Background: an optimization exercise with open tools, aiming at small area. Do not read the settings as production practice. At most, simulation tests tie the RTL to the original design; equivalence was not proved. Not every run is shown, and edits may drop behaviour that the tests do not exercise. No functional check of the RTL was part of runs 3 to 5. The flow treats the clock pin as an ideal source, which a real chip does not have.

<file path="design/flow/design.v">
module motorCtrlSimple_v2(
	input CLK,
	input reset,
	input [15:0] divider,
	input [15:0] stepsToGo,
	input dirInput,
	output reg dir,
	output step,
	output reg activeMode
);
reg [15:0] clockCounter;
reg [15:0] dividerLoc;
reg [15:0] stepsCnt;
reg stepInt;
assign step = stepInt;  
reg [7:0] delayCounter;
reg [1:0] state;
always @(posedge CLK) begin
	if(reset) begin
		dir <= 0;
		activeMode <= 0;
		clockCounter <= 0;
		dividerLoc <= 0;
		stepsCnt <= 0;
		stepInt <= 0;
		delayCounter <= 0;
		state <= 2'b00;
	end
	else
	case(state)
	2'b00: begin
		activeMode <= 0;		
		stepsCnt <= stepsToGo[15:0];	
		dividerLoc <= divider;
		dir <= dirInput;
		delayCounter <= 8'hff;
		if(stepsToGo[15:0] != 0) begin
			if(dir != dirInput) begin
				state <= 2'b01;	
			end
			else if(dir == dirInput) begin
				state <= 2'b11;
			end
		end
	end
	2'b01: begin			
		if(delayCounter == 0) begin
			state <= 2'b11;		
		end
		else begin			
			delayCounter <= delayCounter - 1;
		end
	end
	2'b11: begin		
		activeMode <= 1;	
		if((stepsCnt==16'h0)&&(clockCounter==15'h0)) begin
			state <= 2'b00;	
		end
		else begin		
			if(clockCounter == 0) begin
				stepInt <= 1;	
				clockCounter <= dividerLoc;	
				stepsCnt <= stepsCnt - 16'h1;
			end
			else begin
				clockCounter <= clockCounter - 16'h1;						
				if(clockCounter == {1'b0, dividerLoc[15:1]})
					stepInt <= 0;	
			end
		end
	end
	endcase
end
endmodule
module async_transmitter(
	input clk,
	input rst,
	input TxD_start,
	input [7:0] TxD_data,
	output TxD,
	output TxD_busy
);
parameter ClkFrequency = 10000000;	 
parameter Baud = 115200;
wire BitTick;
BaudTickGen #(ClkFrequency, Baud) tickgen(.clk(clk), .rst(rst), .enable(TxD_busy), .tick(BitTick));
reg [3:0] TxD_state;
wire TxD_ready = (TxD_state==0);
assign TxD_busy = ~TxD_ready;
reg [7:0] TxD_shift;
always @(posedge clk)
if(rst) begin
	TxD_shift <= 0;
	TxD_state <= 0;
end
else
begin
	if(TxD_ready & TxD_start)
		TxD_shift <= TxD_data;
	else
	if(TxD_state[3] & BitTick)
		TxD_shift <= (TxD_shift >> 1);
	case(TxD_state)
		4'b0000: if(TxD_start) TxD_state <= 4'b0100;
		4'b0100: if(BitTick) TxD_state <= 4'b1000;   
		4'b1000: if(BitTick) TxD_state <= 4'b1001;   
		4'b1001: if(BitTick) TxD_state <= 4'b1010;   
		4'b1010: if(BitTick) TxD_state <= 4'b1011;   
		4'b1011: if(BitTick) TxD_state <= 4'b1100;   
		4'b1100: if(BitTick) TxD_state <= 4'b1101;   
		4'b1101: if(BitTick) TxD_state <= 4'b1110;   
		4'b1110: if(BitTick) TxD_state <= 4'b1111;   
		4'b1111: if(BitTick) TxD_state <= 4'b0010;   
		4'b0010: if(BitTick) TxD_state <= 4'b0011;   
		4'b0011: if(BitTick) TxD_state <= 4'b0000;   
		default: if(BitTick) TxD_state <= 4'b0000;
	endcase
end
assign TxD = (TxD_state<4) | (TxD_state[3] & TxD_shift[0]);   
endmodule
module async_receiver(
	input clk,
	input rst,
	input RxD,
	output reg RxD_data_ready,
	output reg [7:0] RxD_data,   
	output RxD_idle,   
	output reg RxD_endofpacket   
);
parameter ClkFrequency = 25000000;  
parameter Baud = 115200;
parameter Oversampling = 16;   
reg [3:0] RxD_state;
wire OversamplingTick;
BaudTickGen #(ClkFrequency, Baud, Oversampling) tickgen(.clk(clk), .rst(rst), .enable(1'b1), .tick(OversamplingTick));
reg [1:0] RxD_sync;
always @(posedge clk) if(rst) RxD_sync <= 2'b11; else if(OversamplingTick) RxD_sync <= {RxD_sync[0], RxD};
reg [1:0] Filter_cnt;
reg RxD_bit;
always @(posedge clk)
if(rst) begin
	Filter_cnt <= 2'b11;
	RxD_bit <= 1'b1;
end
else if(OversamplingTick)
begin
	if(RxD_sync[1]==1'b1 && Filter_cnt!=2'b11) Filter_cnt <= Filter_cnt + 1'd1;
	else 
	if(RxD_sync[1]==1'b0 && Filter_cnt!=2'b00) Filter_cnt <= Filter_cnt - 1'd1;
	if(Filter_cnt==2'b11) RxD_bit <= 1'b1;
	else
	if(Filter_cnt==2'b00) RxD_bit <= 1'b0;
end
function integer log2(input integer v); begin log2=0; while(v>>log2) log2=log2+1; end endfunction
localparam l2o = log2(Oversampling);
reg [l2o-2:0] OversamplingCnt;
always @(posedge clk) if(rst) OversamplingCnt <= 0; else if(OversamplingTick) OversamplingCnt <= (RxD_state==0) ? 1'd0 : OversamplingCnt + 1'd1;
wire sampleNow = OversamplingTick && (OversamplingCnt==Oversampling/2-1);
always @(posedge clk)
if(rst) RxD_state <= 4'b0000; else
case(RxD_state)
	4'b0000: if(~RxD_bit) RxD_state <=     4'b0001 ;   
	4'b0001: if(sampleNow) RxD_state <= 4'b1000;   
	4'b1000: if(sampleNow) RxD_state <= 4'b1001;   
	4'b1001: if(sampleNow) RxD_state <= 4'b1010;   
	4'b1010: if(sampleNow) RxD_state <= 4'b1011;   
	4'b1011: if(sampleNow) RxD_state <= 4'b1100;   
	4'b1100: if(sampleNow) RxD_state <= 4'b1101;   
	4'b1101: if(sampleNow) RxD_state <= 4'b1110;   
	4'b1110: if(sampleNow) RxD_state <= 4'b1111;   
	4'b1111: if(sampleNow) RxD_state <= 4'b0010;   
	4'b0010: if(sampleNow) RxD_state <= 4'b0000;   
	default: RxD_state <= 4'b0000;
endcase
always @(posedge clk)
if(rst) RxD_data <= 0; else
if(sampleNow && RxD_state[3]) RxD_data <= {RxD_bit, RxD_data[7:1]};
always @(posedge clk)
if(rst) RxD_data_ready <= 0; else
begin
	RxD_data_ready <= (sampleNow && RxD_state==4'b0010 && RxD_bit);   
end
reg [l2o+1:0] GapCnt;
always @(posedge clk) if (rst) GapCnt<=0; else if (RxD_state!=0) GapCnt<=0; else if(OversamplingTick & ~GapCnt[log2(Oversampling)+1]) GapCnt <= GapCnt + 1'h1;
assign RxD_idle = GapCnt[l2o+1];
always @(posedge clk) if (rst) RxD_endofpacket <= 0; else RxD_endofpacket <= OversamplingTick & ~GapCnt[l2o+1] & &GapCnt[l2o:0];
endmodule
module ASSERTION_ERROR();
endmodule
module BaudTickGen(
	input clk, rst, enable,
	output tick   
);
parameter ClkFrequency = 25000000;
parameter Baud = 115200;
parameter Oversampling = 1;
function integer log2(input integer v); begin log2=0; while(v>>log2) log2=log2+1; end endfunction
localparam AccWidth = log2(ClkFrequency/Baud)+8;   
reg [AccWidth:0] Acc;
localparam ShiftLimiter = log2(Baud*Oversampling >> (31-AccWidth));   
localparam Inc = ((Baud*Oversampling << (AccWidth-ShiftLimiter))+(ClkFrequency>>(ShiftLimiter+1)))/(ClkFrequency>>ShiftLimiter);
always @(posedge clk) if(rst) Acc <= 0; else if(enable) Acc <= Acc[AccWidth-1:0] + Inc[AccWidth:0]; else Acc <= Inc[AccWidth:0];
assign tick = Acc[AccWidth];
endmodule
module top(
	input  CLOCK_25,
	input reset,
	output LED,
output [9:0] step,
output [9:0] dir,
input [9:0] term,
input 	UART_RX,
output 	UART_TX,
output DebugPin1,
output reg DebugPin2,
output reg DebugPin3,
output DebugPin_85,
output DebugPin5,
output DebugPin6,
output DebugPin7,
output DebugPin8,
output DebugPin9,
output debugPin106,
output DebugPin_86,
output DebugPin_87,
output DebugPin_103
);
assign LED = ledReg[24];
reg [24:0] ledReg;
always @(posedge CLOCK_25) begin
	if(reset) ledReg <= 0; else
	ledReg <= ledReg + 1;	
end
wire rst;
wire [9:0] fifoEmpty;
wire [9:0] mrCtrlActive;
reg [9:0] mrCtrlActiveR;
reg [15:0] divider[9:0];
reg [15:0] stepCounter[9:0];
reg dirReg[9:0];
reg [9:0] dataPending;
assign DebugPin_87 = step[0];
assign DebugPin_103 = dir[0];
assign DebugPin5 = mrCtrlActive[0];
assign DebugPin6 = dataPending[0];
wire stepCommonWire;
genvar i;
generate
for(i = 0; i < 10; i = i + 1 ) begin : motorControlBlock
motorCtrlSimple_v2 mr(.CLK(CLOCK_25), 
							 .reset(reset),
							 .divider(divider[i][15:0]), 
							 .stepsToGo(stepCounter[i][15:0]), 
							 .dirInput(dirReg[i]),
							 .dir(dir[i]), 
							 .step( step[i]), 
							 .activeMode(mrCtrlActive[i]));
end
endgenerate
reg [31:0] timerCounter; always @(posedge CLOCK_25) timerCounter <= timerCounter + 31'h1;
wire uartRxDataReady;
wire [7:0] uartRxData;
reg uartRxDataReadyL; always @(posedge CLOCK_25) if(reset) uartRxDataReadyL <= 1'b0; else uartRxDataReadyL <= uartRxDataReady;
wire uartRxDataReadyPE = ((uartRxDataReady==1'b1)&&(uartRxDataReadyL==1'b0));
wire uartRxDataReadyNE = ((uartRxDataReady==1'b0)&&(uartRxDataReadyL==1'b1));
reg uartRxDataReadyPEregDebug; always @(posedge CLOCK_25) uartRxDataReadyPEregDebug <= ((uartRxDataReady==1'b1)&&(uartRxDataReadyL==1'b0));
assign DebugPin1 = uartRxDataReadyPE;
assign DebugPin7 = uartRxDataReady;
async_receiver #(.ClkFrequency(25000000), .Baud(115200)) RX(.clk(CLOCK_25), .rst(reset),
																					.RxD(UART_RX), 
																					.RxD_data_ready(uartRxDataReady), 
																					.RxD_data(uartRxData)
 );
assign DebugPin_85 = 1'b0;
assign DebugPin9 = 1'b0;
assign DebugPin_86 = 1'b0;
reg [3:0] uartRecvState;	
reg [3:0] curMrCtrl;
reg [47:0] uartCmd;
reg [17:0] uartTimeOutCounter;
wire sendDriveStatus = uartRxDataReady && (uartRecvState==0) && (uartRxData[3:0] == 4'hF);
assign debugPin106 = sendDriveStatus;
integer c;
always @(posedge CLOCK_25) begin
	if(reset) begin
		uartRecvState <= 0;
		curMrCtrl <= 0;
		uartCmd <= 0;
		uartTimeOutCounter <= 0;
		DebugPin2 <= 0;
		DebugPin3 <= 0;
		dataPending <= 0;
		mrCtrlActiveR <= 0;
		for ( c = 0; c < 10; c = c + 1) begin
			divider[c] <= 0;
			stepCounter[c] <= 0;
			dirReg[c] <= 0;
		end
	end
	else begin
	if(uartRxDataReadyPE) begin
		if(uartRecvState == 0) begin
			if(uartRxData[3:0] == 4'hF) begin				
				uartRecvState <= 0;					
			end
			else begin
				curMrCtrl <= uartRxData[3:0];
				uartRecvState <= uartRecvState + 4'h1;
			end		
		end
		else begin
			uartRecvState <= uartRecvState + 4'h1;		
		end
		uartCmd[47:0] <= {uartRxData[7:0], uartCmd[47:8]}; 		
	end	
	else begin		
		if(uartTimeOutCounter == 18'h0) begin
			uartRecvState <= 4'h0;	
			DebugPin3 <= 1;
		end
		else begin
			DebugPin3 <= 0;
		end
	end
	if(uartRxDataReadyPE) begin
		uartTimeOutCounter <= 18'h3ffff;		 
	end
	else if(uartTimeOutCounter>0) begin
		uartTimeOutCounter <= uartTimeOutCounter - 18'h1;		
	end
	DebugPin2 <=  uartRxDataReadyNE && (uartRecvState == 5);
	if(uartRxDataReadyNE) begin	
		if(uartRecvState == 6) begin
			uartRecvState <= 0;		
			if((curMrCtrl < 4'd10) && (dataPending[curMrCtrl] == 0)) begin
				divider[curMrCtrl] <= uartCmd[31:16];
				stepCounter[curMrCtrl] <= uartCmd[47:32];		
				dirReg[curMrCtrl] <= uartCmd[15];
				dataPending[curMrCtrl] <= 1;
			end
		end		
	end
	else begin	
		mrCtrlActiveR <= mrCtrlActive;		
		for ( c = 0; c < 10; c = c + 1) begin: lbl        
			if({mrCtrlActive[c], mrCtrlActiveR[c]}==2'b10) begin
				dataPending[c] <= 0;
				stepCounter[c] <= 0;
			end	
		end		
	end
	end
end
reg [17:0] sendDelay;
wire uartBusy; reg uartBusyR; 
reg [2:0] uartSendState;
reg uartStartSignal;
reg [7:0] uartTxData;
assign DebugPin8 = uartStartSignal;
async_transmitter #(.ClkFrequency(25000000), .Baud(115200)) TX(.clk(CLOCK_25), .rst(reset),
																					.TxD(UART_TX), 
																					.TxD_start(uartStartSignal), 
																					.TxD_data(uartTxData),
																					.TxD_busy(uartBusy));
parameter delay_between_bytes=18'hfff;
parameter delay_between_packs=18'h3ffff;
always @(posedge CLOCK_25) begin
	if(reset) begin
		uartSendState <= 3'b111;
		uartStartSignal <= 0;
		uartTxData <= 0;
		sendDelay <= 0;
	end
	else
	case(uartSendState)
		3'b000:  begin
			if(sendDriveStatus == 1) begin
				uartTxData[7:0] <= {2'h0, 1'b0, dataPending[4:0]};
				uartStartSignal <= 1;				
				sendDelay <= delay_between_bytes;	
				uartSendState <= 3'b001;			
			end		
			else begin
				uartStartSignal <= 0;
			end
		end
		3'b001: begin
			uartStartSignal <= 0;			
			if(sendDelay == 0) begin
				uartSendState <= 3'b010;
			end
			else begin
				sendDelay <= sendDelay - 18'h1;
			end			
		end		
		3'b010: begin			
			uartTxData[7:0] <= {2'h1, 1'b0, dataPending[9:5]};
			uartStartSignal <= 1;									
			sendDelay <= delay_between_bytes;
			uartSendState <= 3'b011;
		end
		3'b011: begin
			uartStartSignal <= 0;					
			if(sendDelay == 0) begin
				uartSendState <= 3'b100;
			end
			else begin
				sendDelay <= sendDelay - 18'h1;
			end	
		end				
		3'b100: begin
			uartTxData[7:0] <= {2'h2, 1'b0, ~term[4:0]};
			uartStartSignal <= 1;				
			sendDelay <= delay_between_bytes;
			uartSendState <= 3'b101;	
		end	
		3'b101: begin
			uartStartSignal <= 0;			
			if(sendDelay == 0) begin
				uartSendState <= 3'b110;
			end
			else begin
				sendDelay <= sendDelay - 18'h1;
			end	
		end	
		3'b110: begin
			uartTxData[7:0] <= {2'h3, 1'b0, ~term[9:5]};
			uartStartSignal <= 1;									
			sendDelay <= delay_between_packs;
			uartSendState <= 3'b111;
		end	
		3'b111: begin
			uartStartSignal <= 0;					
				uartSendState <= 3'b000;
		end	
		default: begin
			uartStartSignal <= 0;		
		end
	endcase	
end
endmodule
</file>
<file path="design/flow/run.sh">
#!/bin/bash
# synth_recipe.tcl (not shown) runs the flow's synth.tcl, then flattens the netlist and writes it again
# the make line also repeats each setting of config.mk as NAME=value (left out here)
make -C /OpenROAD-flow-scripts/flow DESIGN_CONFIG=/design/flow/config.mk WORK_HOME=/design/flow/orfs CLKGATE_MAP_FILE= SYNTH_SCRIPT=/design/flow/synth_recipe.tcl finish
</file>
<file path="design/flow/config.mk">
export PLATFORM = sky130hd
export DESIGN_NAME = top
export DESIGN_NICKNAME = top
export VERILOG_FILES = /design/flow/design.v
export SDC_FILE = /design/flow/constraint.sdc
export NUM_CORES = 4
export LEC_CHECK = 0
export CAP_MARGIN = 20
export CORE_MARGIN = 2
export CORE_UTILIZATION = 40
export PLACE_DENSITY = 0.6
export SLEW_MARGIN = 20
</file>
<file path="design/flow/constraint.sdc">
create_clock -name core_clock -period 10.0 [get_ports {CLOCK_25}]
set_input_delay 2.0000 -clock core_clock [delete_from_list [all_inputs] [get_ports {CLOCK_25}]]
set_output_delay 2.0000 -clock core_clock [all_outputs]
set_load 0.01 [all_outputs]
</file>
run_1/layer_met4.png
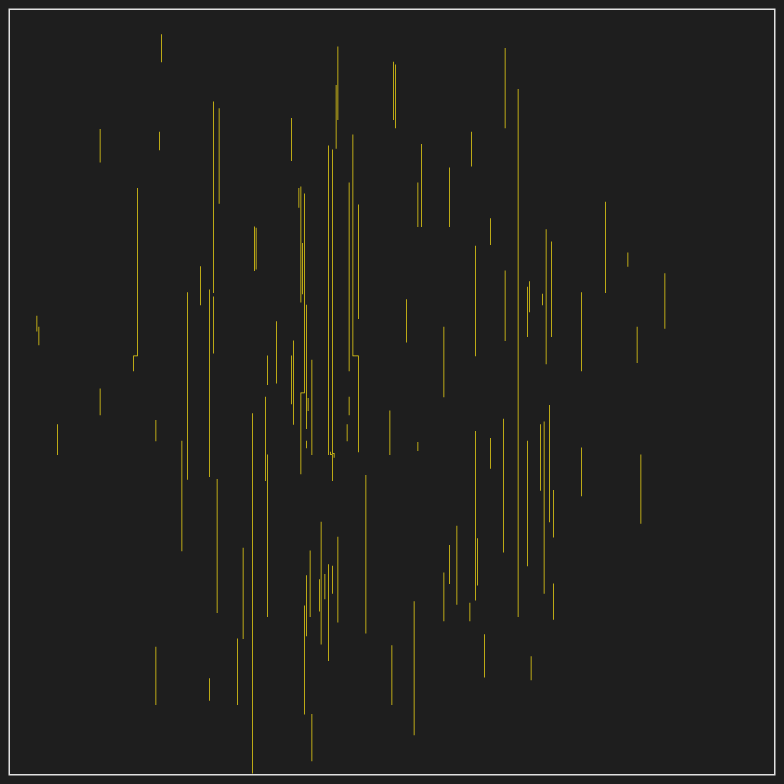
The layer carries 4430 um of wire. 61 nets have wire on it. The layer holds 2.8% of the routed length. The wires run mostly vertical.
Post-Route WL: 156 mm
Vias: 46100

run_1/layer_met2.png
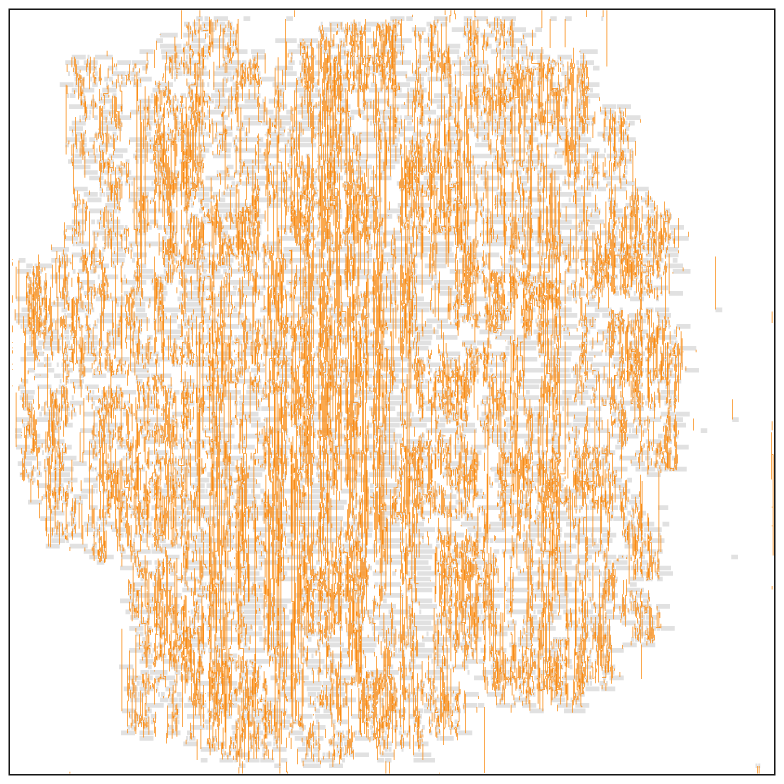
The longest straight run is 105 um. The wires run mostly vertical. The layer holds 46% of the routed length. 4884 nets have wire on it.

==> results.cfg, run 1 <==
[setup_path]
critPathTopFamily = buffers and inverters
worstPathRequired_ns = 8.00
path_buf_inv = 3
endpoint_kind = output pin
cp.arrival_ns = 2.83
worstSetupPathType = reg -> out
cpMaxStageDelayCell = clkdlybuf4s50_1
worst_path_largest_cell_delay_ns = 0.55
crit_chain = inv_1 > ha_1 > nor3b_1 > nand3_1 > inv_1 > clkdlybuf4s50_1
rr_startpoint = motorControlBlock[8].mr.clockCounter[0]$_SDFFE_PP0N_
r2r_setup_slack_ns = 5.90
worst_setup_path_start_kind = register
crit_top_cell = inv_1
rr_endpoint = motorControlBlock[8].mr.state[1]$_SDFFE_PP0P_
crit_path_max_fanout = 5
worstRegToRegCells = 8

[sta]
tns_ns = 0
grt_setup_unrepaired = no
post-route-period-util_pct = 48.3
period_minus_slack_ns = 4.83
final.setup.worst_slack_ns = 5.17
max_freq_ghz = 0.207
whs_ns = 0.454
worstMarginPinSlew_ns = 1.07
hold_viol = 0
skew_ns = 0.0376
setup_viol = 0
relSlewSlack_pct = 28.3
drv_slew = 0

[hold_path]
whs_path_depth = 2
worstHoldStart = uartTxData[0]$_SDFFE_PP0P_
holdPathEnd = uartTxData[0]$_SDFFE_PP0P_
hp-class = reg -> reg

[clock_tree]
postCtsSetupRepairBufs = 0
clockBufferDepth = 3
cts_buffers = 121
ctsResizeCount = 0
clock_latency_ns = 0.76
cts_root_buf = clkbuf_16
h-tree-depth = 3
tritoncts = done
cts_hold_buf = 0
clock_sinks = 1138
clk_pin_slew_worst_paths_ns = 0.06

[cells_and_area]
multi_input_area_share_pct = 44.5
final_core_util_pct = 44.7
clock_area_share_pct = 6.93
bufAreaShareNonClock_pct = 1.84
clock_buffers = 162
buffers = 136
diodes = 2
seq_share_pct = 41.9
seq_cells = 1138
dominant_cells = multi-input combinational cells
final_cell_count_no_fill = 8027
final_cell_area_mm2 = 0.0623
multi_input_area_mm2 = 0.0277
regArea_mm2 = 0.0261
fin_nets = 6181
multi_input_gates = 4478
area_delta_synth_final_pct = 11.1
inverters = 166
fillers = 13400
drive_gt1_share_pct = 6.23

[logic_synthesis]
synth-main-ff-cell = dfxtp_1
syn_area_mm2 = 0.0560
synth_common_cells = dfxtp_1 (808), nor2_1 (608), nand2_1 (524)
ys.warnings.count = 6
synth.ff_latch_count = 1138
synth_top_area_share_pct = 28.9
synth_async_sr_flop_share_pct = 0
avgSynthCellArea_um2 = 9.05
yosysMostFrequentCell = dfxtp_1
yosysUniqueCellTypes = 91
synth_edf_count = 330
yosys.area.top_type = dfxtp_1
synthCells = 6194
synth.top_cells.by_area = dfxtp_1 (29%), edfxtp_1 (18%), a21oi_1 (4.2%)
ys_seq_area_share_pct = 46.5

[detailed_routing]
dr.pass1.iters = 7
wl_met1_mm = 71.2
antenna_left = 0
vias_per_cell = 5.74
wl_met3_mm = 9.51
drtIter0Drc = 4306
drcViolationCount = 0
routed.top_layer = met5
met2_length_mm = 71.1
wl_per_cell_um = 19.5

[placement]
hpwlAfterDp_mm = 103
place_inst = 7793
port_buffers = 44
place_congestion = 0.904
dpl_cell_area_mm2 = 0.0579
dp_slack_ns = 4.80

[global_route]
antenna_found_initial = 12
globalRouteMet2Util_pct = 33.8
met3_usage_pct = 2.54
grt_usage_pct = 21.3
gr-max-usage-layer = met2
grt_pass1_vias = 42500
grtUsageMet1_pct = 30.0
grt_max_degree = 177
grt_pass1_wl_mm = 244
grt-ovfl-total = 0

[floorplanning]
initial_core_util_pct = 40.2
num_tap_cells = 1876
core_mm2 = 0.139
die_area_mm2 = 0.143
die_w_um = 378
num_rows = 137
die_h_um = 378
io_pins = 48

[run]
cap_violations = 0

[outcome]
status = timing/DRC/antenna clean
run_1/layer_met3.png
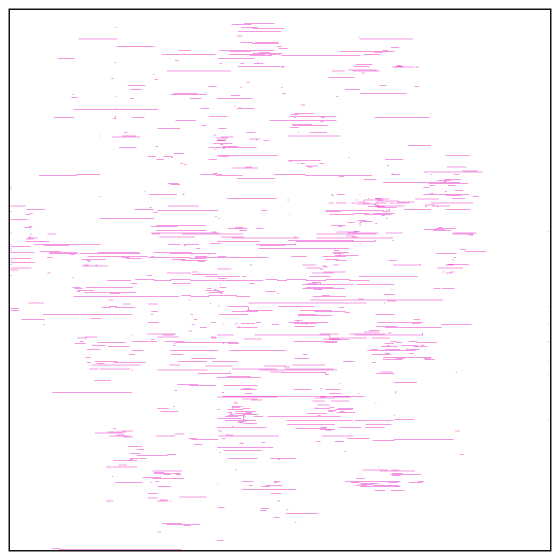
The wires run mostly horizontal. The layer holds 6.1% of the routed length. 458 nets have wire on it.

[run 1: layout by cell type (no fill, tap or decap), types with 25 or more instances in the layout]
cell type and n:
nor4b_1 34, and2_1 306, or3_1 75, clkbuf_1 25, edfxtp_1 330, dfxtp_1 808
a21oi_1 471, nor3_1 166, nand3_1 160, o32ai_1 25, mux2i_1 209, buf_4 90
o31ai_1 36, nand2b_1 45, xnor2_1 136, a21o_1 34, ha_1 127, a22oi_1 88
nor2_1 607, o211ai_1 37, and3_1 108, nand4_1 69, clkdlybuf4s50_1 43, or4_1 57
nor4_1 161, inv_1 159, nand2_1 524, a211oi_1 51, clkbuf_16 123, nor2b_1 35
xor2_1 148, o21ai_0 251, a31oi_1 97
[run 1: kinds of logic (layout without fill, tap and decap cells)]
kind of cell	after synthesis	after routing	synth area share [%]
other cells	1	5	0.00669
xor+xnor	284	284	4.44
compound gates	1382	1382	15.7
simple gates	2450	2450	22.2
buf+inv	580	533	4.07
mux	232	232	4.24
fa+ha+maj	127	127	2.84
flops	1138	1138	46.5
[run 1: worst max-delay path by stage]
stage	from	to	slack [ns]	cells after the start
6_report	uartRecvState[0]$_SDFF_PP0_	debugPin106	5.17	6
2_1_floorplan	reset	dirReg[7]$_SDFFCE_PN0P_	5.90	4
3_3_place_gp	reset	motorControlBlock[7].mr.state[0]$_SDFFE_PP0P_	4.77	6
4_1_cts	uartRecvState[0]$_SDFF_PP0_	debugPin106	5.16	6
5_1_grt	uartRecvState[0]$_SDFF_PP0_	debugPin106	5.06	6
3_5_place_dp	reset	motorControlBlock[7].mr.state[0]$_SDFFE_PP0P_	4.80	6
[run 1: state kept, by name, summed over array words and instances, names as in the netlist, 25 cells and up]
signal                             cells
motorControlBlock.mr.dividerLoc      160
uartCmd                               33
motorControlBlock.mr.delayCounter     80
stepCounter                          160
motorControlBlock.mr.stepsCnt        160
ledReg                                25
motorControlBlock.mr.clockCounter    160
divider                              160
## Run 2: files that changed since run 1, shown whole
==> design/flow/design.v <==
module motorCtrlSimple_v2(
	input CLK,
	input reset,
	input [15:0] divider,
	input [15:0] stepsToGo,
	input go,
	input dirInput,
	output reg dir,
	output reg step,
	output reg activeMode
);
reg [15:0] cnt;
reg [15:0] div;
reg [15:0] steps;
reg [1:0] state;    
wire idle = (state == 2'b00);
wire dly  = (state == 2'b01);
wire R    = ~activeMode | (cnt == 16'h0);    
always @(posedge CLK) begin
	if (reset) begin
		state <= 2'b00;
		activeMode <= 1'b0;
		dir <= 1'b0;
		step <= 1'b0;
	end else begin
		case (state)
		2'b00: begin
			activeMode <= 1'b0;
			dir <= dirInput;
			if (go) state <= (dir != dirInput) ? 2'b01 : 2'b11;
		end
		2'b01: if (cnt[7:0] == 8'h0) state <= 2'b11;
		default: begin
			activeMode <= 1'b1;
			if (R) begin
				if (steps == 16'h0) state <= 2'b00;
				else step <= 1'b1;
			end else if (cnt == {1'b0, div[15:1]})
				step <= 1'b0;
		end
		endcase
	end
	if (idle) begin
		cnt <= 16'h00ff;
		div <= divider;
		steps <= stepsToGo;
	end else if (dly) begin
		cnt <= cnt - 16'h1;
	end else if (R) begin
		cnt <= div;
		steps <= steps - 16'h1;
	end else begin
		cnt <= cnt - 16'h1;
	end
end
endmodule
module async_transmitter(
	input clk,
	input rst,
	input TxD_start,
	input TxD_load,           
	input [7:0] TxD_data,
	output TxD,
	output TxD_willBeReady    
);
reg [3:0] TxD_state;
reg [7:0] TxD_shift;
reg [7:0] bitCnt;           
wire TxD_busy = (TxD_state != 4'b0000);
wire BitTick = (bitCnt == 8'd217);
assign TxD_willBeReady = ~TxD_busy | ((TxD_state == 4'b0011) & BitTick);
always @(posedge clk) begin
	if (~TxD_busy) bitCnt <= 8'd0;
	else if (BitTick) bitCnt <= 8'd1;
	else bitCnt <= bitCnt + 8'd1;
	if (TxD_load) TxD_shift <= TxD_data;
	else if (TxD_state[3] & BitTick) TxD_shift <= (TxD_shift >> 1);
end
always @(posedge clk)
if (rst) TxD_state <= 4'b0000;
else case (TxD_state)
	4'b0000: if (TxD_start) TxD_state <= 4'b0100;
	4'b0100: if (BitTick) TxD_state <= 4'b1000;
	4'b1000: if (BitTick) TxD_state <= 4'b1001;
	4'b1001: if (BitTick) TxD_state <= 4'b1010;
	4'b1010: if (BitTick) TxD_state <= 4'b1011;
	4'b1011: if (BitTick) TxD_state <= 4'b1100;
	4'b1100: if (BitTick) TxD_state <= 4'b1101;
	4'b1101: if (BitTick) TxD_state <= 4'b1110;
	4'b1110: if (BitTick) TxD_state <= 4'b1111;
	4'b1111: if (BitTick) TxD_state <= 4'b0010;
	4'b0010: if (BitTick) TxD_state <= 4'b0011;
	4'b0011: if (BitTick) TxD_state <= 4'b0000;
	default: if (BitTick) TxD_state <= 4'b0000;
endcase
assign TxD = (TxD_state < 4) | (TxD_state[3] & TxD_shift[0]);
endmodule
module async_receiver(
	input clk,
	input rst,
	input RxD,
	output reg RxD_data_ready,
	output reg [7:0] RxD_data
);
reg [10:0] acc;
reg tick;
always @(posedge clk)
	if (rst) {tick, acc} <= 12'd0;
	else {tick, acc} <= {1'b0, acc} + 12'd151;
reg [3:0] RxD_state;
reg [1:0] RxD_sync;
always @(posedge clk) if (rst) RxD_sync <= 2'b11; else if (tick) RxD_sync <= {RxD_sync[0], RxD};
reg [1:0] Filter_cnt;
reg RxD_bit;
always @(posedge clk)
if (rst) begin
	Filter_cnt <= 2'b11;
	RxD_bit <= 1'b1;
end else if (tick) begin
	if (RxD_sync[1] == 1'b1 && Filter_cnt != 2'b11) Filter_cnt <= Filter_cnt + 1'd1;
	else if (RxD_sync[1] == 1'b0 && Filter_cnt != 2'b00) Filter_cnt <= Filter_cnt - 1'd1;
	if (Filter_cnt == 2'b11) RxD_bit <= 1'b1;
	else if (Filter_cnt == 2'b00) RxD_bit <= 1'b0;
end
reg [3:0] OversamplingCnt;
always @(posedge clk) if (rst) OversamplingCnt <= 0; else if (tick) OversamplingCnt <= (RxD_state == 0) ? 4'd0 : OversamplingCnt + 4'd1;
wire sampleNow = tick && (OversamplingCnt == 4'd7);
always @(posedge clk)
if (rst) RxD_state <= 4'b0000; else
case (RxD_state)
	4'b0000: if (~RxD_bit) RxD_state <= 4'b0001;
	4'b0001: if (sampleNow) RxD_state <= 4'b1000;
	4'b1000: if (sampleNow) RxD_state <= 4'b1001;
	4'b1001: if (sampleNow) RxD_state <= 4'b1010;
	4'b1010: if (sampleNow) RxD_state <= 4'b1011;
	4'b1011: if (sampleNow) RxD_state <= 4'b1100;
	4'b1100: if (sampleNow) RxD_state <= 4'b1101;
	4'b1101: if (sampleNow) RxD_state <= 4'b1110;
	4'b1110: if (sampleNow) RxD_state <= 4'b1111;
	4'b1111: if (sampleNow) RxD_state <= 4'b0010;
	4'b0010: if (sampleNow) RxD_state <= 4'b0000;
	default: RxD_state <= 4'b0000;
endcase
always @(posedge clk)
	if (sampleNow && RxD_state[3]) RxD_data <= {RxD_bit, RxD_data[7:1]};
always @(posedge clk)
	if (rst) RxD_data_ready <= 1'b0;
	else RxD_data_ready <= (sampleNow && RxD_state == 4'b0010 && RxD_bit);
endmodule
module top(
	input  CLOCK_25,
	input reset,
	output LED,
	output [9:0] step,
	output [9:0] dir,
	input [9:0] term,
	input 	UART_RX,
	output 	UART_TX,
	output DebugPin1,
	output reg DebugPin2,
	output reg DebugPin3,
	output DebugPin_85,
	output DebugPin5,
	output DebugPin6,
	output DebugPin7,
	output DebugPin8,
	output DebugPin9,
	output debugPin106,
	output DebugPin_86,
	output DebugPin_87,
	output DebugPin_103
);
reg [24:0] ledReg;
always @(posedge CLOCK_25)
	if (reset) ledReg <= 25'd0; else ledReg <= ledReg + 25'd1;
assign LED = ledReg[24];
wire rxReady;           
wire [7:0] rxData;
reg rxReadyL;           
always @(posedge CLOCK_25) if (reset) rxReadyL <= 1'b0; else rxReadyL <= rxReady;
async_receiver RX(.clk(CLOCK_25), .rst(reset), .RxD(UART_RX),
	.RxD_data_ready(rxReady), .RxD_data(rxData));
assign DebugPin1 = rxReady;
assign DebugPin7 = rxReady;
assign DebugPin_85 = 1'b0;
assign DebugPin9 = 1'b0;
assign DebugPin_86 = 1'b0;
reg [2:0] recvState;            
reg [3:0] curAxis;
reg [17:0] timeOut;
reg [7:0] cmdB3, cmdB2, cmdB1;  
reg cmdB0;                      
reg [9:0] pending;
reg [9:0] activeR;
wire [9:0] active;
reg [9:0] dirReg;
reg [15:0] divider [0:9];
reg [15:0] stepCounter [0:9];
wire sendDriveStatus = rxReady && (recvState == 3'd0) && (rxData[3:0] == 4'hF);
assign debugPin106 = sendDriveStatus;
assign DebugPin5 = active[0];
assign DebugPin6 = pending[0];
assign DebugPin_87 = step[0];
assign DebugPin_103 = dir[0];
wire cmdDone = rxReadyL && (recvState == 3'd6);
wire store = cmdDone && (curAxis < 4'd10) && !pending[curAxis];
integer c;
always @(posedge CLOCK_25) begin
	if (reset) begin
		recvState <= 3'd0;
		timeOut <= 18'd0;
		DebugPin2 <= 1'b0;
		DebugPin3 <= 1'b0;
		pending <= 10'd0;
		activeR <= 10'd0;
		dirReg <= 10'd0;
	end else begin
		if (rxReady) begin
			if (recvState == 3'd0) begin
				if (rxData[3:0] != 4'hF) recvState <= 3'd1;
			end else
				recvState <= recvState + 3'd1;
			timeOut <= 18'h3ffff;
		end else begin
			if (timeOut == 18'h0) recvState <= 3'd0;
			DebugPin3 <= (timeOut == 18'h0);
			if (timeOut != 18'h0) timeOut <= timeOut - 18'h1;
		end
		DebugPin2 <= rxReadyL && (recvState == 3'd5);
		if (rxReadyL) begin
			if (recvState == 3'd6) recvState <= 3'd0;
			if (store) begin
				pending[curAxis] <= 1'b1;
				dirReg[curAxis] <= cmdB0;
			end
		end else begin
			activeR <= active;
			pending <= pending & ~(active & ~activeR);
		end
	end
	if (rxReady && recvState == 3'd0) curAxis <= rxData[3:0];
	if (rxReadyL) begin
		cmdB3 <= rxData;
		cmdB2 <= cmdB3;
		cmdB1 <= cmdB2;
		cmdB0 <= cmdB1[7];
	end
	for (c = 0; c < 10; c = c + 1)
		if (store && curAxis == c) begin
			divider[c] <= {cmdB2, cmdB1};
			stepCounter[c] <= {rxData, cmdB3};
		end
end
genvar i;
generate
for (i = 0; i < 10; i = i + 1) begin : motorControlBlock
	motorCtrlSimple_v2 mr(.CLK(CLOCK_25), .reset(reset),
		.divider(divider[i]), .stepsToGo(stepCounter[i]),
		.go(pending[i] && (stepCounter[i] != 16'h0)),
		.dirInput(dirReg[i]), .dir(dir[i]), .step(step[i]), .activeMode(active[i]));
end
endgenerate
reg [2:0] sendState;
reg uartStartSignal;
reg [11:0] sendDelay;
wire txWillBeReady;
assign DebugPin8 = uartStartSignal;
wire sendNow = (sendState == 3'd0) ? sendDriveStatus : (sendState[0] == 1'b0);
reg [7:0] txData;
always @(*)
	case (sendState[2:1])
		2'd0: txData = {3'b000, pending[4:0]};
		2'd1: txData = {3'b010, pending[9:5]};
		2'd2: txData = {3'b100, ~term[4:0]};
		default: txData = {3'b110, ~term[9:5]};
	endcase
always @(posedge CLOCK_25) begin
	if (reset) begin
		sendState <= 3'd7;
		uartStartSignal <= 1'b0;
	end else begin
		uartStartSignal <= sendNow;
		if (sendState[0]) begin
			if (sendState == 3'd7 || sendDelay == 12'h0) sendState <= sendState + 3'd1;
		end else if (sendNow)
			sendState <= sendState + 3'd1;
	end
	if (sendState[0]) sendDelay <= sendDelay - 12'h1;
	else sendDelay <= 12'hfff;
end
async_transmitter TX(.clk(CLOCK_25), .rst(reset), .TxD(UART_TX),
	.TxD_start(uartStartSignal), .TxD_load(sendNow & txWillBeReady),
	.TxD_data(txData), .TxD_willBeReady(txWillBeReady));
endmodule
run_2/placement.png
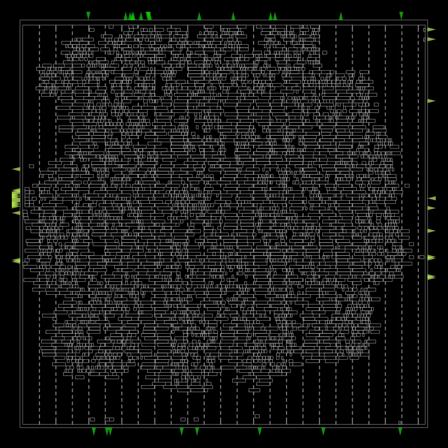
fraction of area in registers: 53.5%
Non-Filler Instances: 5604
n_taps: 1500
Fill cells: 10300
seq_cells: 1028

run_2/layer_met1.png
The bar under the picture is 100 um long.
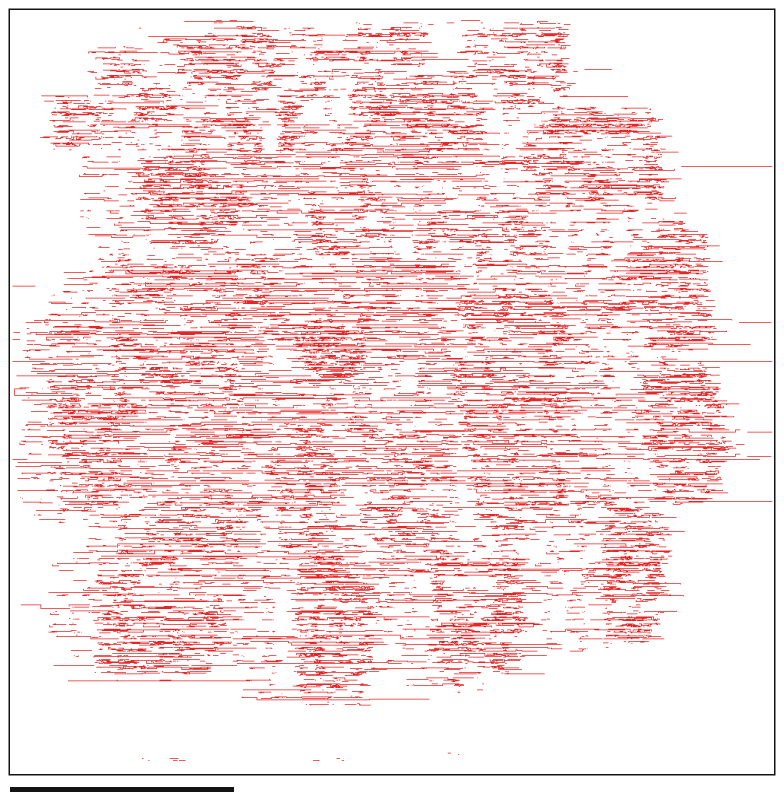
The wires run mostly horizontal. 3886 nets have wire on it. The layer carries 50.7 mm of wire. The longest straight run is 81.2 um. The layer holds 45% of the routed length.

run_2/layer_met3.png
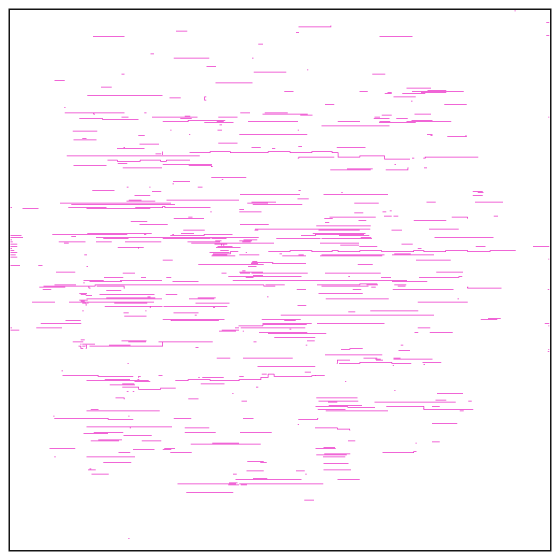
The layer holds 6.9% of the routed length. The layer carries 7650 um of wire. 275 nets have wire on it. The longest straight run is 110 um.

run_2/layer_met2.png
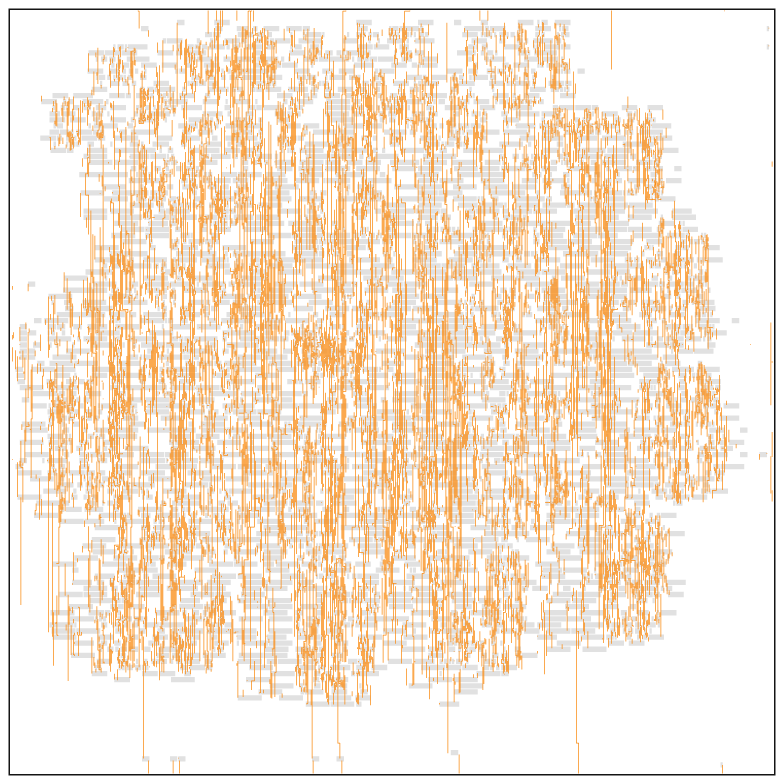
3325 nets have wire on it. The wires run mostly vertical. The layer carries 50.3 mm of wire.

==> results.cfg, run 2 <==
[outcome]
status = timing/DRC/antenna clean

[setup_path]
rr_endpoint = motorControlBlock[9].mr.step$_SDFFE_PP0P_
worstSetupPathType = reg -> out
worstPathRequired_ns = 8.00
endpoint_kind = output pin
cp.arrival_ns = 2.71
r2r_setup_slack_ns = 6.87
worstRegToRegCells = 8
crit_path_max_fanout = 14

[cells_and_area]
buffers = 106
area_delta_synth_final_pct = 12.6
regArea_mm2 = 0.0274
drive_gt1_share_pct = 7.76
multi_input_gates = 2661
clock_area_share_pct = 7.45
diodes = 4
fin_nets = 4069
final_cell_mix = edfxtp_1 (685), nand2_1 (432), dfxtp_1 (342)
bufAreaShareNonClock_pct = 1.78
inverters = 99

[detailed_routing]
antenna_left = 0
wl_per_cell_um = 19.9
dr.pass1.iters = 6
vias_per_cell = 5.46
vias = 30600
drcViolationCount = 0

[sta]
setup_viol = 0
whs_ns = 0.410
period_minus_slack_ns = 4.71
relSlewSlack_pct = 24.2
drv_slew = 0
final.setup.worst_slack_ns = 5.29
hold_viol = 0
skew_ns = 0.0222
grt_setup_unrepaired = no
worstMarginPinSlew_ns = 1.14
max_freq_ghz = 0.212

[clock_tree]
ctsResizeCount = 0
cts_hold_buf = 0
clk_pin_slew_worst_paths_ns = 0.06
clockBufferDepth = 3
postCtsSetupRepairBufs = 0
tritoncts = done
cts_root_buf = clkbuf_16
cts_buffers = 108
clock_sinks = 1028
h-tree-depth = 3
clock_latency_ns = 0.70

[logic_synthesis]
yosysUniqueCellTypes = 85
ys.warnings.count = 8
synth_fa_ha_area_share_pct = 1.43
synth.top_cells.by_area = edfxtp_1 (45%), dfxtp_1 (15%), xnor2_1 (4.6%)
yosysMostFrequentCell = edfxtp_1
synth-main-ff-cell = edfxtp_1
synth_compound_area_share_pct = 8.99
synthXorXnorAreaFrac_pct = 8.71
synth_top_family_by_area = simple AND/OR/NAND/NOR gates
synthCells = 3987
synth_common_cells = edfxtp_1 (685), nand2_1 (432), dfxtp_1 (343)
synth_top_area_share_pct = 45.1
synth.ff_latch_count = 1028
yosys.area_share.simple_pct = 16.1
avgSynthCellArea_um2 = 11.4
yosys.area.top_type = edfxtp_1
syn_area_mm2 = 0.0456
synth_async_sr_flop_share_pct = 0
synthMuxAreaShare_pct = 1.80
synth_edf_count = 685

[global_route]
antenna_found_initial = 18
grt_usage_pct = 18.8
grt-ovfl-total = 0
grt_pass1_vias = 28900
grt_pass1_wl_mm = 171

[hold_path]
whs_path_depth = 0
hp-class = reg -> reg
worstHoldStart = divider[8][9]$_DFFE_PP_

[run]
cap_violations = 0

[placement]
dp_slack_ns = 6.04
hpwlAfterDp_mm = 71.6
place_congestion = 0.836
port_buffers = 44

[floorplanning]
die_h_um = 342
num_rows = 123
## run 2: cell types whose count changed after synthesis, moves of 75 or more
cell / change
nand2_1: -92
mux2i_1: -143
a22oi_1: -75
nor2_1: -309
dfxtp_1: -465
xnor2_1: +103
ha_1: -75
a21oi_1: -340
clkbuf_1: -223
and3_1: -89
edfxtp_1: +355
nor3_1: -79
and2_1: -293
## run 2: worst max-delay path by stage
stage	from	end
after global routing	RX.RxD_data[2]$_DFFE_PP_	debugPin106
after CTS	RX.RxD_data[2]$_DFFE_PP_	debugPin106
after floorplan	curAxis[1]$_DFFE_PP_	divider[4][0]$_DFFE_PP_
final	RX.RxD_data[2]$_DFFE_PP_	debugPin106
after detailed placement	RX.RxD_data[2]$_DFFE_PP_	debugPin106
after global placement	RX.RxD_data[2]$_DFFE_PP_	debugPin106
## run 2: critical path, stage by stage, from the launching register on
cell and delay [ns]:
edfxtp_1 0.77, and4_1 0.41, and3_1 0.27, clkdlybuf4s50_1 0.56
## run 2: logic make-up (layout without fill, tap and decap cells)
logic type	after synthesis	after routing
other	1	7
adders and majority gates	52	52
AOI/OAI and AO/OA	635	635
and+or+nand+nor	1441	1441
buffers and inverters	300	411
xor gates and xnor gates	453	453
DFF	1028	1028
muxes	77	77
## run 2: per-stage QoR
| stage | util [%] | instance area [um^2] | std cells |
|---|---|---|---|
| after floorplan | - | 45600 | 3989 |
| after global placement | 42.1 | 47500 | 5393 |
| after detailed placement | 42.1 | 47500 | 5393 |
| after CTS | 45.5 | 51300 | 5599 |
| after global routing | 45.5 | 51300 | 5600 |
| final | 45.5 | 51300 | 5604 |
## run 2: metal layers
layer | up-vias | share of wire [%] | track usage [%]
met5 | - | 0.024 | 0
met4 | 4 | 2.6 | 5.48
met3 | 173 | 6.9 | 2.88
met2 | 899 | 45 | 29.6
met1 | 14900 | 45 | 27.0
li1 | 14600 | - | -
==> run 2 -> run 3 <==
--- a/design/flow/design.v
+++ b/design/flow/design.v
@@ -11,9 +11,16 @@
 );
-reg [15:0] cnt;
-reg [15:0] div;
+reg [14:0] cnt;
+reg [14:0] half;     
+reg odd;             
 reg [15:0] steps;
-reg [1:0] state;    
+reg [1:0] state;     
+reg extra;           
 wire idle = (state == 2'b00);
 wire dly  = (state == 2'b01);
-wire R    = ~activeMode | (cnt == 16'h0);    
+wire cz   = (cnt[14:1] == 14'h0);
+wire c0   = cz & ~cnt[0];
+wire c1   = cz & cnt[0];
+wire hz   = (half == 15'h0);
+wire hiEnd = step & (extra | (c0 & ~odd));
+wire R = ~activeMode | (~step & c1) | (hiEnd & hz);
 always @(posedge CLK) begin
@@ -31,3 +38,3 @@
 		end
-		2'b01: if (cnt[7:0] == 8'h0) state <= 2'b11;
+		2'b01: if (c0) state <= 2'b11;
 		default: begin
@@ -37,3 +44,3 @@
 				else step <= 1'b1;
-			end else if (cnt == {1'b0, div[15:1]})
+			end else if (hiEnd)
 				step <= 1'b0;
@@ -42,13 +49,14 @@
 	end
+	extra <= ~R & step & ~extra & c0 & odd;
 	if (idle) begin
-		cnt <= 16'h00ff;
-		div <= divider;
+		cnt <= 15'h00ff;
+		half <= divider[15:1];
+		odd <= divider[0];
 		steps <= stepsToGo;
 	end else if (dly) begin
-		cnt <= cnt - 16'h1;
-	end else if (R) begin
-		cnt <= div;
-		steps <= steps - 16'h1;
+		cnt <= cnt - 15'h1;
 	end else begin
-		cnt <= cnt - 16'h1;
+		if (R | hiEnd) cnt <= half;
+		else cnt <= cnt - 15'h1;
+		if (R) steps <= steps - 16'h1;
 	end
@@ -69,8 +77,8 @@
 wire TxD_busy = (TxD_state != 4'b0000);
-wire BitTick = (bitCnt == 8'd217);
+wire BitTick = (bitCnt == 8'hff);
 assign TxD_willBeReady = ~TxD_busy | ((TxD_state == 4'b0011) & BitTick);
 always @(posedge clk) begin
-	if (~TxD_busy) bitCnt <= 8'd0;
-	else if (BitTick) bitCnt <= 8'd1;
-	else bitCnt <= bitCnt + 8'd1;
+	if (~TxD_busy) bitCnt <= 8'h89;
+	else if (BitTick) bitCnt <= 8'h12;
+	else bitCnt <= {bitCnt[6:0], bitCnt[7] ^ bitCnt[5] ^ bitCnt[4] ^ bitCnt[3]};
 	if (TxD_load) TxD_shift <= TxD_data;
@@ -172,6 +180,14 @@
 );
-reg [24:0] ledReg;
+reg [23:0] ledCnt;
+reg ledReg;
+wire ledZ = (ledCnt[22:0] == 23'h0);
 always @(posedge CLOCK_25)
-	if (reset) ledReg <= 25'd0; else ledReg <= ledReg + 25'd1;
-assign LED = ledReg[24];
+	if (reset) begin
+		ledCnt <= 24'h0;
+		ledReg <= 1'b0;
+	end else begin
+		ledCnt <= {ledCnt[22:0], ledCnt[23] ^ ledCnt[22] ^ ledCnt[21] ^ ledCnt[16] ^ ledZ};
+		ledReg <= ledReg ^ (ledCnt[23] & ledZ);
+	end
+assign LED = ledReg;
 wire rxReady;           
@@ -190,2 +206,3 @@
 reg [17:0] timeOut;
+reg timeOutDone;
 reg [7:0] cmdB3, cmdB2, cmdB1;  
@@ -210,3 +227,3 @@
 		recvState <= 3'd0;
-		timeOut <= 18'd0;
+		timeOutDone <= 1'b1;
 		DebugPin2 <= 1'b0;
@@ -222,7 +239,7 @@
 				recvState <= recvState + 3'd1;
-			timeOut <= 18'h3ffff;
+			timeOutDone <= 1'b0;
 		end else begin
-			if (timeOut == 18'h0) recvState <= 3'd0;
-			DebugPin3 <= (timeOut == 18'h0);
-			if (timeOut != 18'h0) timeOut <= timeOut - 18'h1;
+			if (timeOutDone) recvState <= 3'd0;
+			DebugPin3 <= timeOutDone;
+			if (&timeOut) timeOutDone <= 1'b1;
 		end
@@ -240,2 +257,4 @@
 	end
+	if (rxReady) timeOut <= 18'h3fffe;
+	else timeOut <= {timeOut[16:0], timeOut[17] ^ timeOut[10]};
 	if (rxReady && recvState == 3'd0) curAxis <= rxData[3:0];
@@ -264,3 +283,4 @@
 reg uartStartSignal;
-reg [11:0] sendDelay;
+reg [11:0] sendDelay;    
+wire sendDelayEnd = sendDelay[11] & (sendDelay[10:0] == 11'h0);
 wire txWillBeReady;
@@ -283,3 +303,3 @@
 		if (sendState[0]) begin
-			if (sendState == 3'd7 || sendDelay == 12'h0) sendState <= sendState + 3'd1;
+			if (sendState == 3'd7 || sendDelayEnd) sendState <= sendState + 3'd1;
 		end else if (sendNow)
@@ -287,4 +307,4 @@
 	end
-	if (sendState[0]) sendDelay <= sendDelay - 12'h1;
-	else sendDelay <= 12'hfff;
+	if (sendState[0]) sendDelay <= {sendDelay[10:0], sendDelay[11] ^ sendDelay[10] ^ sendDelay[9] ^ sendDelay[3] ^ (sendDelay[10:0] == 11'h0)};
+	else sendDelay <= 12'h0;
 end
--- a/design/flow/config.mk
+++ b/design/flow/config.mk
@@ -10,2 +10,4 @@
 export CORE_UTILIZATION = 40
+export CTS_CLUSTER_DIAMETER = 100
+export CTS_CLUSTER_SIZE = 30
 export PLACE_DENSITY = 0.6
run_3/layer_met2.png
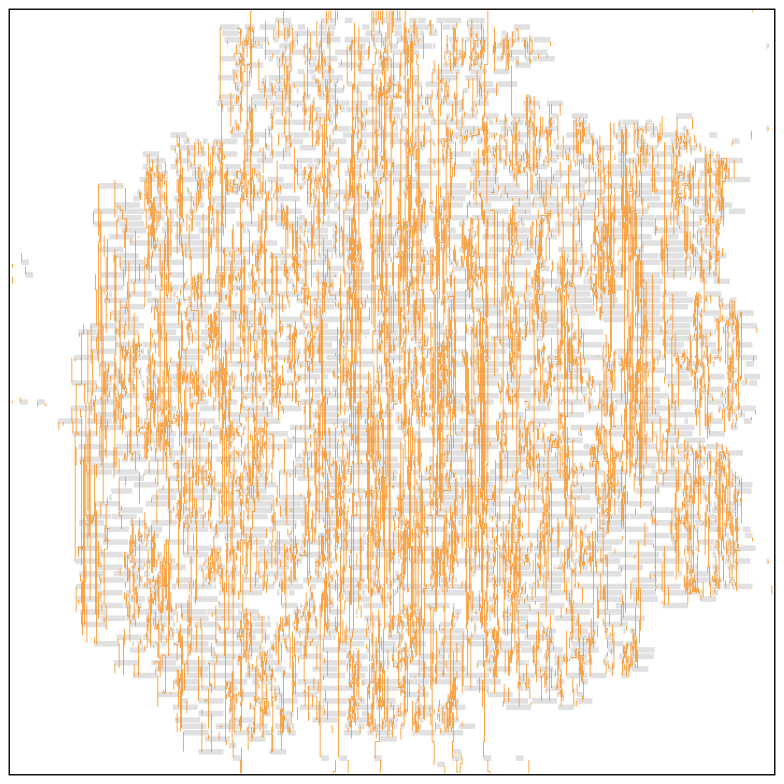
The longest straight run is 96.6 um. The wires run mostly vertical. The layer carries 43.9 mm of wire.
GR Util met2: 28.0%
Post-Route WL: 94.3 mm
Vias: 26100

run_3/layer_met3.png
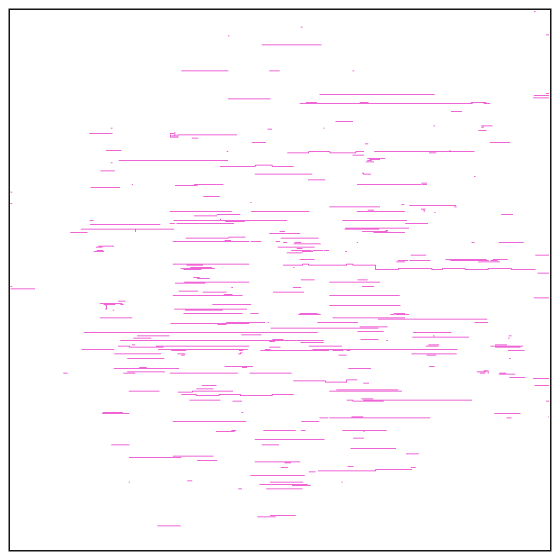
The layer carries 5150 um of wire. The layer holds 5.5% of the routed length.

run_3/layer_met1.png
The bar under the picture is 100 um long.
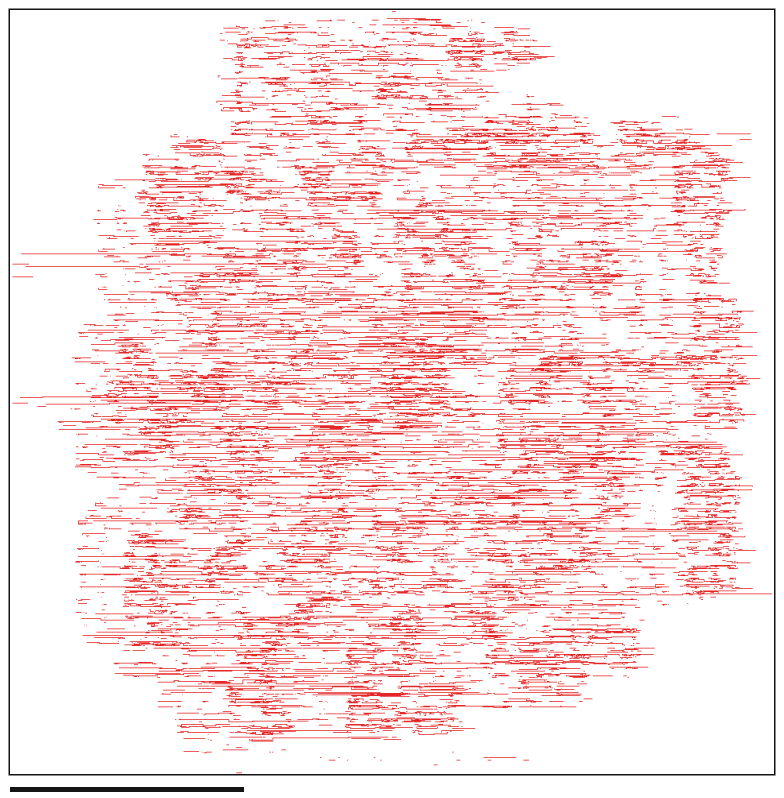
The layer carries 43.4 mm of wire. 3354 nets have wire on it. The wires run mostly horizontal. The layer holds 46% of the routed length. The longest straight run is 85.1 um.

run_3/placement.png
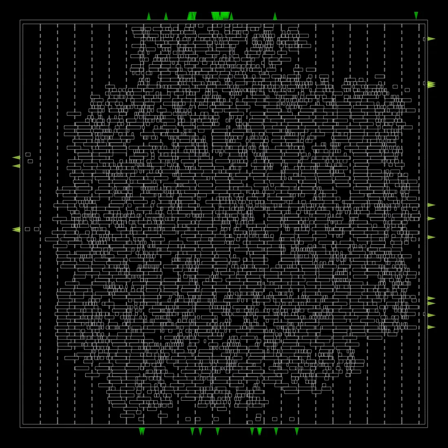
post-layout util: 43.3%
Non-Filler Instances: 4872
fraction of area in registers: 61.3%
seq_cells: 1029
n_taps: 1380

==> results.cfg, run 3 <==
[run]
cap_violations = 0

[logic_synthesis]
synth_top_area_share_pct = 49.3
avgSynthCellArea_um2 = 12.0
synth-main-ff-cell = edfxtp_1
synth_common_cells = edfxtp_1 (685), dfxtp_1 (344), nand2_1 (328)
yosysUniqueCellTypes = 77
synth.ff_latch_count = 1029
yosys.area.top_type = edfxtp_1
synth_edf_count = 685
synthCells = 3476
yosysMostFrequentCell = edfxtp_1
ys.warnings.count = 8
ys_seq_area_share_pct = 65.9
synth_async_sr_flop_share_pct = 0
synth.top_cells.by_area = edfxtp_1 (49%), dfxtp_1 (17%), xnor2_1 (3.7%)
syn_area_mm2 = 0.0417

[clock_tree]
clk_pin_slew_worst_paths_ns = 0.11
cts_buffers = 40
clock_latency_ns = 0.62
ctsResizeCount = 0
tritoncts = done
cts_root_buf = clkbuf_16
clockBufferDepth = 3
cts_hold_buf = 0
clock_sinks = 1029
postCtsSetupRepairBufs = 0
h-tree-depth = 2

[floorplanning]
core_mm2 = 0.103
die_w_um = 327
num_rows = 118
io_pins = 48
initial_core_util_pct = 40.3
die_h_um = 327
die_area_mm2 = 0.107

[detailed_routing]
drtIter0Drc = 2481
vias_per_cell = 5.35
wl_per_cell_um = 19.4
antenna_left = 0
drcViolationCount = 0
dr.pass1.iters = 5

[sta]
relSlewSlack_pct = 31.1
post-route-period-util_pct = 48.3
grt_setup_unrepaired = no
max_freq_ghz = 0.207
tns_ns = 0
skew_ns = 0.0217
worstMarginPinSlew_ns = 1.03
final.setup.worst_slack_ns = 5.17
drv_slew = 0
hold_viol = 0
setup_viol = 0
period_minus_slack_ns = 4.83

[global_route]
antenna_found_initial = 10
grt_pass1_wl_mm = 143
grt_usage_pct = 17.3
grt_pass1_vias = 24200
grt-ovfl-total = 0
grt_max_degree = 75

[placement]
place_inst = 4796
dpl_cell_area_mm2 = 0.0436
port_buffers = 44
place_congestion = 0.821
hpwlAfterDp_mm = 61.7
dp_slack_ns = 5.75

[hold_path]
worstHoldStart = divider[2][7]$_DFFE_PP_
holdPathEnd = motorControlBlock[2].mr.half[6]$_DFFE_PP_
whs_path_depth = 0
hp-class = reg -> reg

[cells_and_area]
fin_nets = 3507
drive_gt1_share_pct = 4.79
final_cell_mix = edfxtp_1 (685), dfxtp_1 (343), nand2_1 (328)
area_delta_synth_final_pct = 7.39
top_regs = divider x160, motorControlBlock.mr.steps x160, stepCounter x160
final_cell_area_mm2 = 0.0448
final_common_cell = edfxtp_1

[setup_path]
endpoint_kind = output pin
crit_path_max_fanout = 13
worst_setup_path_start_kind = register
path_buf_inv = 2
worst_path_largest_cell_delay_ns = 0.74
worstPathRequired_ns = 8.00
cp.arrival_ns = 2.83
worstRegToRegCells = 7
worstSetupPathType = reg -> out
rr_endpoint = divider[5][10]$_DFFE_PP_
r2r_setup_slack_ns = 6.84
crit_chain = nand4_1 > nor3b_1 > nand2_1 > inv_1 > clkdlybuf4s50_1
rr_startpoint = rxReadyL$_SDFF_PP0_
critPathTopFamily = simple AND/OR/NAND/NOR gates
cpMaxStageDelayCell = edfxtp_1

[outcome]
status = timing/DRC/antenna clean
[run 3: how the worst max path moves through the flow]
stage,startpoint,to,slack (ns),cells past startpoint
after floorplan,rxReadyL$_SDFF_PP0_,divider[1][0]$_DFFE_PP_,5.46,5
after global placement,RX.RxD_data[1]$_DFFE_PP_,debugPin106,5.81,5
after detailed placement,RX.RxD_data[3]$_DFFE_PP_,debugPin106,5.75,5
after CTS,RX.RxD_data[3]$_DFFE_PP_,debugPin106,5.07,5
after global routing,RX.RxD_data[3]$_DFFE_PP_,debugPin106,4.97,5
final,RX.RxD_data[0]$_DFFE_PP_,debugPin106,5.17,5
[run 3: metal layers]
| layer | wire [um] | GRT usage (%) | up-vias |
|---|---|---|---|
| li1 | - | - | 12700 |
| met1 | 43400 | 24.9 | 12700 |
| met2 | 43900 | 28.0 | 577 |
| met3 | 5150 | 1.95 | 79 |
| met4 | 1910 | 4.14 | 0 |
| met5 | 0 | 0 | - |
[run 3: logic make-up (layout without fill, tap and decap cells)]
logic type / count (synthesis) / after routing / share of synthesized area (%)
AOI/OAI and AO/OA: 560 / 560 / 8.08
xor gates and xnor gates: 277 / 277 / 5.82
adders and majority gates: 36 / 36 / 1.08
buffers and inverters: 249 / 259 / 2.50
DFF: 1029 / 1029 / 65.9
muxes: 47 / 47 / 1.27
other: 1 / 7 / 0.00900
and+or+nand+nor: 1277 / 1277 / 15.4
[run 3: stage by stage]
| stage | hold slack [ns] |
|---|---|
| after global placement | 0.400 |
| final | 0.421 |
| after floorplan | 0.397 |
| after CTS | 0.423 |
| after global routing | 0.434 |
| after detailed placement | 0.405 |
[run 3: layout make-up]
type / instances / area [um^2]
diodes: 4 / 10.0
repair buffers: 94 / 813
fillers: 9517 / 58700
flip-flops and latches: 1029 / 27500
clock buffers: 68 / 1140
clock inverters: 4 / 26.3
multi-input cells: 2200 / 13200
well taps: 1380 / 1730
inverters: 93 / 350
==> run 3 -> run 4 <==
--- a/design/flow/config.mk
+++ b/design/flow/config.mk
@@ -10,3 +10,3 @@
 export CORE_UTILIZATION = 40
-export CTS_CLUSTER_DIAMETER = 100
+export CTS_CLUSTER_DIAMETER = 60
 export CTS_CLUSTER_SIZE = 30
run_4/layer_met1.png
The bar under the picture is 100 um long.
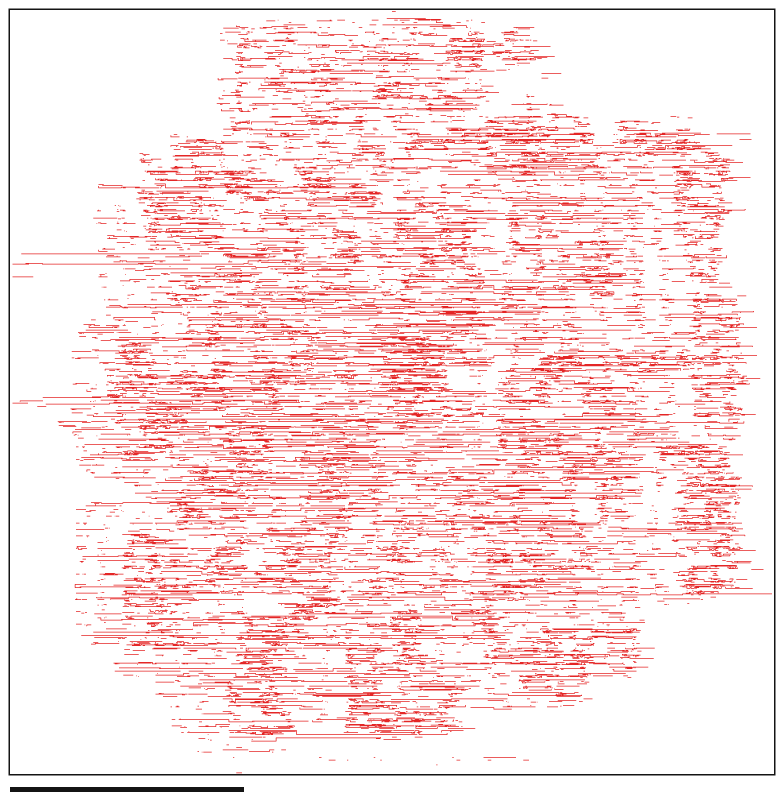
3394 nets have wire on it. The layer carries 43.8 mm of wire. The longest straight run is 84.6 um. The wires run mostly horizontal.

run_4/placement.png
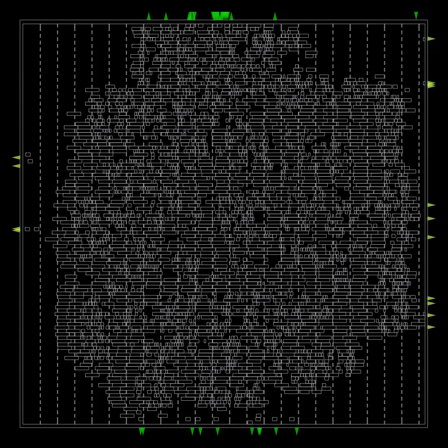
post-layout util: 45.1%
Fill cells: 9313
Non-Filler Instances: 4950

run_4/layer_met3.png
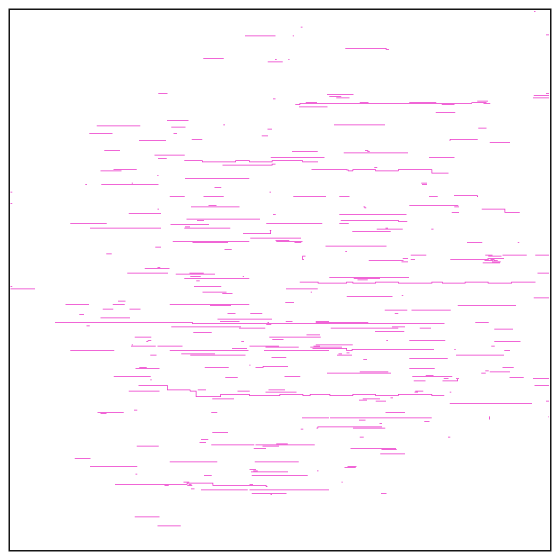
172 nets have wire on it. The wires run mostly horizontal. The layer holds 5.1% of the routed length. The longest straight run is 153 um. The layer carries 4830 um of wire.
Post-Route WL: 95.5 mm
global routing usage on met3: 2.56%
Vias: 26400

run_4/layer_met4.png
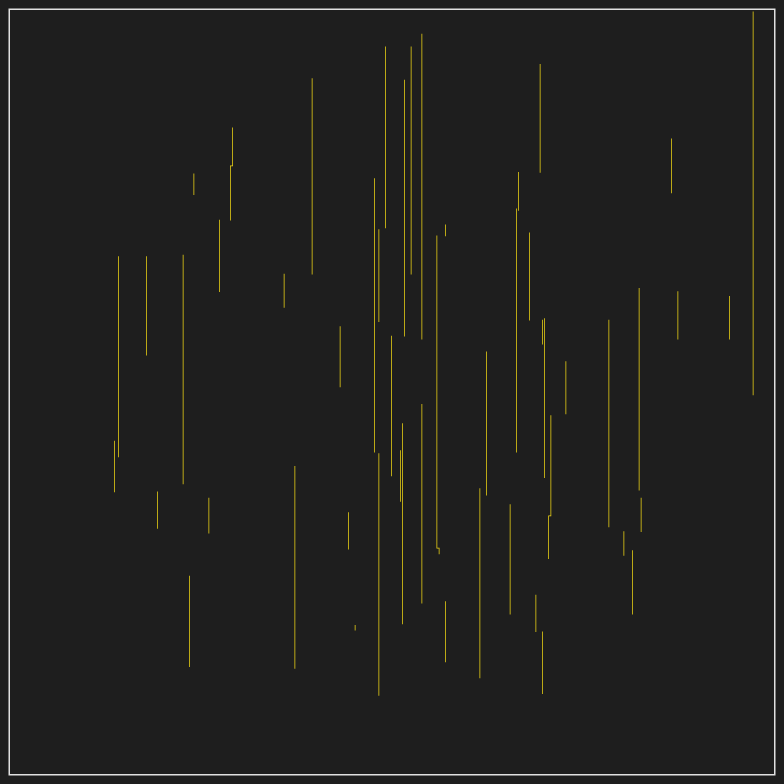
The layer carries 2770 um of wire. 24 nets have wire on it. The layer holds 2.9% of the routed length. The wires run mostly vertical.

==> results.cfg, run 4 <==
[outcome]
status = timing/DRC/antenna clean

[logic_synthesis]
yosys.area_share.simple_pct = 15.4
synth-main-ff-cell = edfxtp_1
yosysUniqueCellTypes = 77
ys.warnings.count = 8
yosys.area.top_type = edfxtp_1
synthXorXnorAreaFrac_pct = 5.82
yosysMostFrequentCell = edfxtp_1
avgSynthCellArea_um2 = 12.0
syn_area_mm2 = 0.0417
synthMuxAreaShare_pct = 1.27
synth_top_area_share_pct = 49.3
ys_seq_area_share_pct = 65.9
synth.top_cells.by_area = edfxtp_1 (49%), dfxtp_1 (17%), xnor2_1 (3.7%)
synth_top_family_by_area = simple AND/OR/NAND/NOR gates
synth_edf_count = 685
synth_fa_ha_area_share_pct = 1.08
synth.ff_latch_count = 1029
synth_compound_area_share_pct = 8.08

[cells_and_area]
area_delta_synth_final_pct = 12.0
top_regs = divider x160, motorControlBlock.mr.steps x160, stepCounter x160
fin_nets = 3548
drive_gt1_share_pct = 7.65
final_cell_mix = edfxtp_1 (685), dfxtp_1 (343), nand2_1 (328)
final_cell_area_mm2 = 0.0467
final_common_cell = edfxtp_1

[placement]
port_buffers = 44
hpwlAfterDp_mm = 61.7
dpl_cell_area_mm2 = 0.0436
dp_slack_ns = 5.75

[detailed_routing]
vias_per_cell = 5.33
dr.pass1.iters = 5
wl_per_cell_um = 19.3
drtIter0Drc = 2298

[global_route]
gr-max-usage-layer = met2
grtUsageMet1_pct = 24.8
antenna_found_initial = 10
globalRouteMet2Util_pct = 28.2
grt_usage_pct = 17.6
grt_pass1_vias = 24700

[floorplanning]
core_mm2 = 0.103
initial_core_util_pct = 40.3
num_rows = 118
die_h_um = 327

[clock_tree]
clock_sinks = 1029
tritoncts = done
clock_latency_ns = 0.69
clockBufferDepth = 3
h-tree-depth = 3
cts_root_buf = clkbuf_16
cts_buffers = 81
clk_pin_slew_worst_paths_ns = 0.10

[hold_path]
hp-class = reg -> reg

[sta]
skew_ns = 0.0459
hold_viol = 0
post-route-period-util_pct = 48.9
worstMarginPinSlew_ns = 1.04
whs_ns = 0.404
max_freq_ghz = 0.204
setup_viol = 0
period_minus_slack_ns = 4.89
drv_slew = 0
relSlewSlack_pct = 30.5
tns_ns = 0

[setup_path]
worstSetupPathType = reg -> out
endpoint_kind = output pin
worstPathRequired_ns = 8.00
crit_path_max_fanout = 14
cp.arrival_ns = 2.89

[run]
cap_violations = 0
==> run 4: cell counts after synthesis <==
No cell type changed its count.
==> run 4: final timing paths <==
path	from	end	slack, ns	cells past startpoint
setup / recovery	RX.RxD_data[2]$_DFFE_PP_	debugPin106	5.11	5
hold / removal	divider[8][15]$_DFFE_PP_	motorControlBlock[8].mr.half[14]$_DFFE_PP_	0.40	0
setup reg to reg	rxReadyL$_SDFF_PP0_	divider[5][10]$_DFFE_PP_	6.83	7
hold reg to reg	divider[8][15]$_DFFE_PP_	motorControlBlock[8].mr.half[14]$_DFFE_PP_	0.40	0
==> run 4: routing by layer <==
metal | part of all wire, % | wire length [um]
met1 | 46 | 43800
met2 | 46 | 44100
met3 | 5.1 | 4830
met4 | 2.9 | 2770
met5 | 0 | 0
==> run 4: cells by family (layout without fill, tap and decap cells) <==
logic type               after synthesis  after routing
adder cells (fa/ha/maj)               36             36
flip-flops                          1029           1029
other                                  1              5
multiplexers                          47             47
AND/OR/NAND/NOR                     1277           1277
XOR/XNOR                             277            277
AO/OA/AOI/OAI                        560            560
buffers and inverters                249            339
==> run 4: cell type report <==
class | count | area (um^2)
Tap cell | 1380 | 1730
Timing Repair Buffer | 94 | 813
Multi-Input combinational cell | 2200 | 13200
Inverter | 93 | 350
Clock inverter | 68 | 1030
Clock buffer | 84 | 2070
Fill cell | 9313 | 56800
Sequential cell | 1029 | 27500
Antenna cell | 2 | 5.00
==> run 4: worst max-delay path, cell delays in order (launching register included) <==
cell,delay (ns)
edfxtp_1,0.72
nand4_1,0.18
nor3b_1,0.44
nand2_1,0.22
inv_1,0.11
clkdlybuf4s50_1,0.54
==> run 4 -> run 5 <==
--- a/design/flow/config.mk
+++ b/design/flow/config.mk
@@ -10,4 +10,4 @@
 export CORE_UTILIZATION = 40
-export CTS_CLUSTER_DIAMETER = 60
-export CTS_CLUSTER_SIZE = 30
+export CTS_CLUSTER_DIAMETER = 100
+export CTS_CLUSTER_SIZE = 25
 export PLACE_DENSITY = 0.6
run_5/layer_met2.png
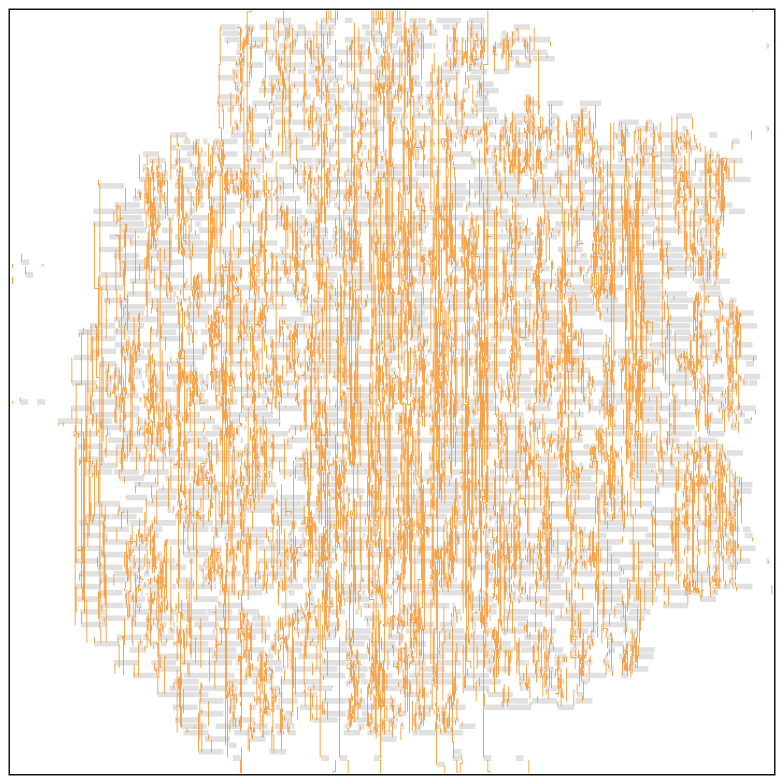
The layer carries 44.4 mm of wire. The longest straight run is 103 um.
Post-Route WL: 94.2 mm
Vias: 26100
GR Util met2: 28.5%

run_5/layer_met3.png
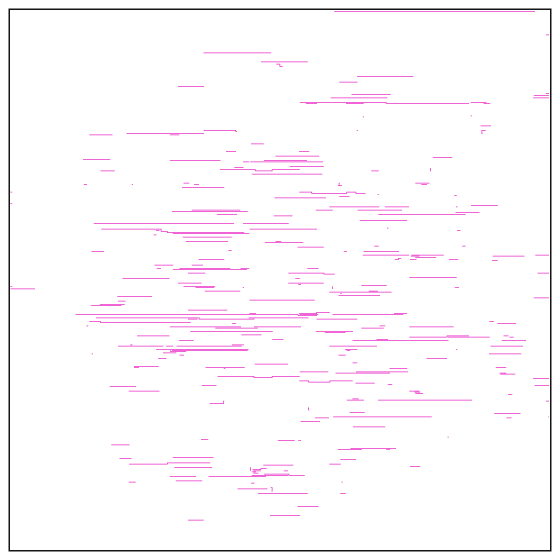
170 nets have wire on it. The layer holds 4.8% of the routed length. The wires run mostly horizontal.
global routing usage on met3: 1.74%

run_5/placement.png
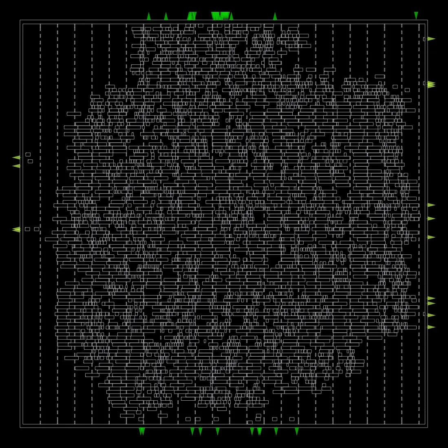
post-layout util: 43.5%
Non-Filler Instances: 4885
fraction of area in registers: 61.0%
Fill cells: 9482

run_5/layer_met1.png
The bar under the picture is 100 um long.
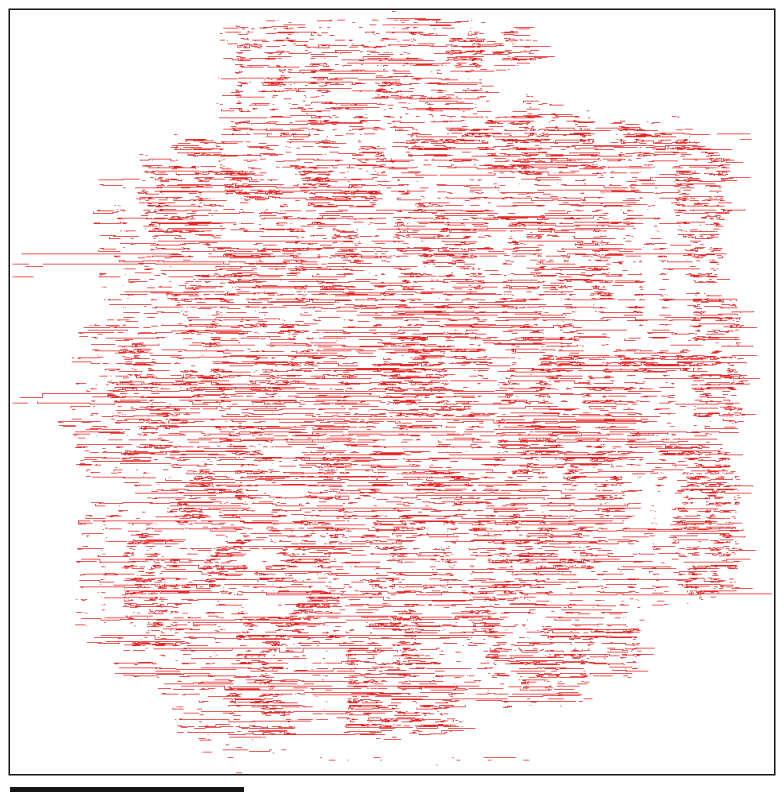
The wires run mostly horizontal. The longest straight run is 83.3 um.

==> results.cfg, run 5 <==
[floorplanning]
io_pins = 48
die_w_um = 327
num_rows = 118
core_mm2 = 0.103
die_area_mm2 = 0.107
die_h_um = 327
initial_core_util_pct = 40.3

[setup_path]
endpoint_kind = output pin
cp.arrival_ns = 2.83
cpMaxStageDelayCell = edfxtp_1
path_buf_inv = 2
worst_setup_path_start_kind = register
crit_path_max_fanout = 14
worstPathRequired_ns = 8.00
worst_path_largest_cell_delay_ns = 0.73
crit_chain = nand4_1 > nor3b_1 > nand2_1 > inv_1 > clkdlybuf4s50_1
worstSetupPathType = reg -> out
critPathTopFamily = simple AND/OR/NAND/NOR gates

[placement]
port_buffers = 44
place_inst = 4796
hpwlAfterDp_mm = 61.7
place_congestion = 0.821
dpl_cell_area_mm2 = 0.0436

[logic_synthesis]
synth_edf_count = 685
yosysUniqueCellTypes = 77
synth.top_cells.by_area = edfxtp_1 (49%), dfxtp_1 (17%), xnor2_1 (3.7%)
syn_area_mm2 = 0.0417
synth_async_sr_flop_share_pct = 0
ys_seq_area_share_pct = 65.9
yosys.area.top_type = edfxtp_1
yosysMostFrequentCell = edfxtp_1
synth_common_cells = edfxtp_1 (685), dfxtp_1 (344), nand2_1 (328)
ys.warnings.count = 8
synth-main-ff-cell = edfxtp_1
synth.ff_latch_count = 1029
synthCells = 3476
avgSynthCellArea_um2 = 12.0
synth_top_area_share_pct = 49.3

[detailed_routing]
vias_per_cell = 5.35
antenna_left = 0
drcViolationCount = 0
wl_per_cell_um = 19.3
dr.pass1.iters = 5
drtIter0Drc = 2364

[clock_tree]
cts_hold_buf = 0
cts_root_buf = clkbuf_16
cts_buffers = 47
clock_latency_ns = 0.63
h-tree-depth = 2
ctsResizeCount = 0
clockBufferDepth = 3
postCtsSetupRepairBufs = 0
clk_pin_slew_worst_paths_ns = 0.10
clock_sinks = 1029
tritoncts = done

[sta]
hold_viol = 0
worstMarginPinSlew_ns = 1.06
tns_ns = 0
post-route-period-util_pct = 48.3
relSlewSlack_pct = 29.3
whs_ns = 0.420
grt_setup_unrepaired = no
drv_slew = 0
skew_ns = 0.0281
setup_viol = 0
max_freq_ghz = 0.207
period_minus_slack_ns = 4.83

[cells_and_area]
fin_nets = 3514
top_regs = divider x160, motorControlBlock.mr.steps x160, stepCounter x160
drive_gt1_share_pct = 5.08
final_cell_mix = edfxtp_1 (685), dfxtp_1 (343), nand2_1 (328)
final_common_cell = edfxtp_1
final_cell_area_mm2 = 0.0450
area_delta_synth_final_pct = 7.97

[global_route]
antenna_found_initial = 11
grt_usage_pct = 17.3
grt_pass1_vias = 24400
grt_max_degree = 75
grt_pass1_wl_mm = 144
grt-ovfl-total = 0

[hold_path]
hp-class = reg -> reg

[outcome]
status = timing/DRC/antenna clean

[run]
cap_violations = 0
-- run 5: final timing paths --
check	depth (start not counted)	slack, ns	from	end
setup / recovery	5	5.17	RX.RxD_data[3]$_DFFE_PP_	debugPin106
hold / removal	0	0.42	divider[9][4]$_DFFE_PP_	motorControlBlock[9].mr.half[3]$_DFFE_PP_
setup reg to reg	7	6.85	rxReadyL$_SDFF_PP0_	divider[1][11]$_DFFE_PP_
hold reg to reg	0	0.42	divider[9][4]$_DFFE_PP_	motorControlBlock[9].mr.half[3]$_DFFE_PP_
-- run 5: worst reg2reg max path, stage by stage (launching register included) --
cell      delay (ns)
dfxtp_2         0.33
buf_4           0.44
nand3_1         0.36
nor4_1          0.54
nor3_1          0.26
nand2b_1        0.31
nor3_2          0.13
buf_4           0.40
-- run 5: stage by stage --
| step | setup WS (ns) |
|---|---|
| 6_report | 5.17 |
| 5_1_grt | 4.97 |
| 4_1_cts | 5.07 |
| 3_5_place_dp | 5.75 |
| 3_3_place_gp | 5.81 |
| 2_1_floorplan | 5.46 |
-- run 5: kinds of logic (layout without fill, tap and decap cells) --
family | after synthesis | in the layout | share of synthesized area (%)
simple gates | 1277 | 1277 | 15.4
flops | 1029 | 1029 | 65.9
compound gates | 560 | 560 | 8.08
xor+xnor | 277 | 277 | 5.82
buf+inv | 249 | 275 | 2.50
mux | 47 | 47 | 1.27
fa+ha+maj | 36 | 36 | 1.08
other cells | 1 | 4 | 0.00900
-- run 5: final cells by class --
type | count | area, um^2
fillers | 9482 | 58500
flip-flops and latches | 1029 | 27500
multi-input cells | 2200 | 13200
well taps | 1380 | 1730
clock buffers | 81 | 1350
repair buffers | 94 | 813
inverters | 93 | 350
clock inverters | 7 | 66.3
diodes | 1 | 2.50
-- run 5: per-layer routing --
layer	track usage, %	up-vias	share of wire [%]
li1	-	12700	-
met1	25.0	12800	47
met2	28.5	509	47
met3	1.74	74	4.8
met4	3.16	0	1.5
met5	0	-	0
==> run 5 -> run 6 <==
--- a/design/flow/design.v
+++ b/design/flow/design.v
@@ -50,2 +50,3 @@
 	extra <= ~R & step & ~extra & c0 & odd;
+	steps <= idle ? stepsToGo : steps - {15'h0, state[1] & R};
 	if (idle) begin
@@ -54,3 +55,2 @@
 		odd <= divider[0];
-		steps <= stepsToGo;
 	end else if (dly) begin
@@ -60,3 +60,2 @@
 		else cnt <= cnt - 15'h1;
-		if (R) steps <= steps - 16'h1;
 	end
--- a/design/flow/config.mk
+++ b/design/flow/config.mk
@@ -11,3 +11,4 @@
 export CTS_CLUSTER_DIAMETER = 100
-export CTS_CLUSTER_SIZE = 25
+export CTS_CLUSTER_SIZE = 30
+export GPL_TIMING_DRIVEN = 0
 export PLACE_DENSITY = 0.6
run_6/placement.png
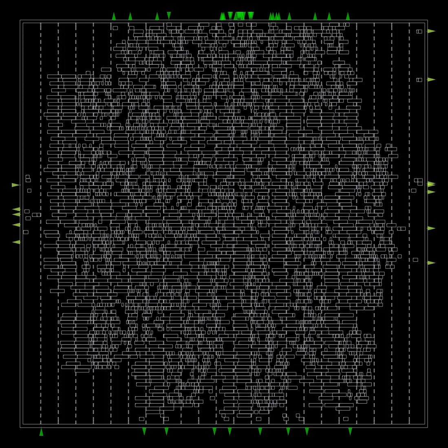
post-layout util: 43.9%
Core Area: 0.0997 mm^2
Fill cells: 9153
fraction of area in registers: 59.1%
Non-Filler Instances: 4918

run_6/layer_met3.png
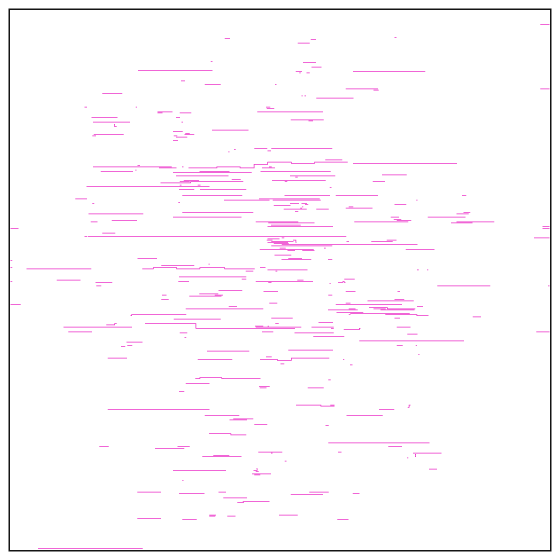
The layer carries 4140 um of wire. The longest straight run is 153 um. The layer holds 4.3% of the routed length. The wires run mostly horizontal. 187 nets have wire on it.
global routing usage on met3: 1.91%
Vias: 26000
Post-Route WL: 95.6 mm

run_6/layer_met2.png
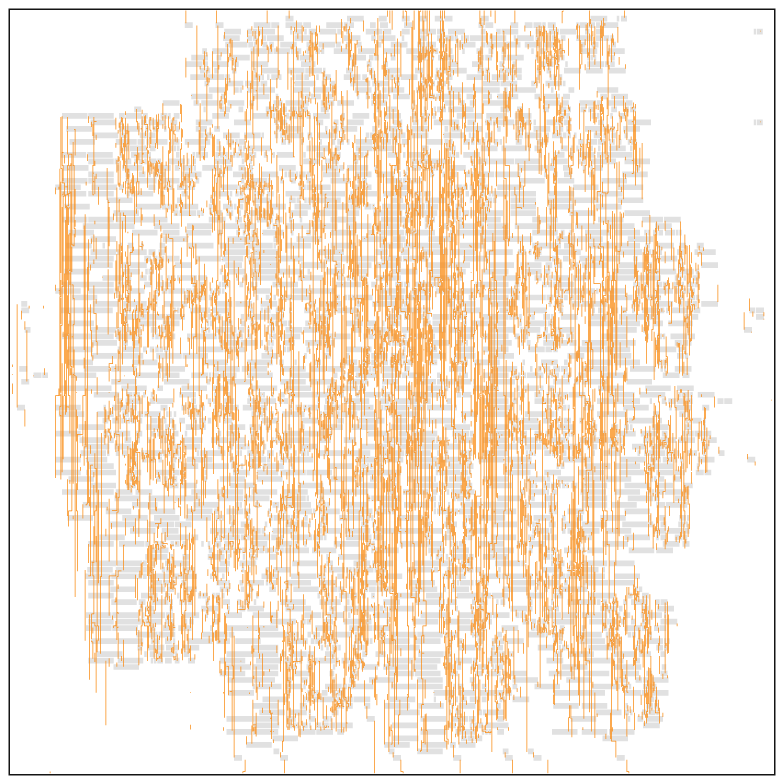
2925 nets have wire on it. The longest straight run is 108 um. The layer carries 44.8 mm of wire. The layer holds 47% of the routed length. The wires run mostly vertical.

run_6/layer_met4.png
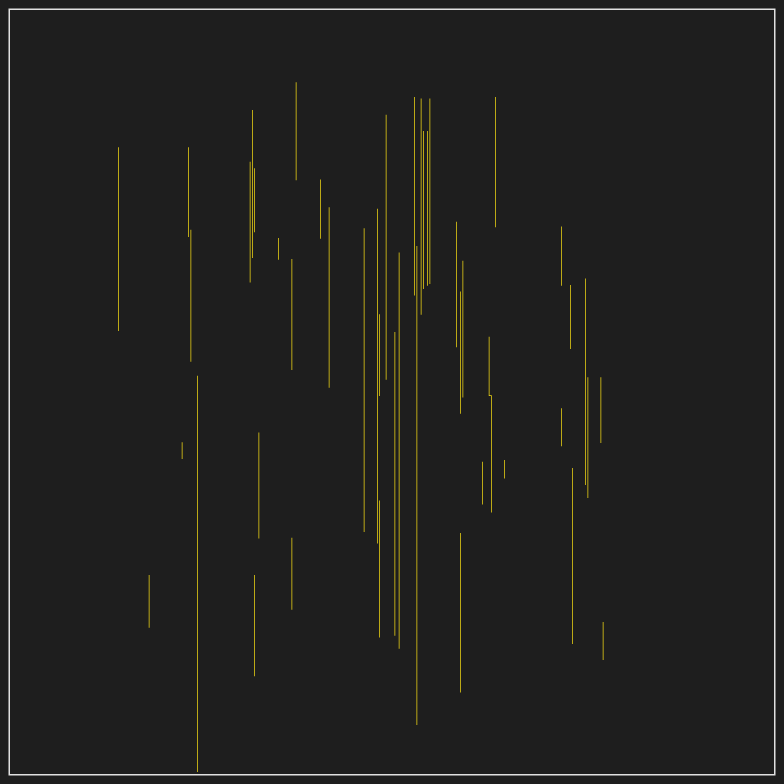
The layer holds 3.0% of the routed length. 31 nets have wire on it. The wires run mostly vertical. The layer carries 2860 um of wire.

==> results.cfg, run 6 <==
[cells_and_area]
drive_gt1_share_pct = 5.22
top_regs = divider x160, motorControlBlock.mr.steps x160, stepCounter x160
area_delta_synth_final_pct = 9.20
final_cell_mix = edfxtp_1 (525), dfxtp_1 (503), nand2_1 (333)
final_common_cell = edfxtp_1
fin_nets = 3648
final_cell_area_mm2 = 0.0438

[clock_tree]
cts_buffers = 40
ctsResizeCount = 0
tritoncts = done
clk_pin_slew_worst_paths_ns = 0.11
clock_sinks = 1029
clockBufferDepth = 3
postCtsSetupRepairBufs = 0
cts_root_buf = clkbuf_16
clock_latency_ns = 0.61
cts_hold_buf = 0
h-tree-depth = 2

[sta]
relSlewSlack_pct = 15.9
grt_setup_unrepaired = no
hold_viol = 0
period_minus_slack_ns = 4.75
post-route-period-util_pct = 47.5
final.setup.worst_slack_ns = 5.25
tns_ns = 0
drv_slew = 0
max_freq_ghz = 0.211
skew_ns = 0.0264
whs_ns = 0.423
setup_viol = 0
worstMarginPinSlew_ns = 1.26

[logic_synthesis]
synthCells = 3475
synth_async_sr_flop_share_pct = 0
synth.ff_latch_count = 1029
avgSynthCellArea_um2 = 11.5
synth-main-ff-cell = edfxtp_1
yosysUniqueCellTypes = 71
yosysMostFrequentCell = edfxtp_1
synth_common_cells = edfxtp_1 (525), dfxtp_1 (504), nand2_1 (333)
synth.top_cells.by_area = edfxtp_1 (39%), dfxtp_1 (25%), xnor2_1 (3.9%)
ys.warnings.count = 8
syn_area_mm2 = 0.0401
synth_edf_count = 525
ys_seq_area_share_pct = 64.5
synth_top_area_share_pct = 39.3
yosys.area.top_type = edfxtp_1

[setup_path]
rr_endpoint = motorControlBlock[0].mr.steps[11]$_DFF_P_
worstRegToRegCells = 13
r2r_setup_slack_ns = 5.83
endpoint_kind = register
worstPathRequired_ns = 10.47
worstSetupPathType = in -> reg
crit_path_max_fanout = 10
worst_setup_path_start_kind = input pin
rr_startpoint = motorControlBlock[0].mr.cnt[8]$_SDFF_PP0_
cp.arrival_ns = 5.22

[global_route]
grt-ovfl-total = 0
antenna_found_initial = 10
grt_max_degree = 33
globalRouteMet2Util_pct = 30.7
grt_pass1_wl_mm = 146
gr-max-usage-layer = met2
grtUsageMet1_pct = 25.2
grt_usage_pct = 18.4
grt_pass1_vias = 24600

[placement]
dpl_cell_area_mm2 = 0.0426
place_inst = 4845
dp_slack_ns = 4.58
place_congestion = 0.833
hpwlAfterDp_mm = 66.0
port_buffers = 44

[detailed_routing]
drcViolationCount = 0
dr.pass1.iters = 5
antenna_left = 0
wl_per_cell_um = 19.4
drtIter0Drc = 2082
vias_per_cell = 5.29

[floorplanning]
num_rows = 116
die_w_um = 321
initial_core_util_pct = 40.2
io_pins = 48
die_area_mm2 = 0.103
die_h_um = 321

[outcome]
status = timing/DRC/antenna clean

[hold_path]
holdPathEnd = motorControlBlock[5].mr.half[8]$_DFFE_PP_
worstHoldStart = divider[5][9]$_DFFE_PP_
hp-class = reg -> reg
whs_path_depth = 0

[run]
cap_violations = 0
==> run 6: changes by cell type in the layout (fill, tap and decap cells not counted), sizes merged, moves of 17 or more <==
cell    delta
dfxtp    +160
edfxtp   -160
clkbuf    +99
or4       -22
a31oi     -19
nor2b     +18
and3      +17
nor2      +17
nor3      -17
==> run 6: worst max-delay path: stages <==
cell and delay, ns:
clkdlybuf4s50_1 0.66, clkbuf_1 0.77, clkbuf_1 0.88, buf_1 0.77, nor2_1 0.11
==> run 6: logic make-up (layout without fill, tap and decap cells) <==
group | count (synthesis) | in the layout | share of synthesized area, %
multiplexers | 36 | 36 | 0.996
buffers and inverters | 241 | 383 | 2.54
AO/OA/AOI/OAI | 560 | 560 | 8.65
AND/OR/NAND/NOR | 1286 | 1286 | 15.8
flip-flops | 1029 | 1029 | 64.5
adder cells (fa/ha/maj) | 46 | 46 | 1.44
other | 1 | 4 | 0.00936
XOR/XNOR | 276 | 276 | 6.03
==> run 6: layer usage <==
layer  part of all wire (%)  routed length, um
met2                     47              44800
met1                     46              43800
met3                    4.3               4140
met5                      0                  0
met4                    3.0               2860
==> run 6: how the worst max path moves through the flow <==
stage / slack [ns] / startpoint / to / cells after the start
after floorplan: 5.90 / curAxis[0]$_DFFE_PP_ / divider[0][0]$_DFFE_PP_ / 5
after global placement: 4.24 / reset / motorControlBlock[1].mr.dir$_SDFFE_PP0P_ / 5
after detailed placement: 4.58 / reset / TX.TxD_state[1]$_SDFFE_PP0P_ / 5
after CTS: 5.20 / RX.RxD_data[3]$_DFFE_PP_ / debugPin106 / 4
after global routing: 5.16 / RX.RxD_data[3]$_DFFE_PP_ / debugPin106 / 4
final: 5.25 / reset / TX.TxD_state[1]$_SDFFE_PP0P_ / 5
==> run 6: final cells by class <==
cell class | instances | area (um^2)
diodes | 1 | 2.50
plain buffers | 152 | 701
clock buffers | 68 | 1130
clock inverters | 4 | 27.5
fillers | 9153 | 55900
inverters | 89 | 334
multi-input cells | 2207 | 13200
flip-flops and latches | 1029 | 25900
well taps | 1298 | 1620
repair buffers | 70 | 862
==> run 6 -> run 7 <==
--- a/design/flow/config.mk
+++ b/design/flow/config.mk
@@ -12,3 +12,2 @@
 export CTS_CLUSTER_SIZE = 30
-export GPL_TIMING_DRIVEN = 0
 export PLACE_DENSITY = 0.6
run_7/placement.png
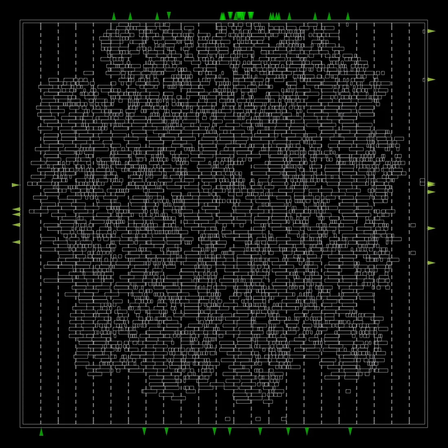
Non-Filler Instances: 4777
row cnt: 116
fraction of area in registers: 60.1%
n_taps: 1298
post-layout util: 43.2%

run_7/layer_met3.png
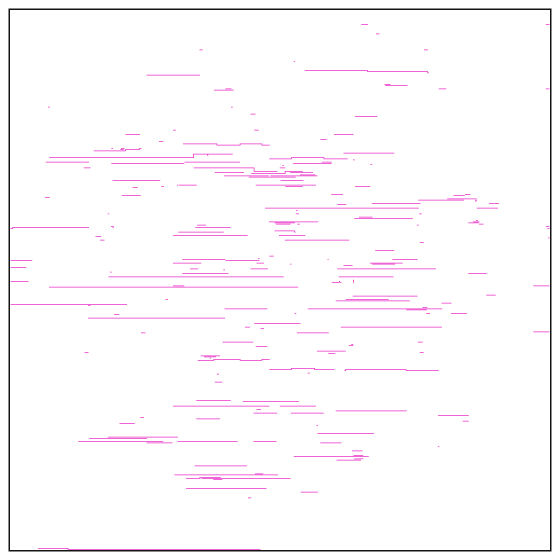
The wires run mostly horizontal. The layer holds 4.2% of the routed length. The layer carries 3740 um of wire. 129 nets have wire on it.

run_7/layer_met4.png
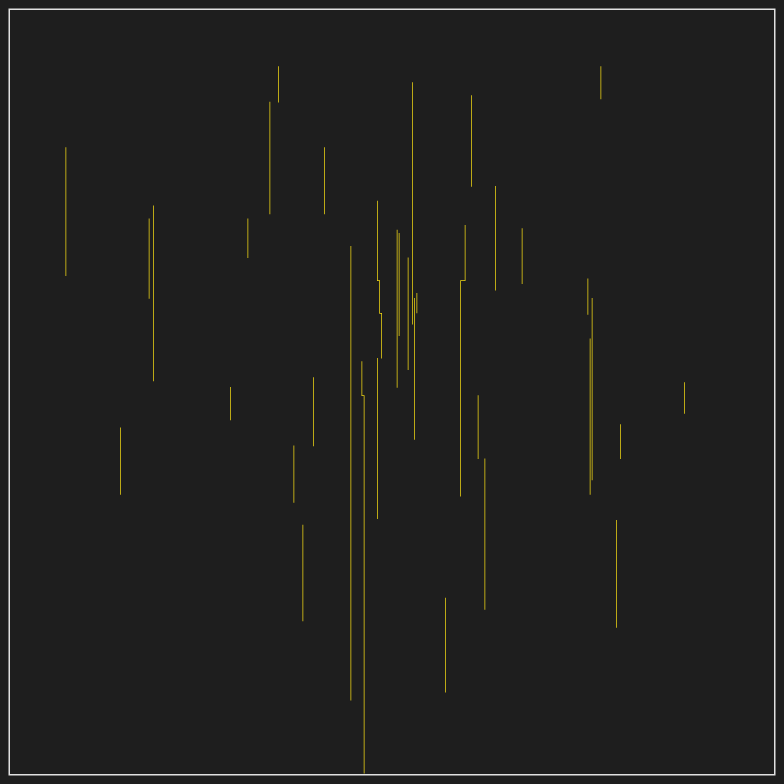
The longest straight run is 190 um. 17 nets have wire on it.

run_7/layer_met2.png
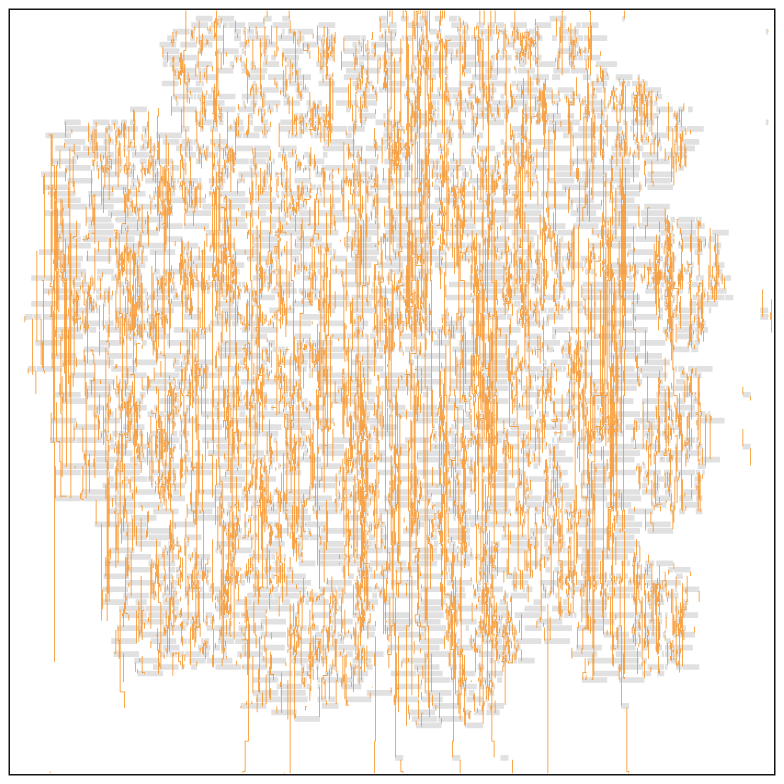
The longest straight run is 111 um. The wires run mostly vertical. 2800 nets have wire on it. The layer holds 48% of the routed length.
Vias: 25000
Post-Route WL: 88.1 mm
GR Util met2: 28.5%

==> results.cfg, run 7 <==
[sta]
relSlewSlack_pct = 26.9
drv_slew = 0
setup_viol = 0
hold_viol = 0
period_minus_slack_ns = 4.44
skew_ns = 0.0269
whs_ns = 0.405
tns_ns = 0
post-route-period-util_pct = 44.4
final.setup.worst_slack_ns = 5.56
worstMarginPinSlew_ns = 1.10

[clock_tree]
cts_root_buf = clkbuf_16
ctsResizeCount = 0
clk_pin_slew_worst_paths_ns = 0.11
postCtsSetupRepairBufs = 0
cts_buffers = 41
clock_sinks = 1029
tritoncts = done
clock_latency_ns = 0.62
clockBufferDepth = 3
cts_hold_buf = 0

[logic_synthesis]
synth_edf_count = 525
syn_area_mm2 = 0.0401
synth_async_sr_flop_share_pct = 0
ys.warnings.count = 8
avgSynthCellArea_um2 = 11.5
ys_seq_area_share_pct = 64.5
synth-main-ff-cell = edfxtp_1
synthCells = 3475
synth_top_area_share_pct = 39.3
yosys.area.top_type = edfxtp_1
yosysUniqueCellTypes = 71
synth_common_cells = edfxtp_1 (525), dfxtp_1 (504), nand2_1 (333)
synth.ff_latch_count = 1029
synth.top_cells.by_area = edfxtp_1 (39%), dfxtp_1 (25%), xnor2_1 (3.9%)

[setup_path]
cpMaxStageDelayCell = edfxtp_1
worst_setup_path_start_kind = register
crit_chain = and4_1 > nand3_1 > inv_1 > clkdlybuf4s50_1
cp.arrival_ns = 2.44
r2r_setup_slack_ns = 5.99
worstSetupPathType = reg -> out
endpoint_kind = output pin
worst_path_largest_cell_delay_ns = 0.71

[cells_and_area]
final_cell_mix = edfxtp_1 (525), dfxtp_1 (503), nand2_1 (333)
drive_gt1_share_pct = 4.49
top_regs = divider x160, motorControlBlock.mr.steps x160, stepCounter x160
final_common_cell = edfxtp_1
area_delta_synth_final_pct = 7.37

[detailed_routing]
dr.pass1.iters = 5
vias_per_cell = 5.24
wl_per_cell_um = 18.4
antenna_left = 0
drtIter0Drc = 2031

[outcome]
status = timing/DRC/antenna clean

[global_route]
grt-ovfl-total = 0
grt_max_degree = 75
grt_pass1_vias = 23700
grt_usage_pct = 16.9
antenna_found_initial = 11

[floorplanning]
initial_core_util_pct = 40.2
die_h_um = 321
die_w_um = 321
die_area_mm2 = 0.103
io_pins = 48

[placement]
dp_slack_ns = 6.04
port_buffers = 44
place_congestion = 0.834
hpwlAfterDp_mm = 57.8
## run 7: cell types whose count changed in the layout (fill, tap and decap cells not counted), sizes merged
cell,previous run,this run
clkbuf,180,68
diode,1,2
clkdlybuf4s50,44,43
clkinvlp,0,1
buf,66,36
## run 7: kinds of logic (layout without fill, tap and decap cells)
group,Yosys count,count (layout),share of synthesized area [%]
xor+xnor,276,276,6.03
buf+inv,241,241,2.54
fa+ha+maj,46,46,1.44
mux,36,36,0.996
flops,1029,1029,64.5
other cells,1,5,0.00936
simple gates,1286,1286,15.8
compound gates,560,560,8.65
## run 7: through the flow
stage	std cells	area, um^2
floorplan	3477	40100
global placement	4702	41800
detailed placement	4702	41800
CTS	4775	43000
global route	4775	43000
finish	4777	43000
## run 7: worst paths after layout
kind	start	cells after the start	end
max	RX.RxD_data[3]$_DFFE_PP_	4	debugPin106
min	divider[6][14]$_DFFE_PP_	0	motorControlBlock[6].mr.half[13]$_DFFE_PP_
max reg2reg	motorControlBlock[0].mr.cnt[8]$_SDFF_PP0_	12	motorControlBlock[0].mr.steps[11]$_DFF_P_
min reg2reg	divider[6][14]$_DFFE_PP_	0	motorControlBlock[6].mr.half[13]$_DFFE_PP_
## run 7: area by class of cell
type	count	area (um^2)	share of cell area, %
repair buffers	79	701	1.63
diodes	2	5.00	0.0116
multi-input cells	2207	13300	30.9
well taps	1298	1620	3.77
inverters	89	334	0.776
clock buffers	68	1140	2.64
clock inverters	5	58.8	0.137
flip-flops and latches	1029	25900	60.1
## run 7: critical path, delay by kind of cell (launching register included)
family,cells,cell delay (ns)
buffers and inverters,2,0.61
and+or+nand+nor,2,0.50
DFF,1,0.71
## run 7: per-layer routing
metal / global-route usage, % / vias up / part of all wire [%]
li1: - / 12500 / -
met1: 23.4 / 12100 / 46
met2: 28.5 / 372 / 47
met3: 1.87 / 86 / 4.2
met4: 3.69 / 0 / 2.1
met5: 0 / - / 0
==> run 7 -> run 8 <==
--- a/design/flow/design.v
+++ b/design/flow/design.v
@@ -68,3 +68,3 @@
 	input TxD_load,           
-	input [7:0] TxD_data,
+	input [7:0] TxD_data,     
 	output TxD,
@@ -73,3 +73,3 @@
 reg [3:0] TxD_state;
-reg [7:0] TxD_shift;
+reg [7:0] TxD_byte;         
 reg [7:0] bitCnt;           
@@ -82,4 +82,6 @@
 	else bitCnt <= {bitCnt[6:0], bitCnt[7] ^ bitCnt[5] ^ bitCnt[4] ^ bitCnt[3]};
-	if (TxD_load) TxD_shift <= TxD_data;
-	else if (TxD_state[3] & BitTick) TxD_shift <= (TxD_shift >> 1);
+	if (TxD_load) begin
+		TxD_byte[7:6] <= TxD_data[7:6];
+		TxD_byte[4:0] <= TxD_data[4:0];
+	end
 end
@@ -102,3 +104,4 @@
 endcase
-assign TxD = (TxD_state < 4) | (TxD_state[3] & TxD_shift[0]);
+wire [7:0] txBits = {TxD_byte[7:6], 1'b0, TxD_byte[4:0]};
+assign TxD = (TxD_state < 4) | (TxD_state[3] & txBits[TxD_state[2:0]]);
 endmodule
==> design/flow/flow/run.sh (new file) <==
#!/bin/bash
set -e
export BUFFER_PORTS_ARGS="-buffer_cell sky130_fd_sc_hd__buf_1"
export CTS_ARGS="-sink_clustering_enable -repair_clock_nets -sink_clustering_size 30 -sink_clustering_max_diameter 100 -dont_use_dummy_load"
export RECOVER_POWER=100
bash standard.sh > standard_flow.log 2>&1
==> design/flow/standard.sh (new file) <==
#!/bin/bash
# synth_recipe.tcl (not shown) runs the flow's synth.tcl, then flattens the netlist and writes it again
# the make line also repeats each setting of config.mk as NAME=value (left out here)
make -C /OpenROAD-flow-scripts/flow DESIGN_CONFIG=/design/flow/config.mk WORK_HOME=/design/flow/orfs CLKGATE_MAP_FILE= SYNTH_SCRIPT=/design/flow/synth_recipe.tcl "${@:-finish}"
removed: design/flow/run.sh
run_8/layer_met1.png
The bar under the picture is 100 um long.
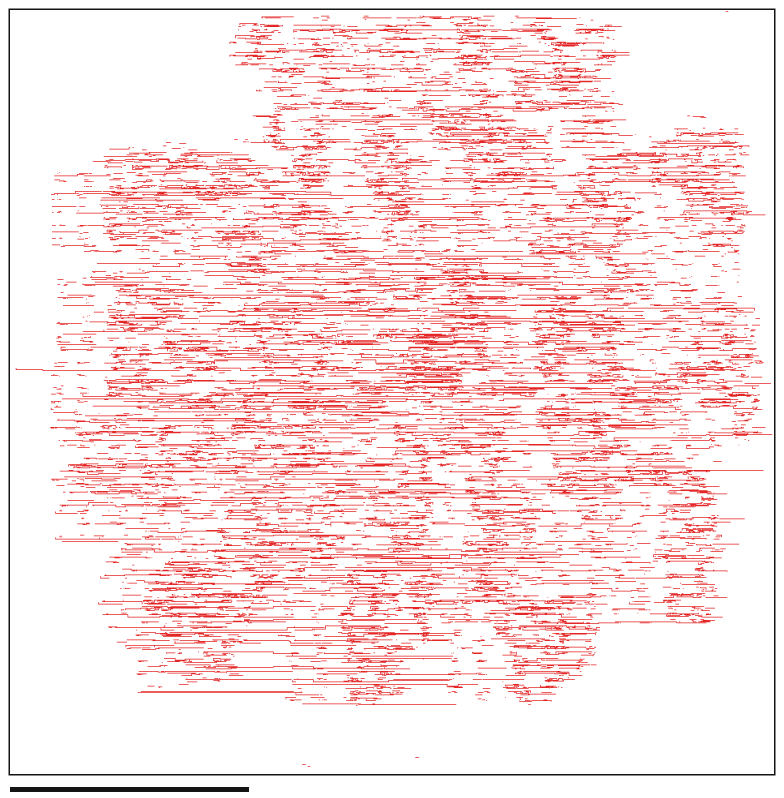
3375 nets have wire on it. The layer carries 41.4 mm of wire.
global routing usage on met1: 23.9%
Post-Route WL: 88.5 mm

run_8/layer_met3.png
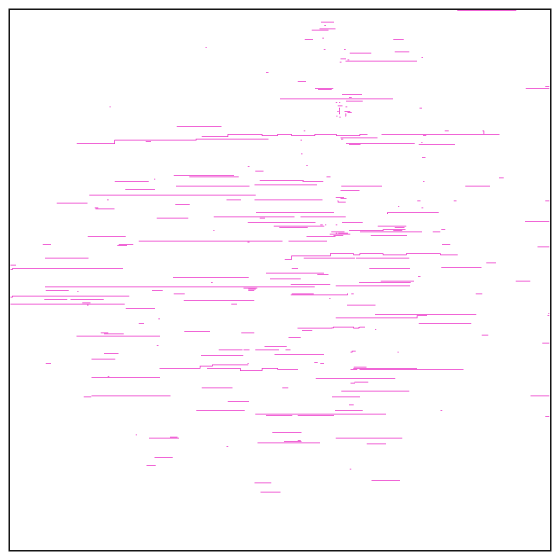
The wires run mostly horizontal. The layer carries 4130 um of wire.
global routing usage on met3: 2.13%
Vias: 25000

run_8/layer_met2.png
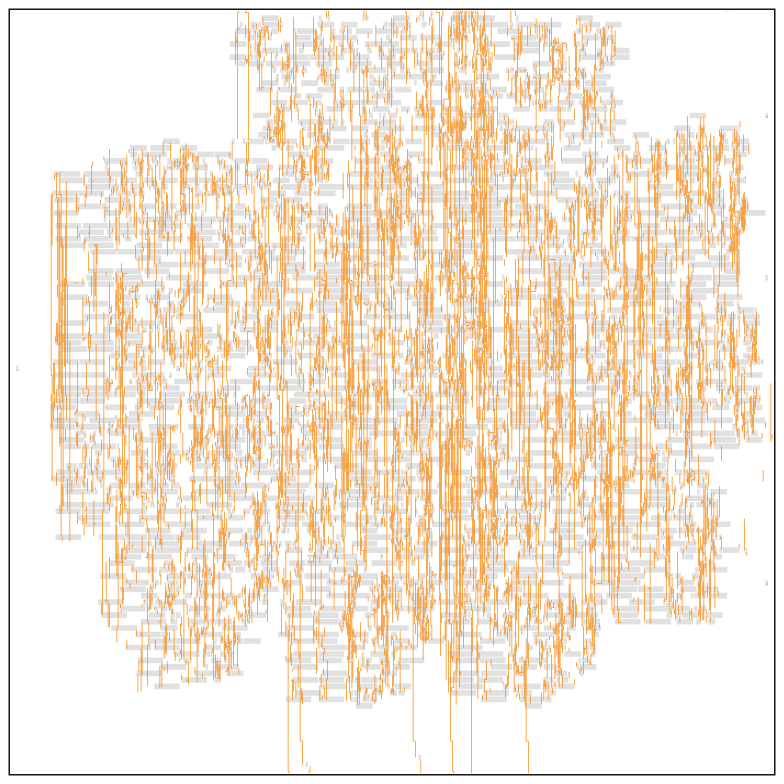
The layer carries 40.2 mm of wire. The layer holds 45% of the routed length. 2820 nets have wire on it. The wires run mostly vertical. The longest straight run is 106 um.

run_8/placement.png
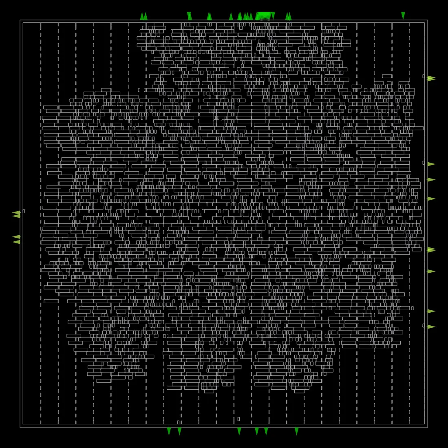
Core Area: 0.0996 mm^2
fraction of area in registers: 61.0%
seq_cells: 1028
Fill cells: 9328

==> results.cfg, run 8 <==
[outcome]
status = failed layout checks
violations = max-capacitance violations, max-slew violations

[placement]
place_congestion = 0.809
dp_slack_ns = 5.85
dpl_cell_area_mm2 = 0.0416
hpwlAfterDp_mm = 58.0

[setup_path]
worstPathRequired_ns = 10.36
crit_path_max_fanout = 67
crit_top_cell = clkbuf_1
cp.arrival_ns = 6.91
path_buf_inv = 2
rr_startpoint = rxReadyL$_SDFF_PP0_
worstRegToRegCells = 7
cpMaxStageDelayCell = clkbuf_1
endpoint_kind = register
worstSetupPathType = in -> reg
rr_endpoint = divider[1][15]$_DFFE_PP_
worst_setup_path_start_kind = input pin
worst_path_largest_cell_delay_ns = 2.69
crit_chain = clkbuf_1 > clkbuf_1 > or3_1 > o32ai_1
critPathTopFamily = buffers and inverters
r2r_setup_slack_ns = 4.12

[cells_and_area]
fin_nets = 3509
drive_gt1_share_pct = 2.47
final_common_cell = edfxtp_1
final_cell_area_mm2 = 0.0424
top_regs = divider x160, motorControlBlock.mr.steps x160, stepCounter x160
final_cell_mix = edfxtp_1 (524), dfxtp_1 (504), nand2_1 (348)
area_delta_synth_final_pct = 5.84

[global_route]
antenna_found_initial = 9
grt_usage_pct = 17.0
grt-ovfl-total = 0
grt_pass1_vias = 23500
grt_max_degree = 68
grt_pass1_wl_mm = 136

[clock_tree]
ctsResizeCount = 0
clock_sinks = 1028
clk_pin_slew_worst_paths_ns = 0.12
cts_root_buf = clkbuf_16
tritoncts = done
cts_buffers = 40
postCtsSetupRepairBufs = 0
h-tree-depth = 2

[logic_synthesis]
yosys.area_share.simple_pct = 15.4
synth.ff_latch_count = 1028
synthCells = 3471
synth-main-ff-cell = edfxtp_1
yosys.area.top_type = edfxtp_1
synthMuxAreaShare_pct = 1.21
yosysMostFrequentCell = edfxtp_1
ys.warnings.count = 8
synth_top_family_by_area = simple AND/OR/NAND/NOR gates
synth_common_cells = edfxtp_1 (524), dfxtp_1 (504), nand2_1 (348)
yosysUniqueCellTypes = 74
synth.top_cells.by_area = edfxtp_1 (39%), dfxtp_1 (25%), xnor2_1 (3.9%)
synthXorXnorAreaFrac_pct = 6.13
syn_area_mm2 = 0.0400
ys_seq_area_share_pct = 64.5
avgSynthCellArea_um2 = 11.5
synth_fa_ha_area_share_pct = 1.44
synth_top_area_share_pct = 39.3

[floorplanning]
die_h_um = 320
initial_core_util_pct = 40.2
num_rows = 116
die_w_um = 320
io_pins = 48
die_area_mm2 = 0.103

[sta]
worstMarginPinSlew_ns = 3.68
final.setup.worst_slack_ns = 3.44
skew_ns = 0.0469
post-route-period-util_pct = 65.6
setup_viol = 0
period_minus_slack_ns = 6.56
hold_viol = 0
tns_ns = 0
max_freq_ghz = 0.153
drv_slew = 788

[hold_path]
hp-class = reg -> reg
holdPathEnd = motorControlBlock[4].mr.half[14]$_DFFE_PP_
whs_path_depth = 0

[detailed_routing]
drcViolationCount = 0
dr.pass1.iters = 7
vias_per_cell = 5.26
antenna_left = 0
drtIter0Drc = 1971
wl_per_cell_um = 18.6

[run]
cap_violations = 22
==> run 8: cell types whose count changed after synthesis, sizes merged, moves of 9 or more <==
cell    previous run  this run
o21ai            201       218
mux2i             23        36
nor2             293       279
a21oi            107       116
nand2            333       348
and3              36        21
nand2b            29        19
==> run 8: final cells by class <==
class | instances | area, um^2 | area share (%)
Antenna cell | 3 | 7.51 | 0.0177
Inverter | 92 | 345 | 0.815
Tap cell | 1298 | 1620 | 3.83
Sequential cell | 1028 | 25800 | 61.0
Clock buffer | 40 | 1000 | 2.36
Multi-Input combinational cell | 2201 | 13200 | 31.2
Timing Repair Buffer | 87 | 338 | 0.798
==> run 8: worst max-delay path by stage <==
stage	startpoint	to	slack, ns	cells after the start
detailed placement	reset	dirReg[9]$_SDFFE_PP0P_	5.85	7
floorplan	rxReadyL$_SDFF_PP0_	divider[0][0]$_DFFE_PP_	5.47	6
finish	reset	motorControlBlock[0].mr.state[1]$_SDFFE_PP0P_	3.44	4
CTS	RX.RxD_data[3]$_DFFE_PP_	debugPin106	5.65	4
global placement	reset	dirReg[9]$_SDFFE_PP0P_	5.86	7
global route	reset	motorControlBlock[0].mr.state[0]$_SDFFE_PP0P_	2.98	4
==> run 8: metal layers <==
metal  track usage, %  wire (um)  part of all wire (%)  vias to the layer above
li1                 -          -                     -                    12400
met1             23.9      41400                    47                    12000
met2             27.7      40200                    45                      425
met3             2.13       4130                   4.7                      115
met4             5.10       2720                   3.1                        0
met5                0          0                     0                        -
==> run 8: logic make-up (layout without fill, tap and decap cells) <==
group,Yosys count,after routing
AOI/OAI and AO/OA,568,568
xor gates and xnor gates,280,280
adders and majority gates,46,46
buffers and inverters,244,219
DFF,1028,1028
muxes,44,44
other,1,6
and+or+nand+nor,1260,1260
==> run 8: through the flow <==
step | hold WS [ns] | util [%] | instances
after floorplan | 0.396 | - | 3473
after global placement | 0.400 | 41.7 | 4703
after detailed placement | 0.405 | 41.7 | 4706
after CTS | 0.420 | 42.7 | 4746
after global routing | 0.427 | 42.5 | 4746
final | 0.414 | 42.5 | 4749
==> run 8 -> run 9 <==
==> design/flow/flow/run.sh (replaced) <==
#!/bin/bash
set -e
export BUFFER_PORTS_ARGS="-buffer_cell sky130_fd_sc_hd__buf_1"
export CTS_ARGS="-sink_clustering_enable -repair_clock_nets -sink_clustering_size 30 -sink_clustering_max_diameter 100 -dont_use_dummy_load"
bash standard.sh > standard_flow.log 2>&1
run_9/layer_met3.png
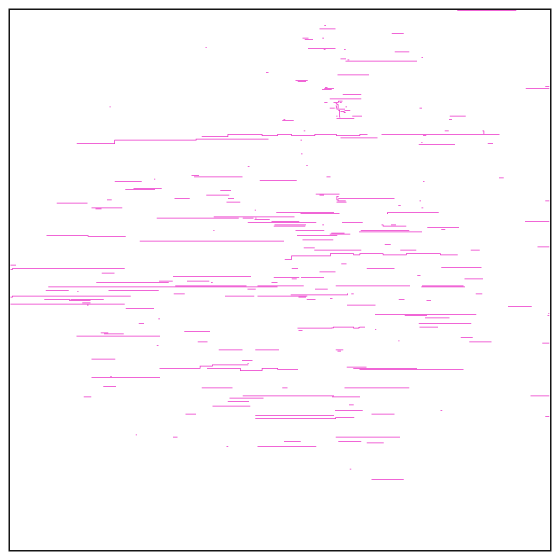
138 nets have wire on it. The layer carries 3760 um of wire. The layer holds 4.2% of the routed length. The longest straight run is 136 um.

run_9/placement.png
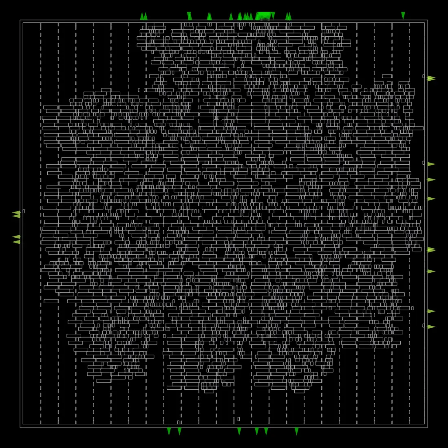
Fill cells: 9285
post-layout util: 42.8%

run_9/layer_met2.png
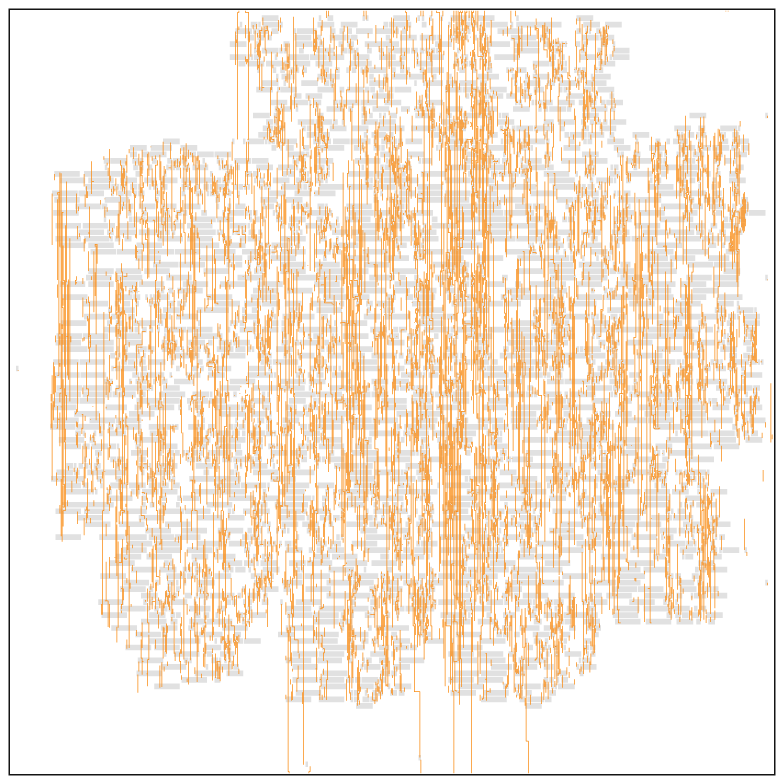
The longest straight run is 106 um. The layer carries 40.5 mm of wire. The wires run mostly vertical.

run_9/layer_met1.png
The bar under the picture is 100 um long.
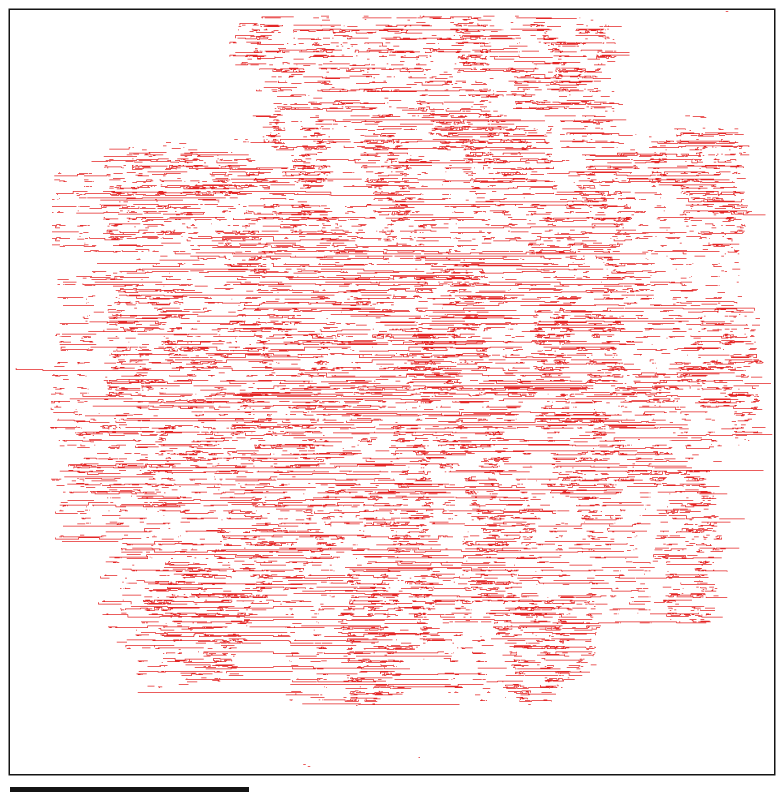
The layer carries 41.8 mm of wire. The wires run mostly horizontal. The longest straight run is 78.7 um. The layer holds 47% of the routed length.

==> results.cfg, run 9 <==
[outcome]
status = timing/DRC/antenna clean

[setup_path]
worstPathRequired_ns = 8.00
r2r_setup_slack_ns = 6.28
crit_chain = and4_1 > nand3_1 > inv_1 > buf_1
cpMaxStageDelayCell = edfxtp_1
worstRegToRegCells = 12
crit_path_max_fanout = 14
cp.arrival_ns = 2.28
worst_setup_path_start_kind = register
worstSetupStartpoint = RX.RxD_data[1]$_DFFE_PP_
endpoint_kind = output pin
worst_path_largest_cell_delay_ns = 0.78
worstSetupPathType = reg -> out
rr_endpoint = motorControlBlock[0].mr.steps[13]$_DFF_P_
rr_startpoint = motorControlBlock[0].mr.cnt[5]$_SDFF_PP1_

[logic_synthesis]
synth.top_cells.by_area = edfxtp_1 (39%), dfxtp_1 (25%), xnor2_1 (3.9%)
synth_async_sr_flop_share_pct = 0
synth-main-ff-cell = edfxtp_1
yosysMostFrequentCell = edfxtp_1
synth_edf_count = 524
avgSynthCellArea_um2 = 11.5
syn_area_mm2 = 0.0400
synth.ff_latch_count = 1028
synth_top_area_share_pct = 39.3
synth_common_cells = edfxtp_1 (524), dfxtp_1 (504), nand2_1 (348)
ys_seq_area_share_pct = 64.5
yosysUniqueCellTypes = 74
yosys.area.top_type = edfxtp_1
ys.warnings.count = 8
synthCells = 3471

[detailed_routing]
wl_per_cell_um = 18.7
drtIter0Drc = 1997
dr.pass1.iters = 5
drt_wl_total_mm = 88.7
vias = 25000
vias_per_cell = 5.27
antenna_left = 0
drcViolationCount = 0

[floorplanning]
die_w_um = 320
die_area_mm2 = 0.103
core_mm2 = 0.0996
num_rows = 116
die_h_um = 320
io_pins = 48
initial_core_util_pct = 40.2

[sta]
hold_viol = 0
skew_ns = 0.0506
grt_setup_unrepaired = no
relSlewSlack_pct = 26.5
worstMarginPinSlew_ns = 1.10
drv_slew = 0
post-route-period-util_pct = 42.8
period_minus_slack_ns = 4.28
tns_ns = 0
setup_viol = 0
max_freq_ghz = 0.234

[run]
cap_violations = 0

[hold_path]
worstHoldStart = divider[7][12]$_DFFE_PP_
whs_path_depth = 0
hp-class = reg -> reg
holdPathEnd = motorControlBlock[7].mr.half[11]$_DFFE_PP_

[clock_tree]
clk_pin_slew_worst_paths_ns = 0.12
cts_hold_buf = 0
cts_buffers = 40
cts_root_buf = clkbuf_16
postCtsSetupRepairBufs = 0
tritoncts = done
ctsResizeCount = 0
clock_latency_ns = 0.64
clock_sinks = 1028
clockBufferDepth = 3
h-tree-depth = 2

[global_route]
grt_pass1_wl_mm = 136
antenna_found_initial = 9
grt_pass1_vias = 23500
grt-ovfl-total = 0
grt_usage_pct = 17.0
grt_max_degree = 68

[cells_and_area]
final_cell_count_no_fill = 4747
final_cell_mix = edfxtp_1 (524), dfxtp_1 (503), nand2_1 (348)
drive_gt1_share_pct = 4.35
area_delta_synth_final_pct = 6.43
final_common_cell = edfxtp_1
top_regs = divider x160, motorControlBlock.mr.steps x160, stepCounter x160
fin_nets = 3509

[placement]
hpwlAfterDp_mm = 58.0
place_inst = 4706
port_buffers = 44
place_congestion = 0.809
run 9: cell counts after synthesis:
Identical to the previous run, type by type.
run 9: worst max-delay path, delay by kind of cell, from the launching register on:
| family | cells | cell delay (ns) |
|---|---|---|
| AND/OR/NAND/NOR | 2 | 0.56 |
| flip-flops | 1 | 0.78 |
| buffers and inverters | 2 | 0.29 |
run 9: per-layer routing:
metal  up-vias  GRT usage, %  wire length [um]
met1     12100          23.9             41800
met5         -             0                 0
met4         0          5.10              2660
met2       412          27.7             40500
met3       112          2.13              3760
li1      12400             -                 -
run 9: layout make-up:
type	instances	area (um^2)
flip-flops and latches	1028	25800
multi-input cells	2201	13300
well taps	1298	1620
repair buffers	87	510
diodes	1	2.50
clock buffers	40	1000
inverters	92	345
fillers	9285	57000
run 9: how the worst max path moves through the flow:
| stage | to | cells after the start |
|---|---|---|
| 3_5_place_dp | dirReg[9]$_SDFFE_PP0P_ | 7 |
| 5_1_grt | debugPin106 | 4 |
| 3_3_place_gp | dirReg[9]$_SDFFE_PP0P_ | 7 |
| 4_1_cts | debugPin106 | 4 |
| 6_report | debugPin106 | 4 |
| 2_1_floorplan | divider[0][0]$_DFFE_PP_ | 6 |
run 9: per-stage QoR:
step           util (%)  hold WS (ns)  setup WS [ns]  area [um^2]
5_1_grt            42.8         0.427           5.61        42600
4_1_cts            42.7         0.420           5.65        42600
3_5_place_dp       41.7         0.405           5.85        41600
6_report           42.8         0.414           5.72        42600
2_1_floorplan         -         0.396           5.47        40000
3_3_place_gp       41.7         0.400           5.86        41500
run 9: logic make-up (layout without fill, tap and decap cells):
| kind of cell | count (synthesis) | in the layout | share of synthesized area [%] |
|---|---|---|---|
| flip-flops | 1028 | 1028 | 64.5 |
| adder cells (fa/ha/maj) | 46 | 46 | 1.44 |
| AND/OR/NAND/NOR | 1260 | 1260 | 15.4 |
| AO/OA/AOI/OAI | 568 | 568 | 8.71 |
| XOR/XNOR | 280 | 280 | 6.13 |
| multiplexers | 44 | 44 | 1.21 |
| other | 1 | 4 | 0.00937 |
| buffers and inverters | 244 | 219 | 2.54 |

-- what the ideal ports hide --
The flow's constraints put no driver on any port. The routed layouts listed below were extracted and timed again, unchanged, in two steps. Step 1 assumes that a clkbuf_16 drives the clock port and a buf_2 every other input. Step 2 moves the port delays by t, midway between the first and last clock arrival at a register: inputs arrive t later, outputs are due t later. That takes back most of the time a late clock gives input paths. Slacks: no drivers / after step 1 / after step 2; pairs: no drivers / after step 1.
run | shift t [ns] | setup WS [ns] | worst setup path after step 2 | pins driven straight from the clock port
run 1 | 0.813 | 5.166 / 5.094 / 4.773 | input to register | 1
run 2 | 0.756 | 5.291 / 5.222 / 5.978 | register to output | 1
run 3 | 0.684 | 5.169 / 5.100 / 5.784 | register to output | 1
run 4 | 0.732 | 5.109 / 5.041 / 5.773 | register to output | 1
run 5 | 0.682 | 5.167 / 5.098 / 5.780 | register to output | 1
run 6 | 0.669 | 5.254 / 5.215 / 4.627 | input to register | 1
run 7 | 0.669 | 5.565 / 5.499 / 5.987 | register to register | 1
run 8 | 0.684 | 3.444 / 3.473 / 2.788 | input to register | 1
run 9 | 0.685 | 5.723 / 5.653 / 5.850 | input to register | 1
The setup slack of run 8, which loses most, moves by +0.029 ns with the drivers and by -0.656 ns with both steps.
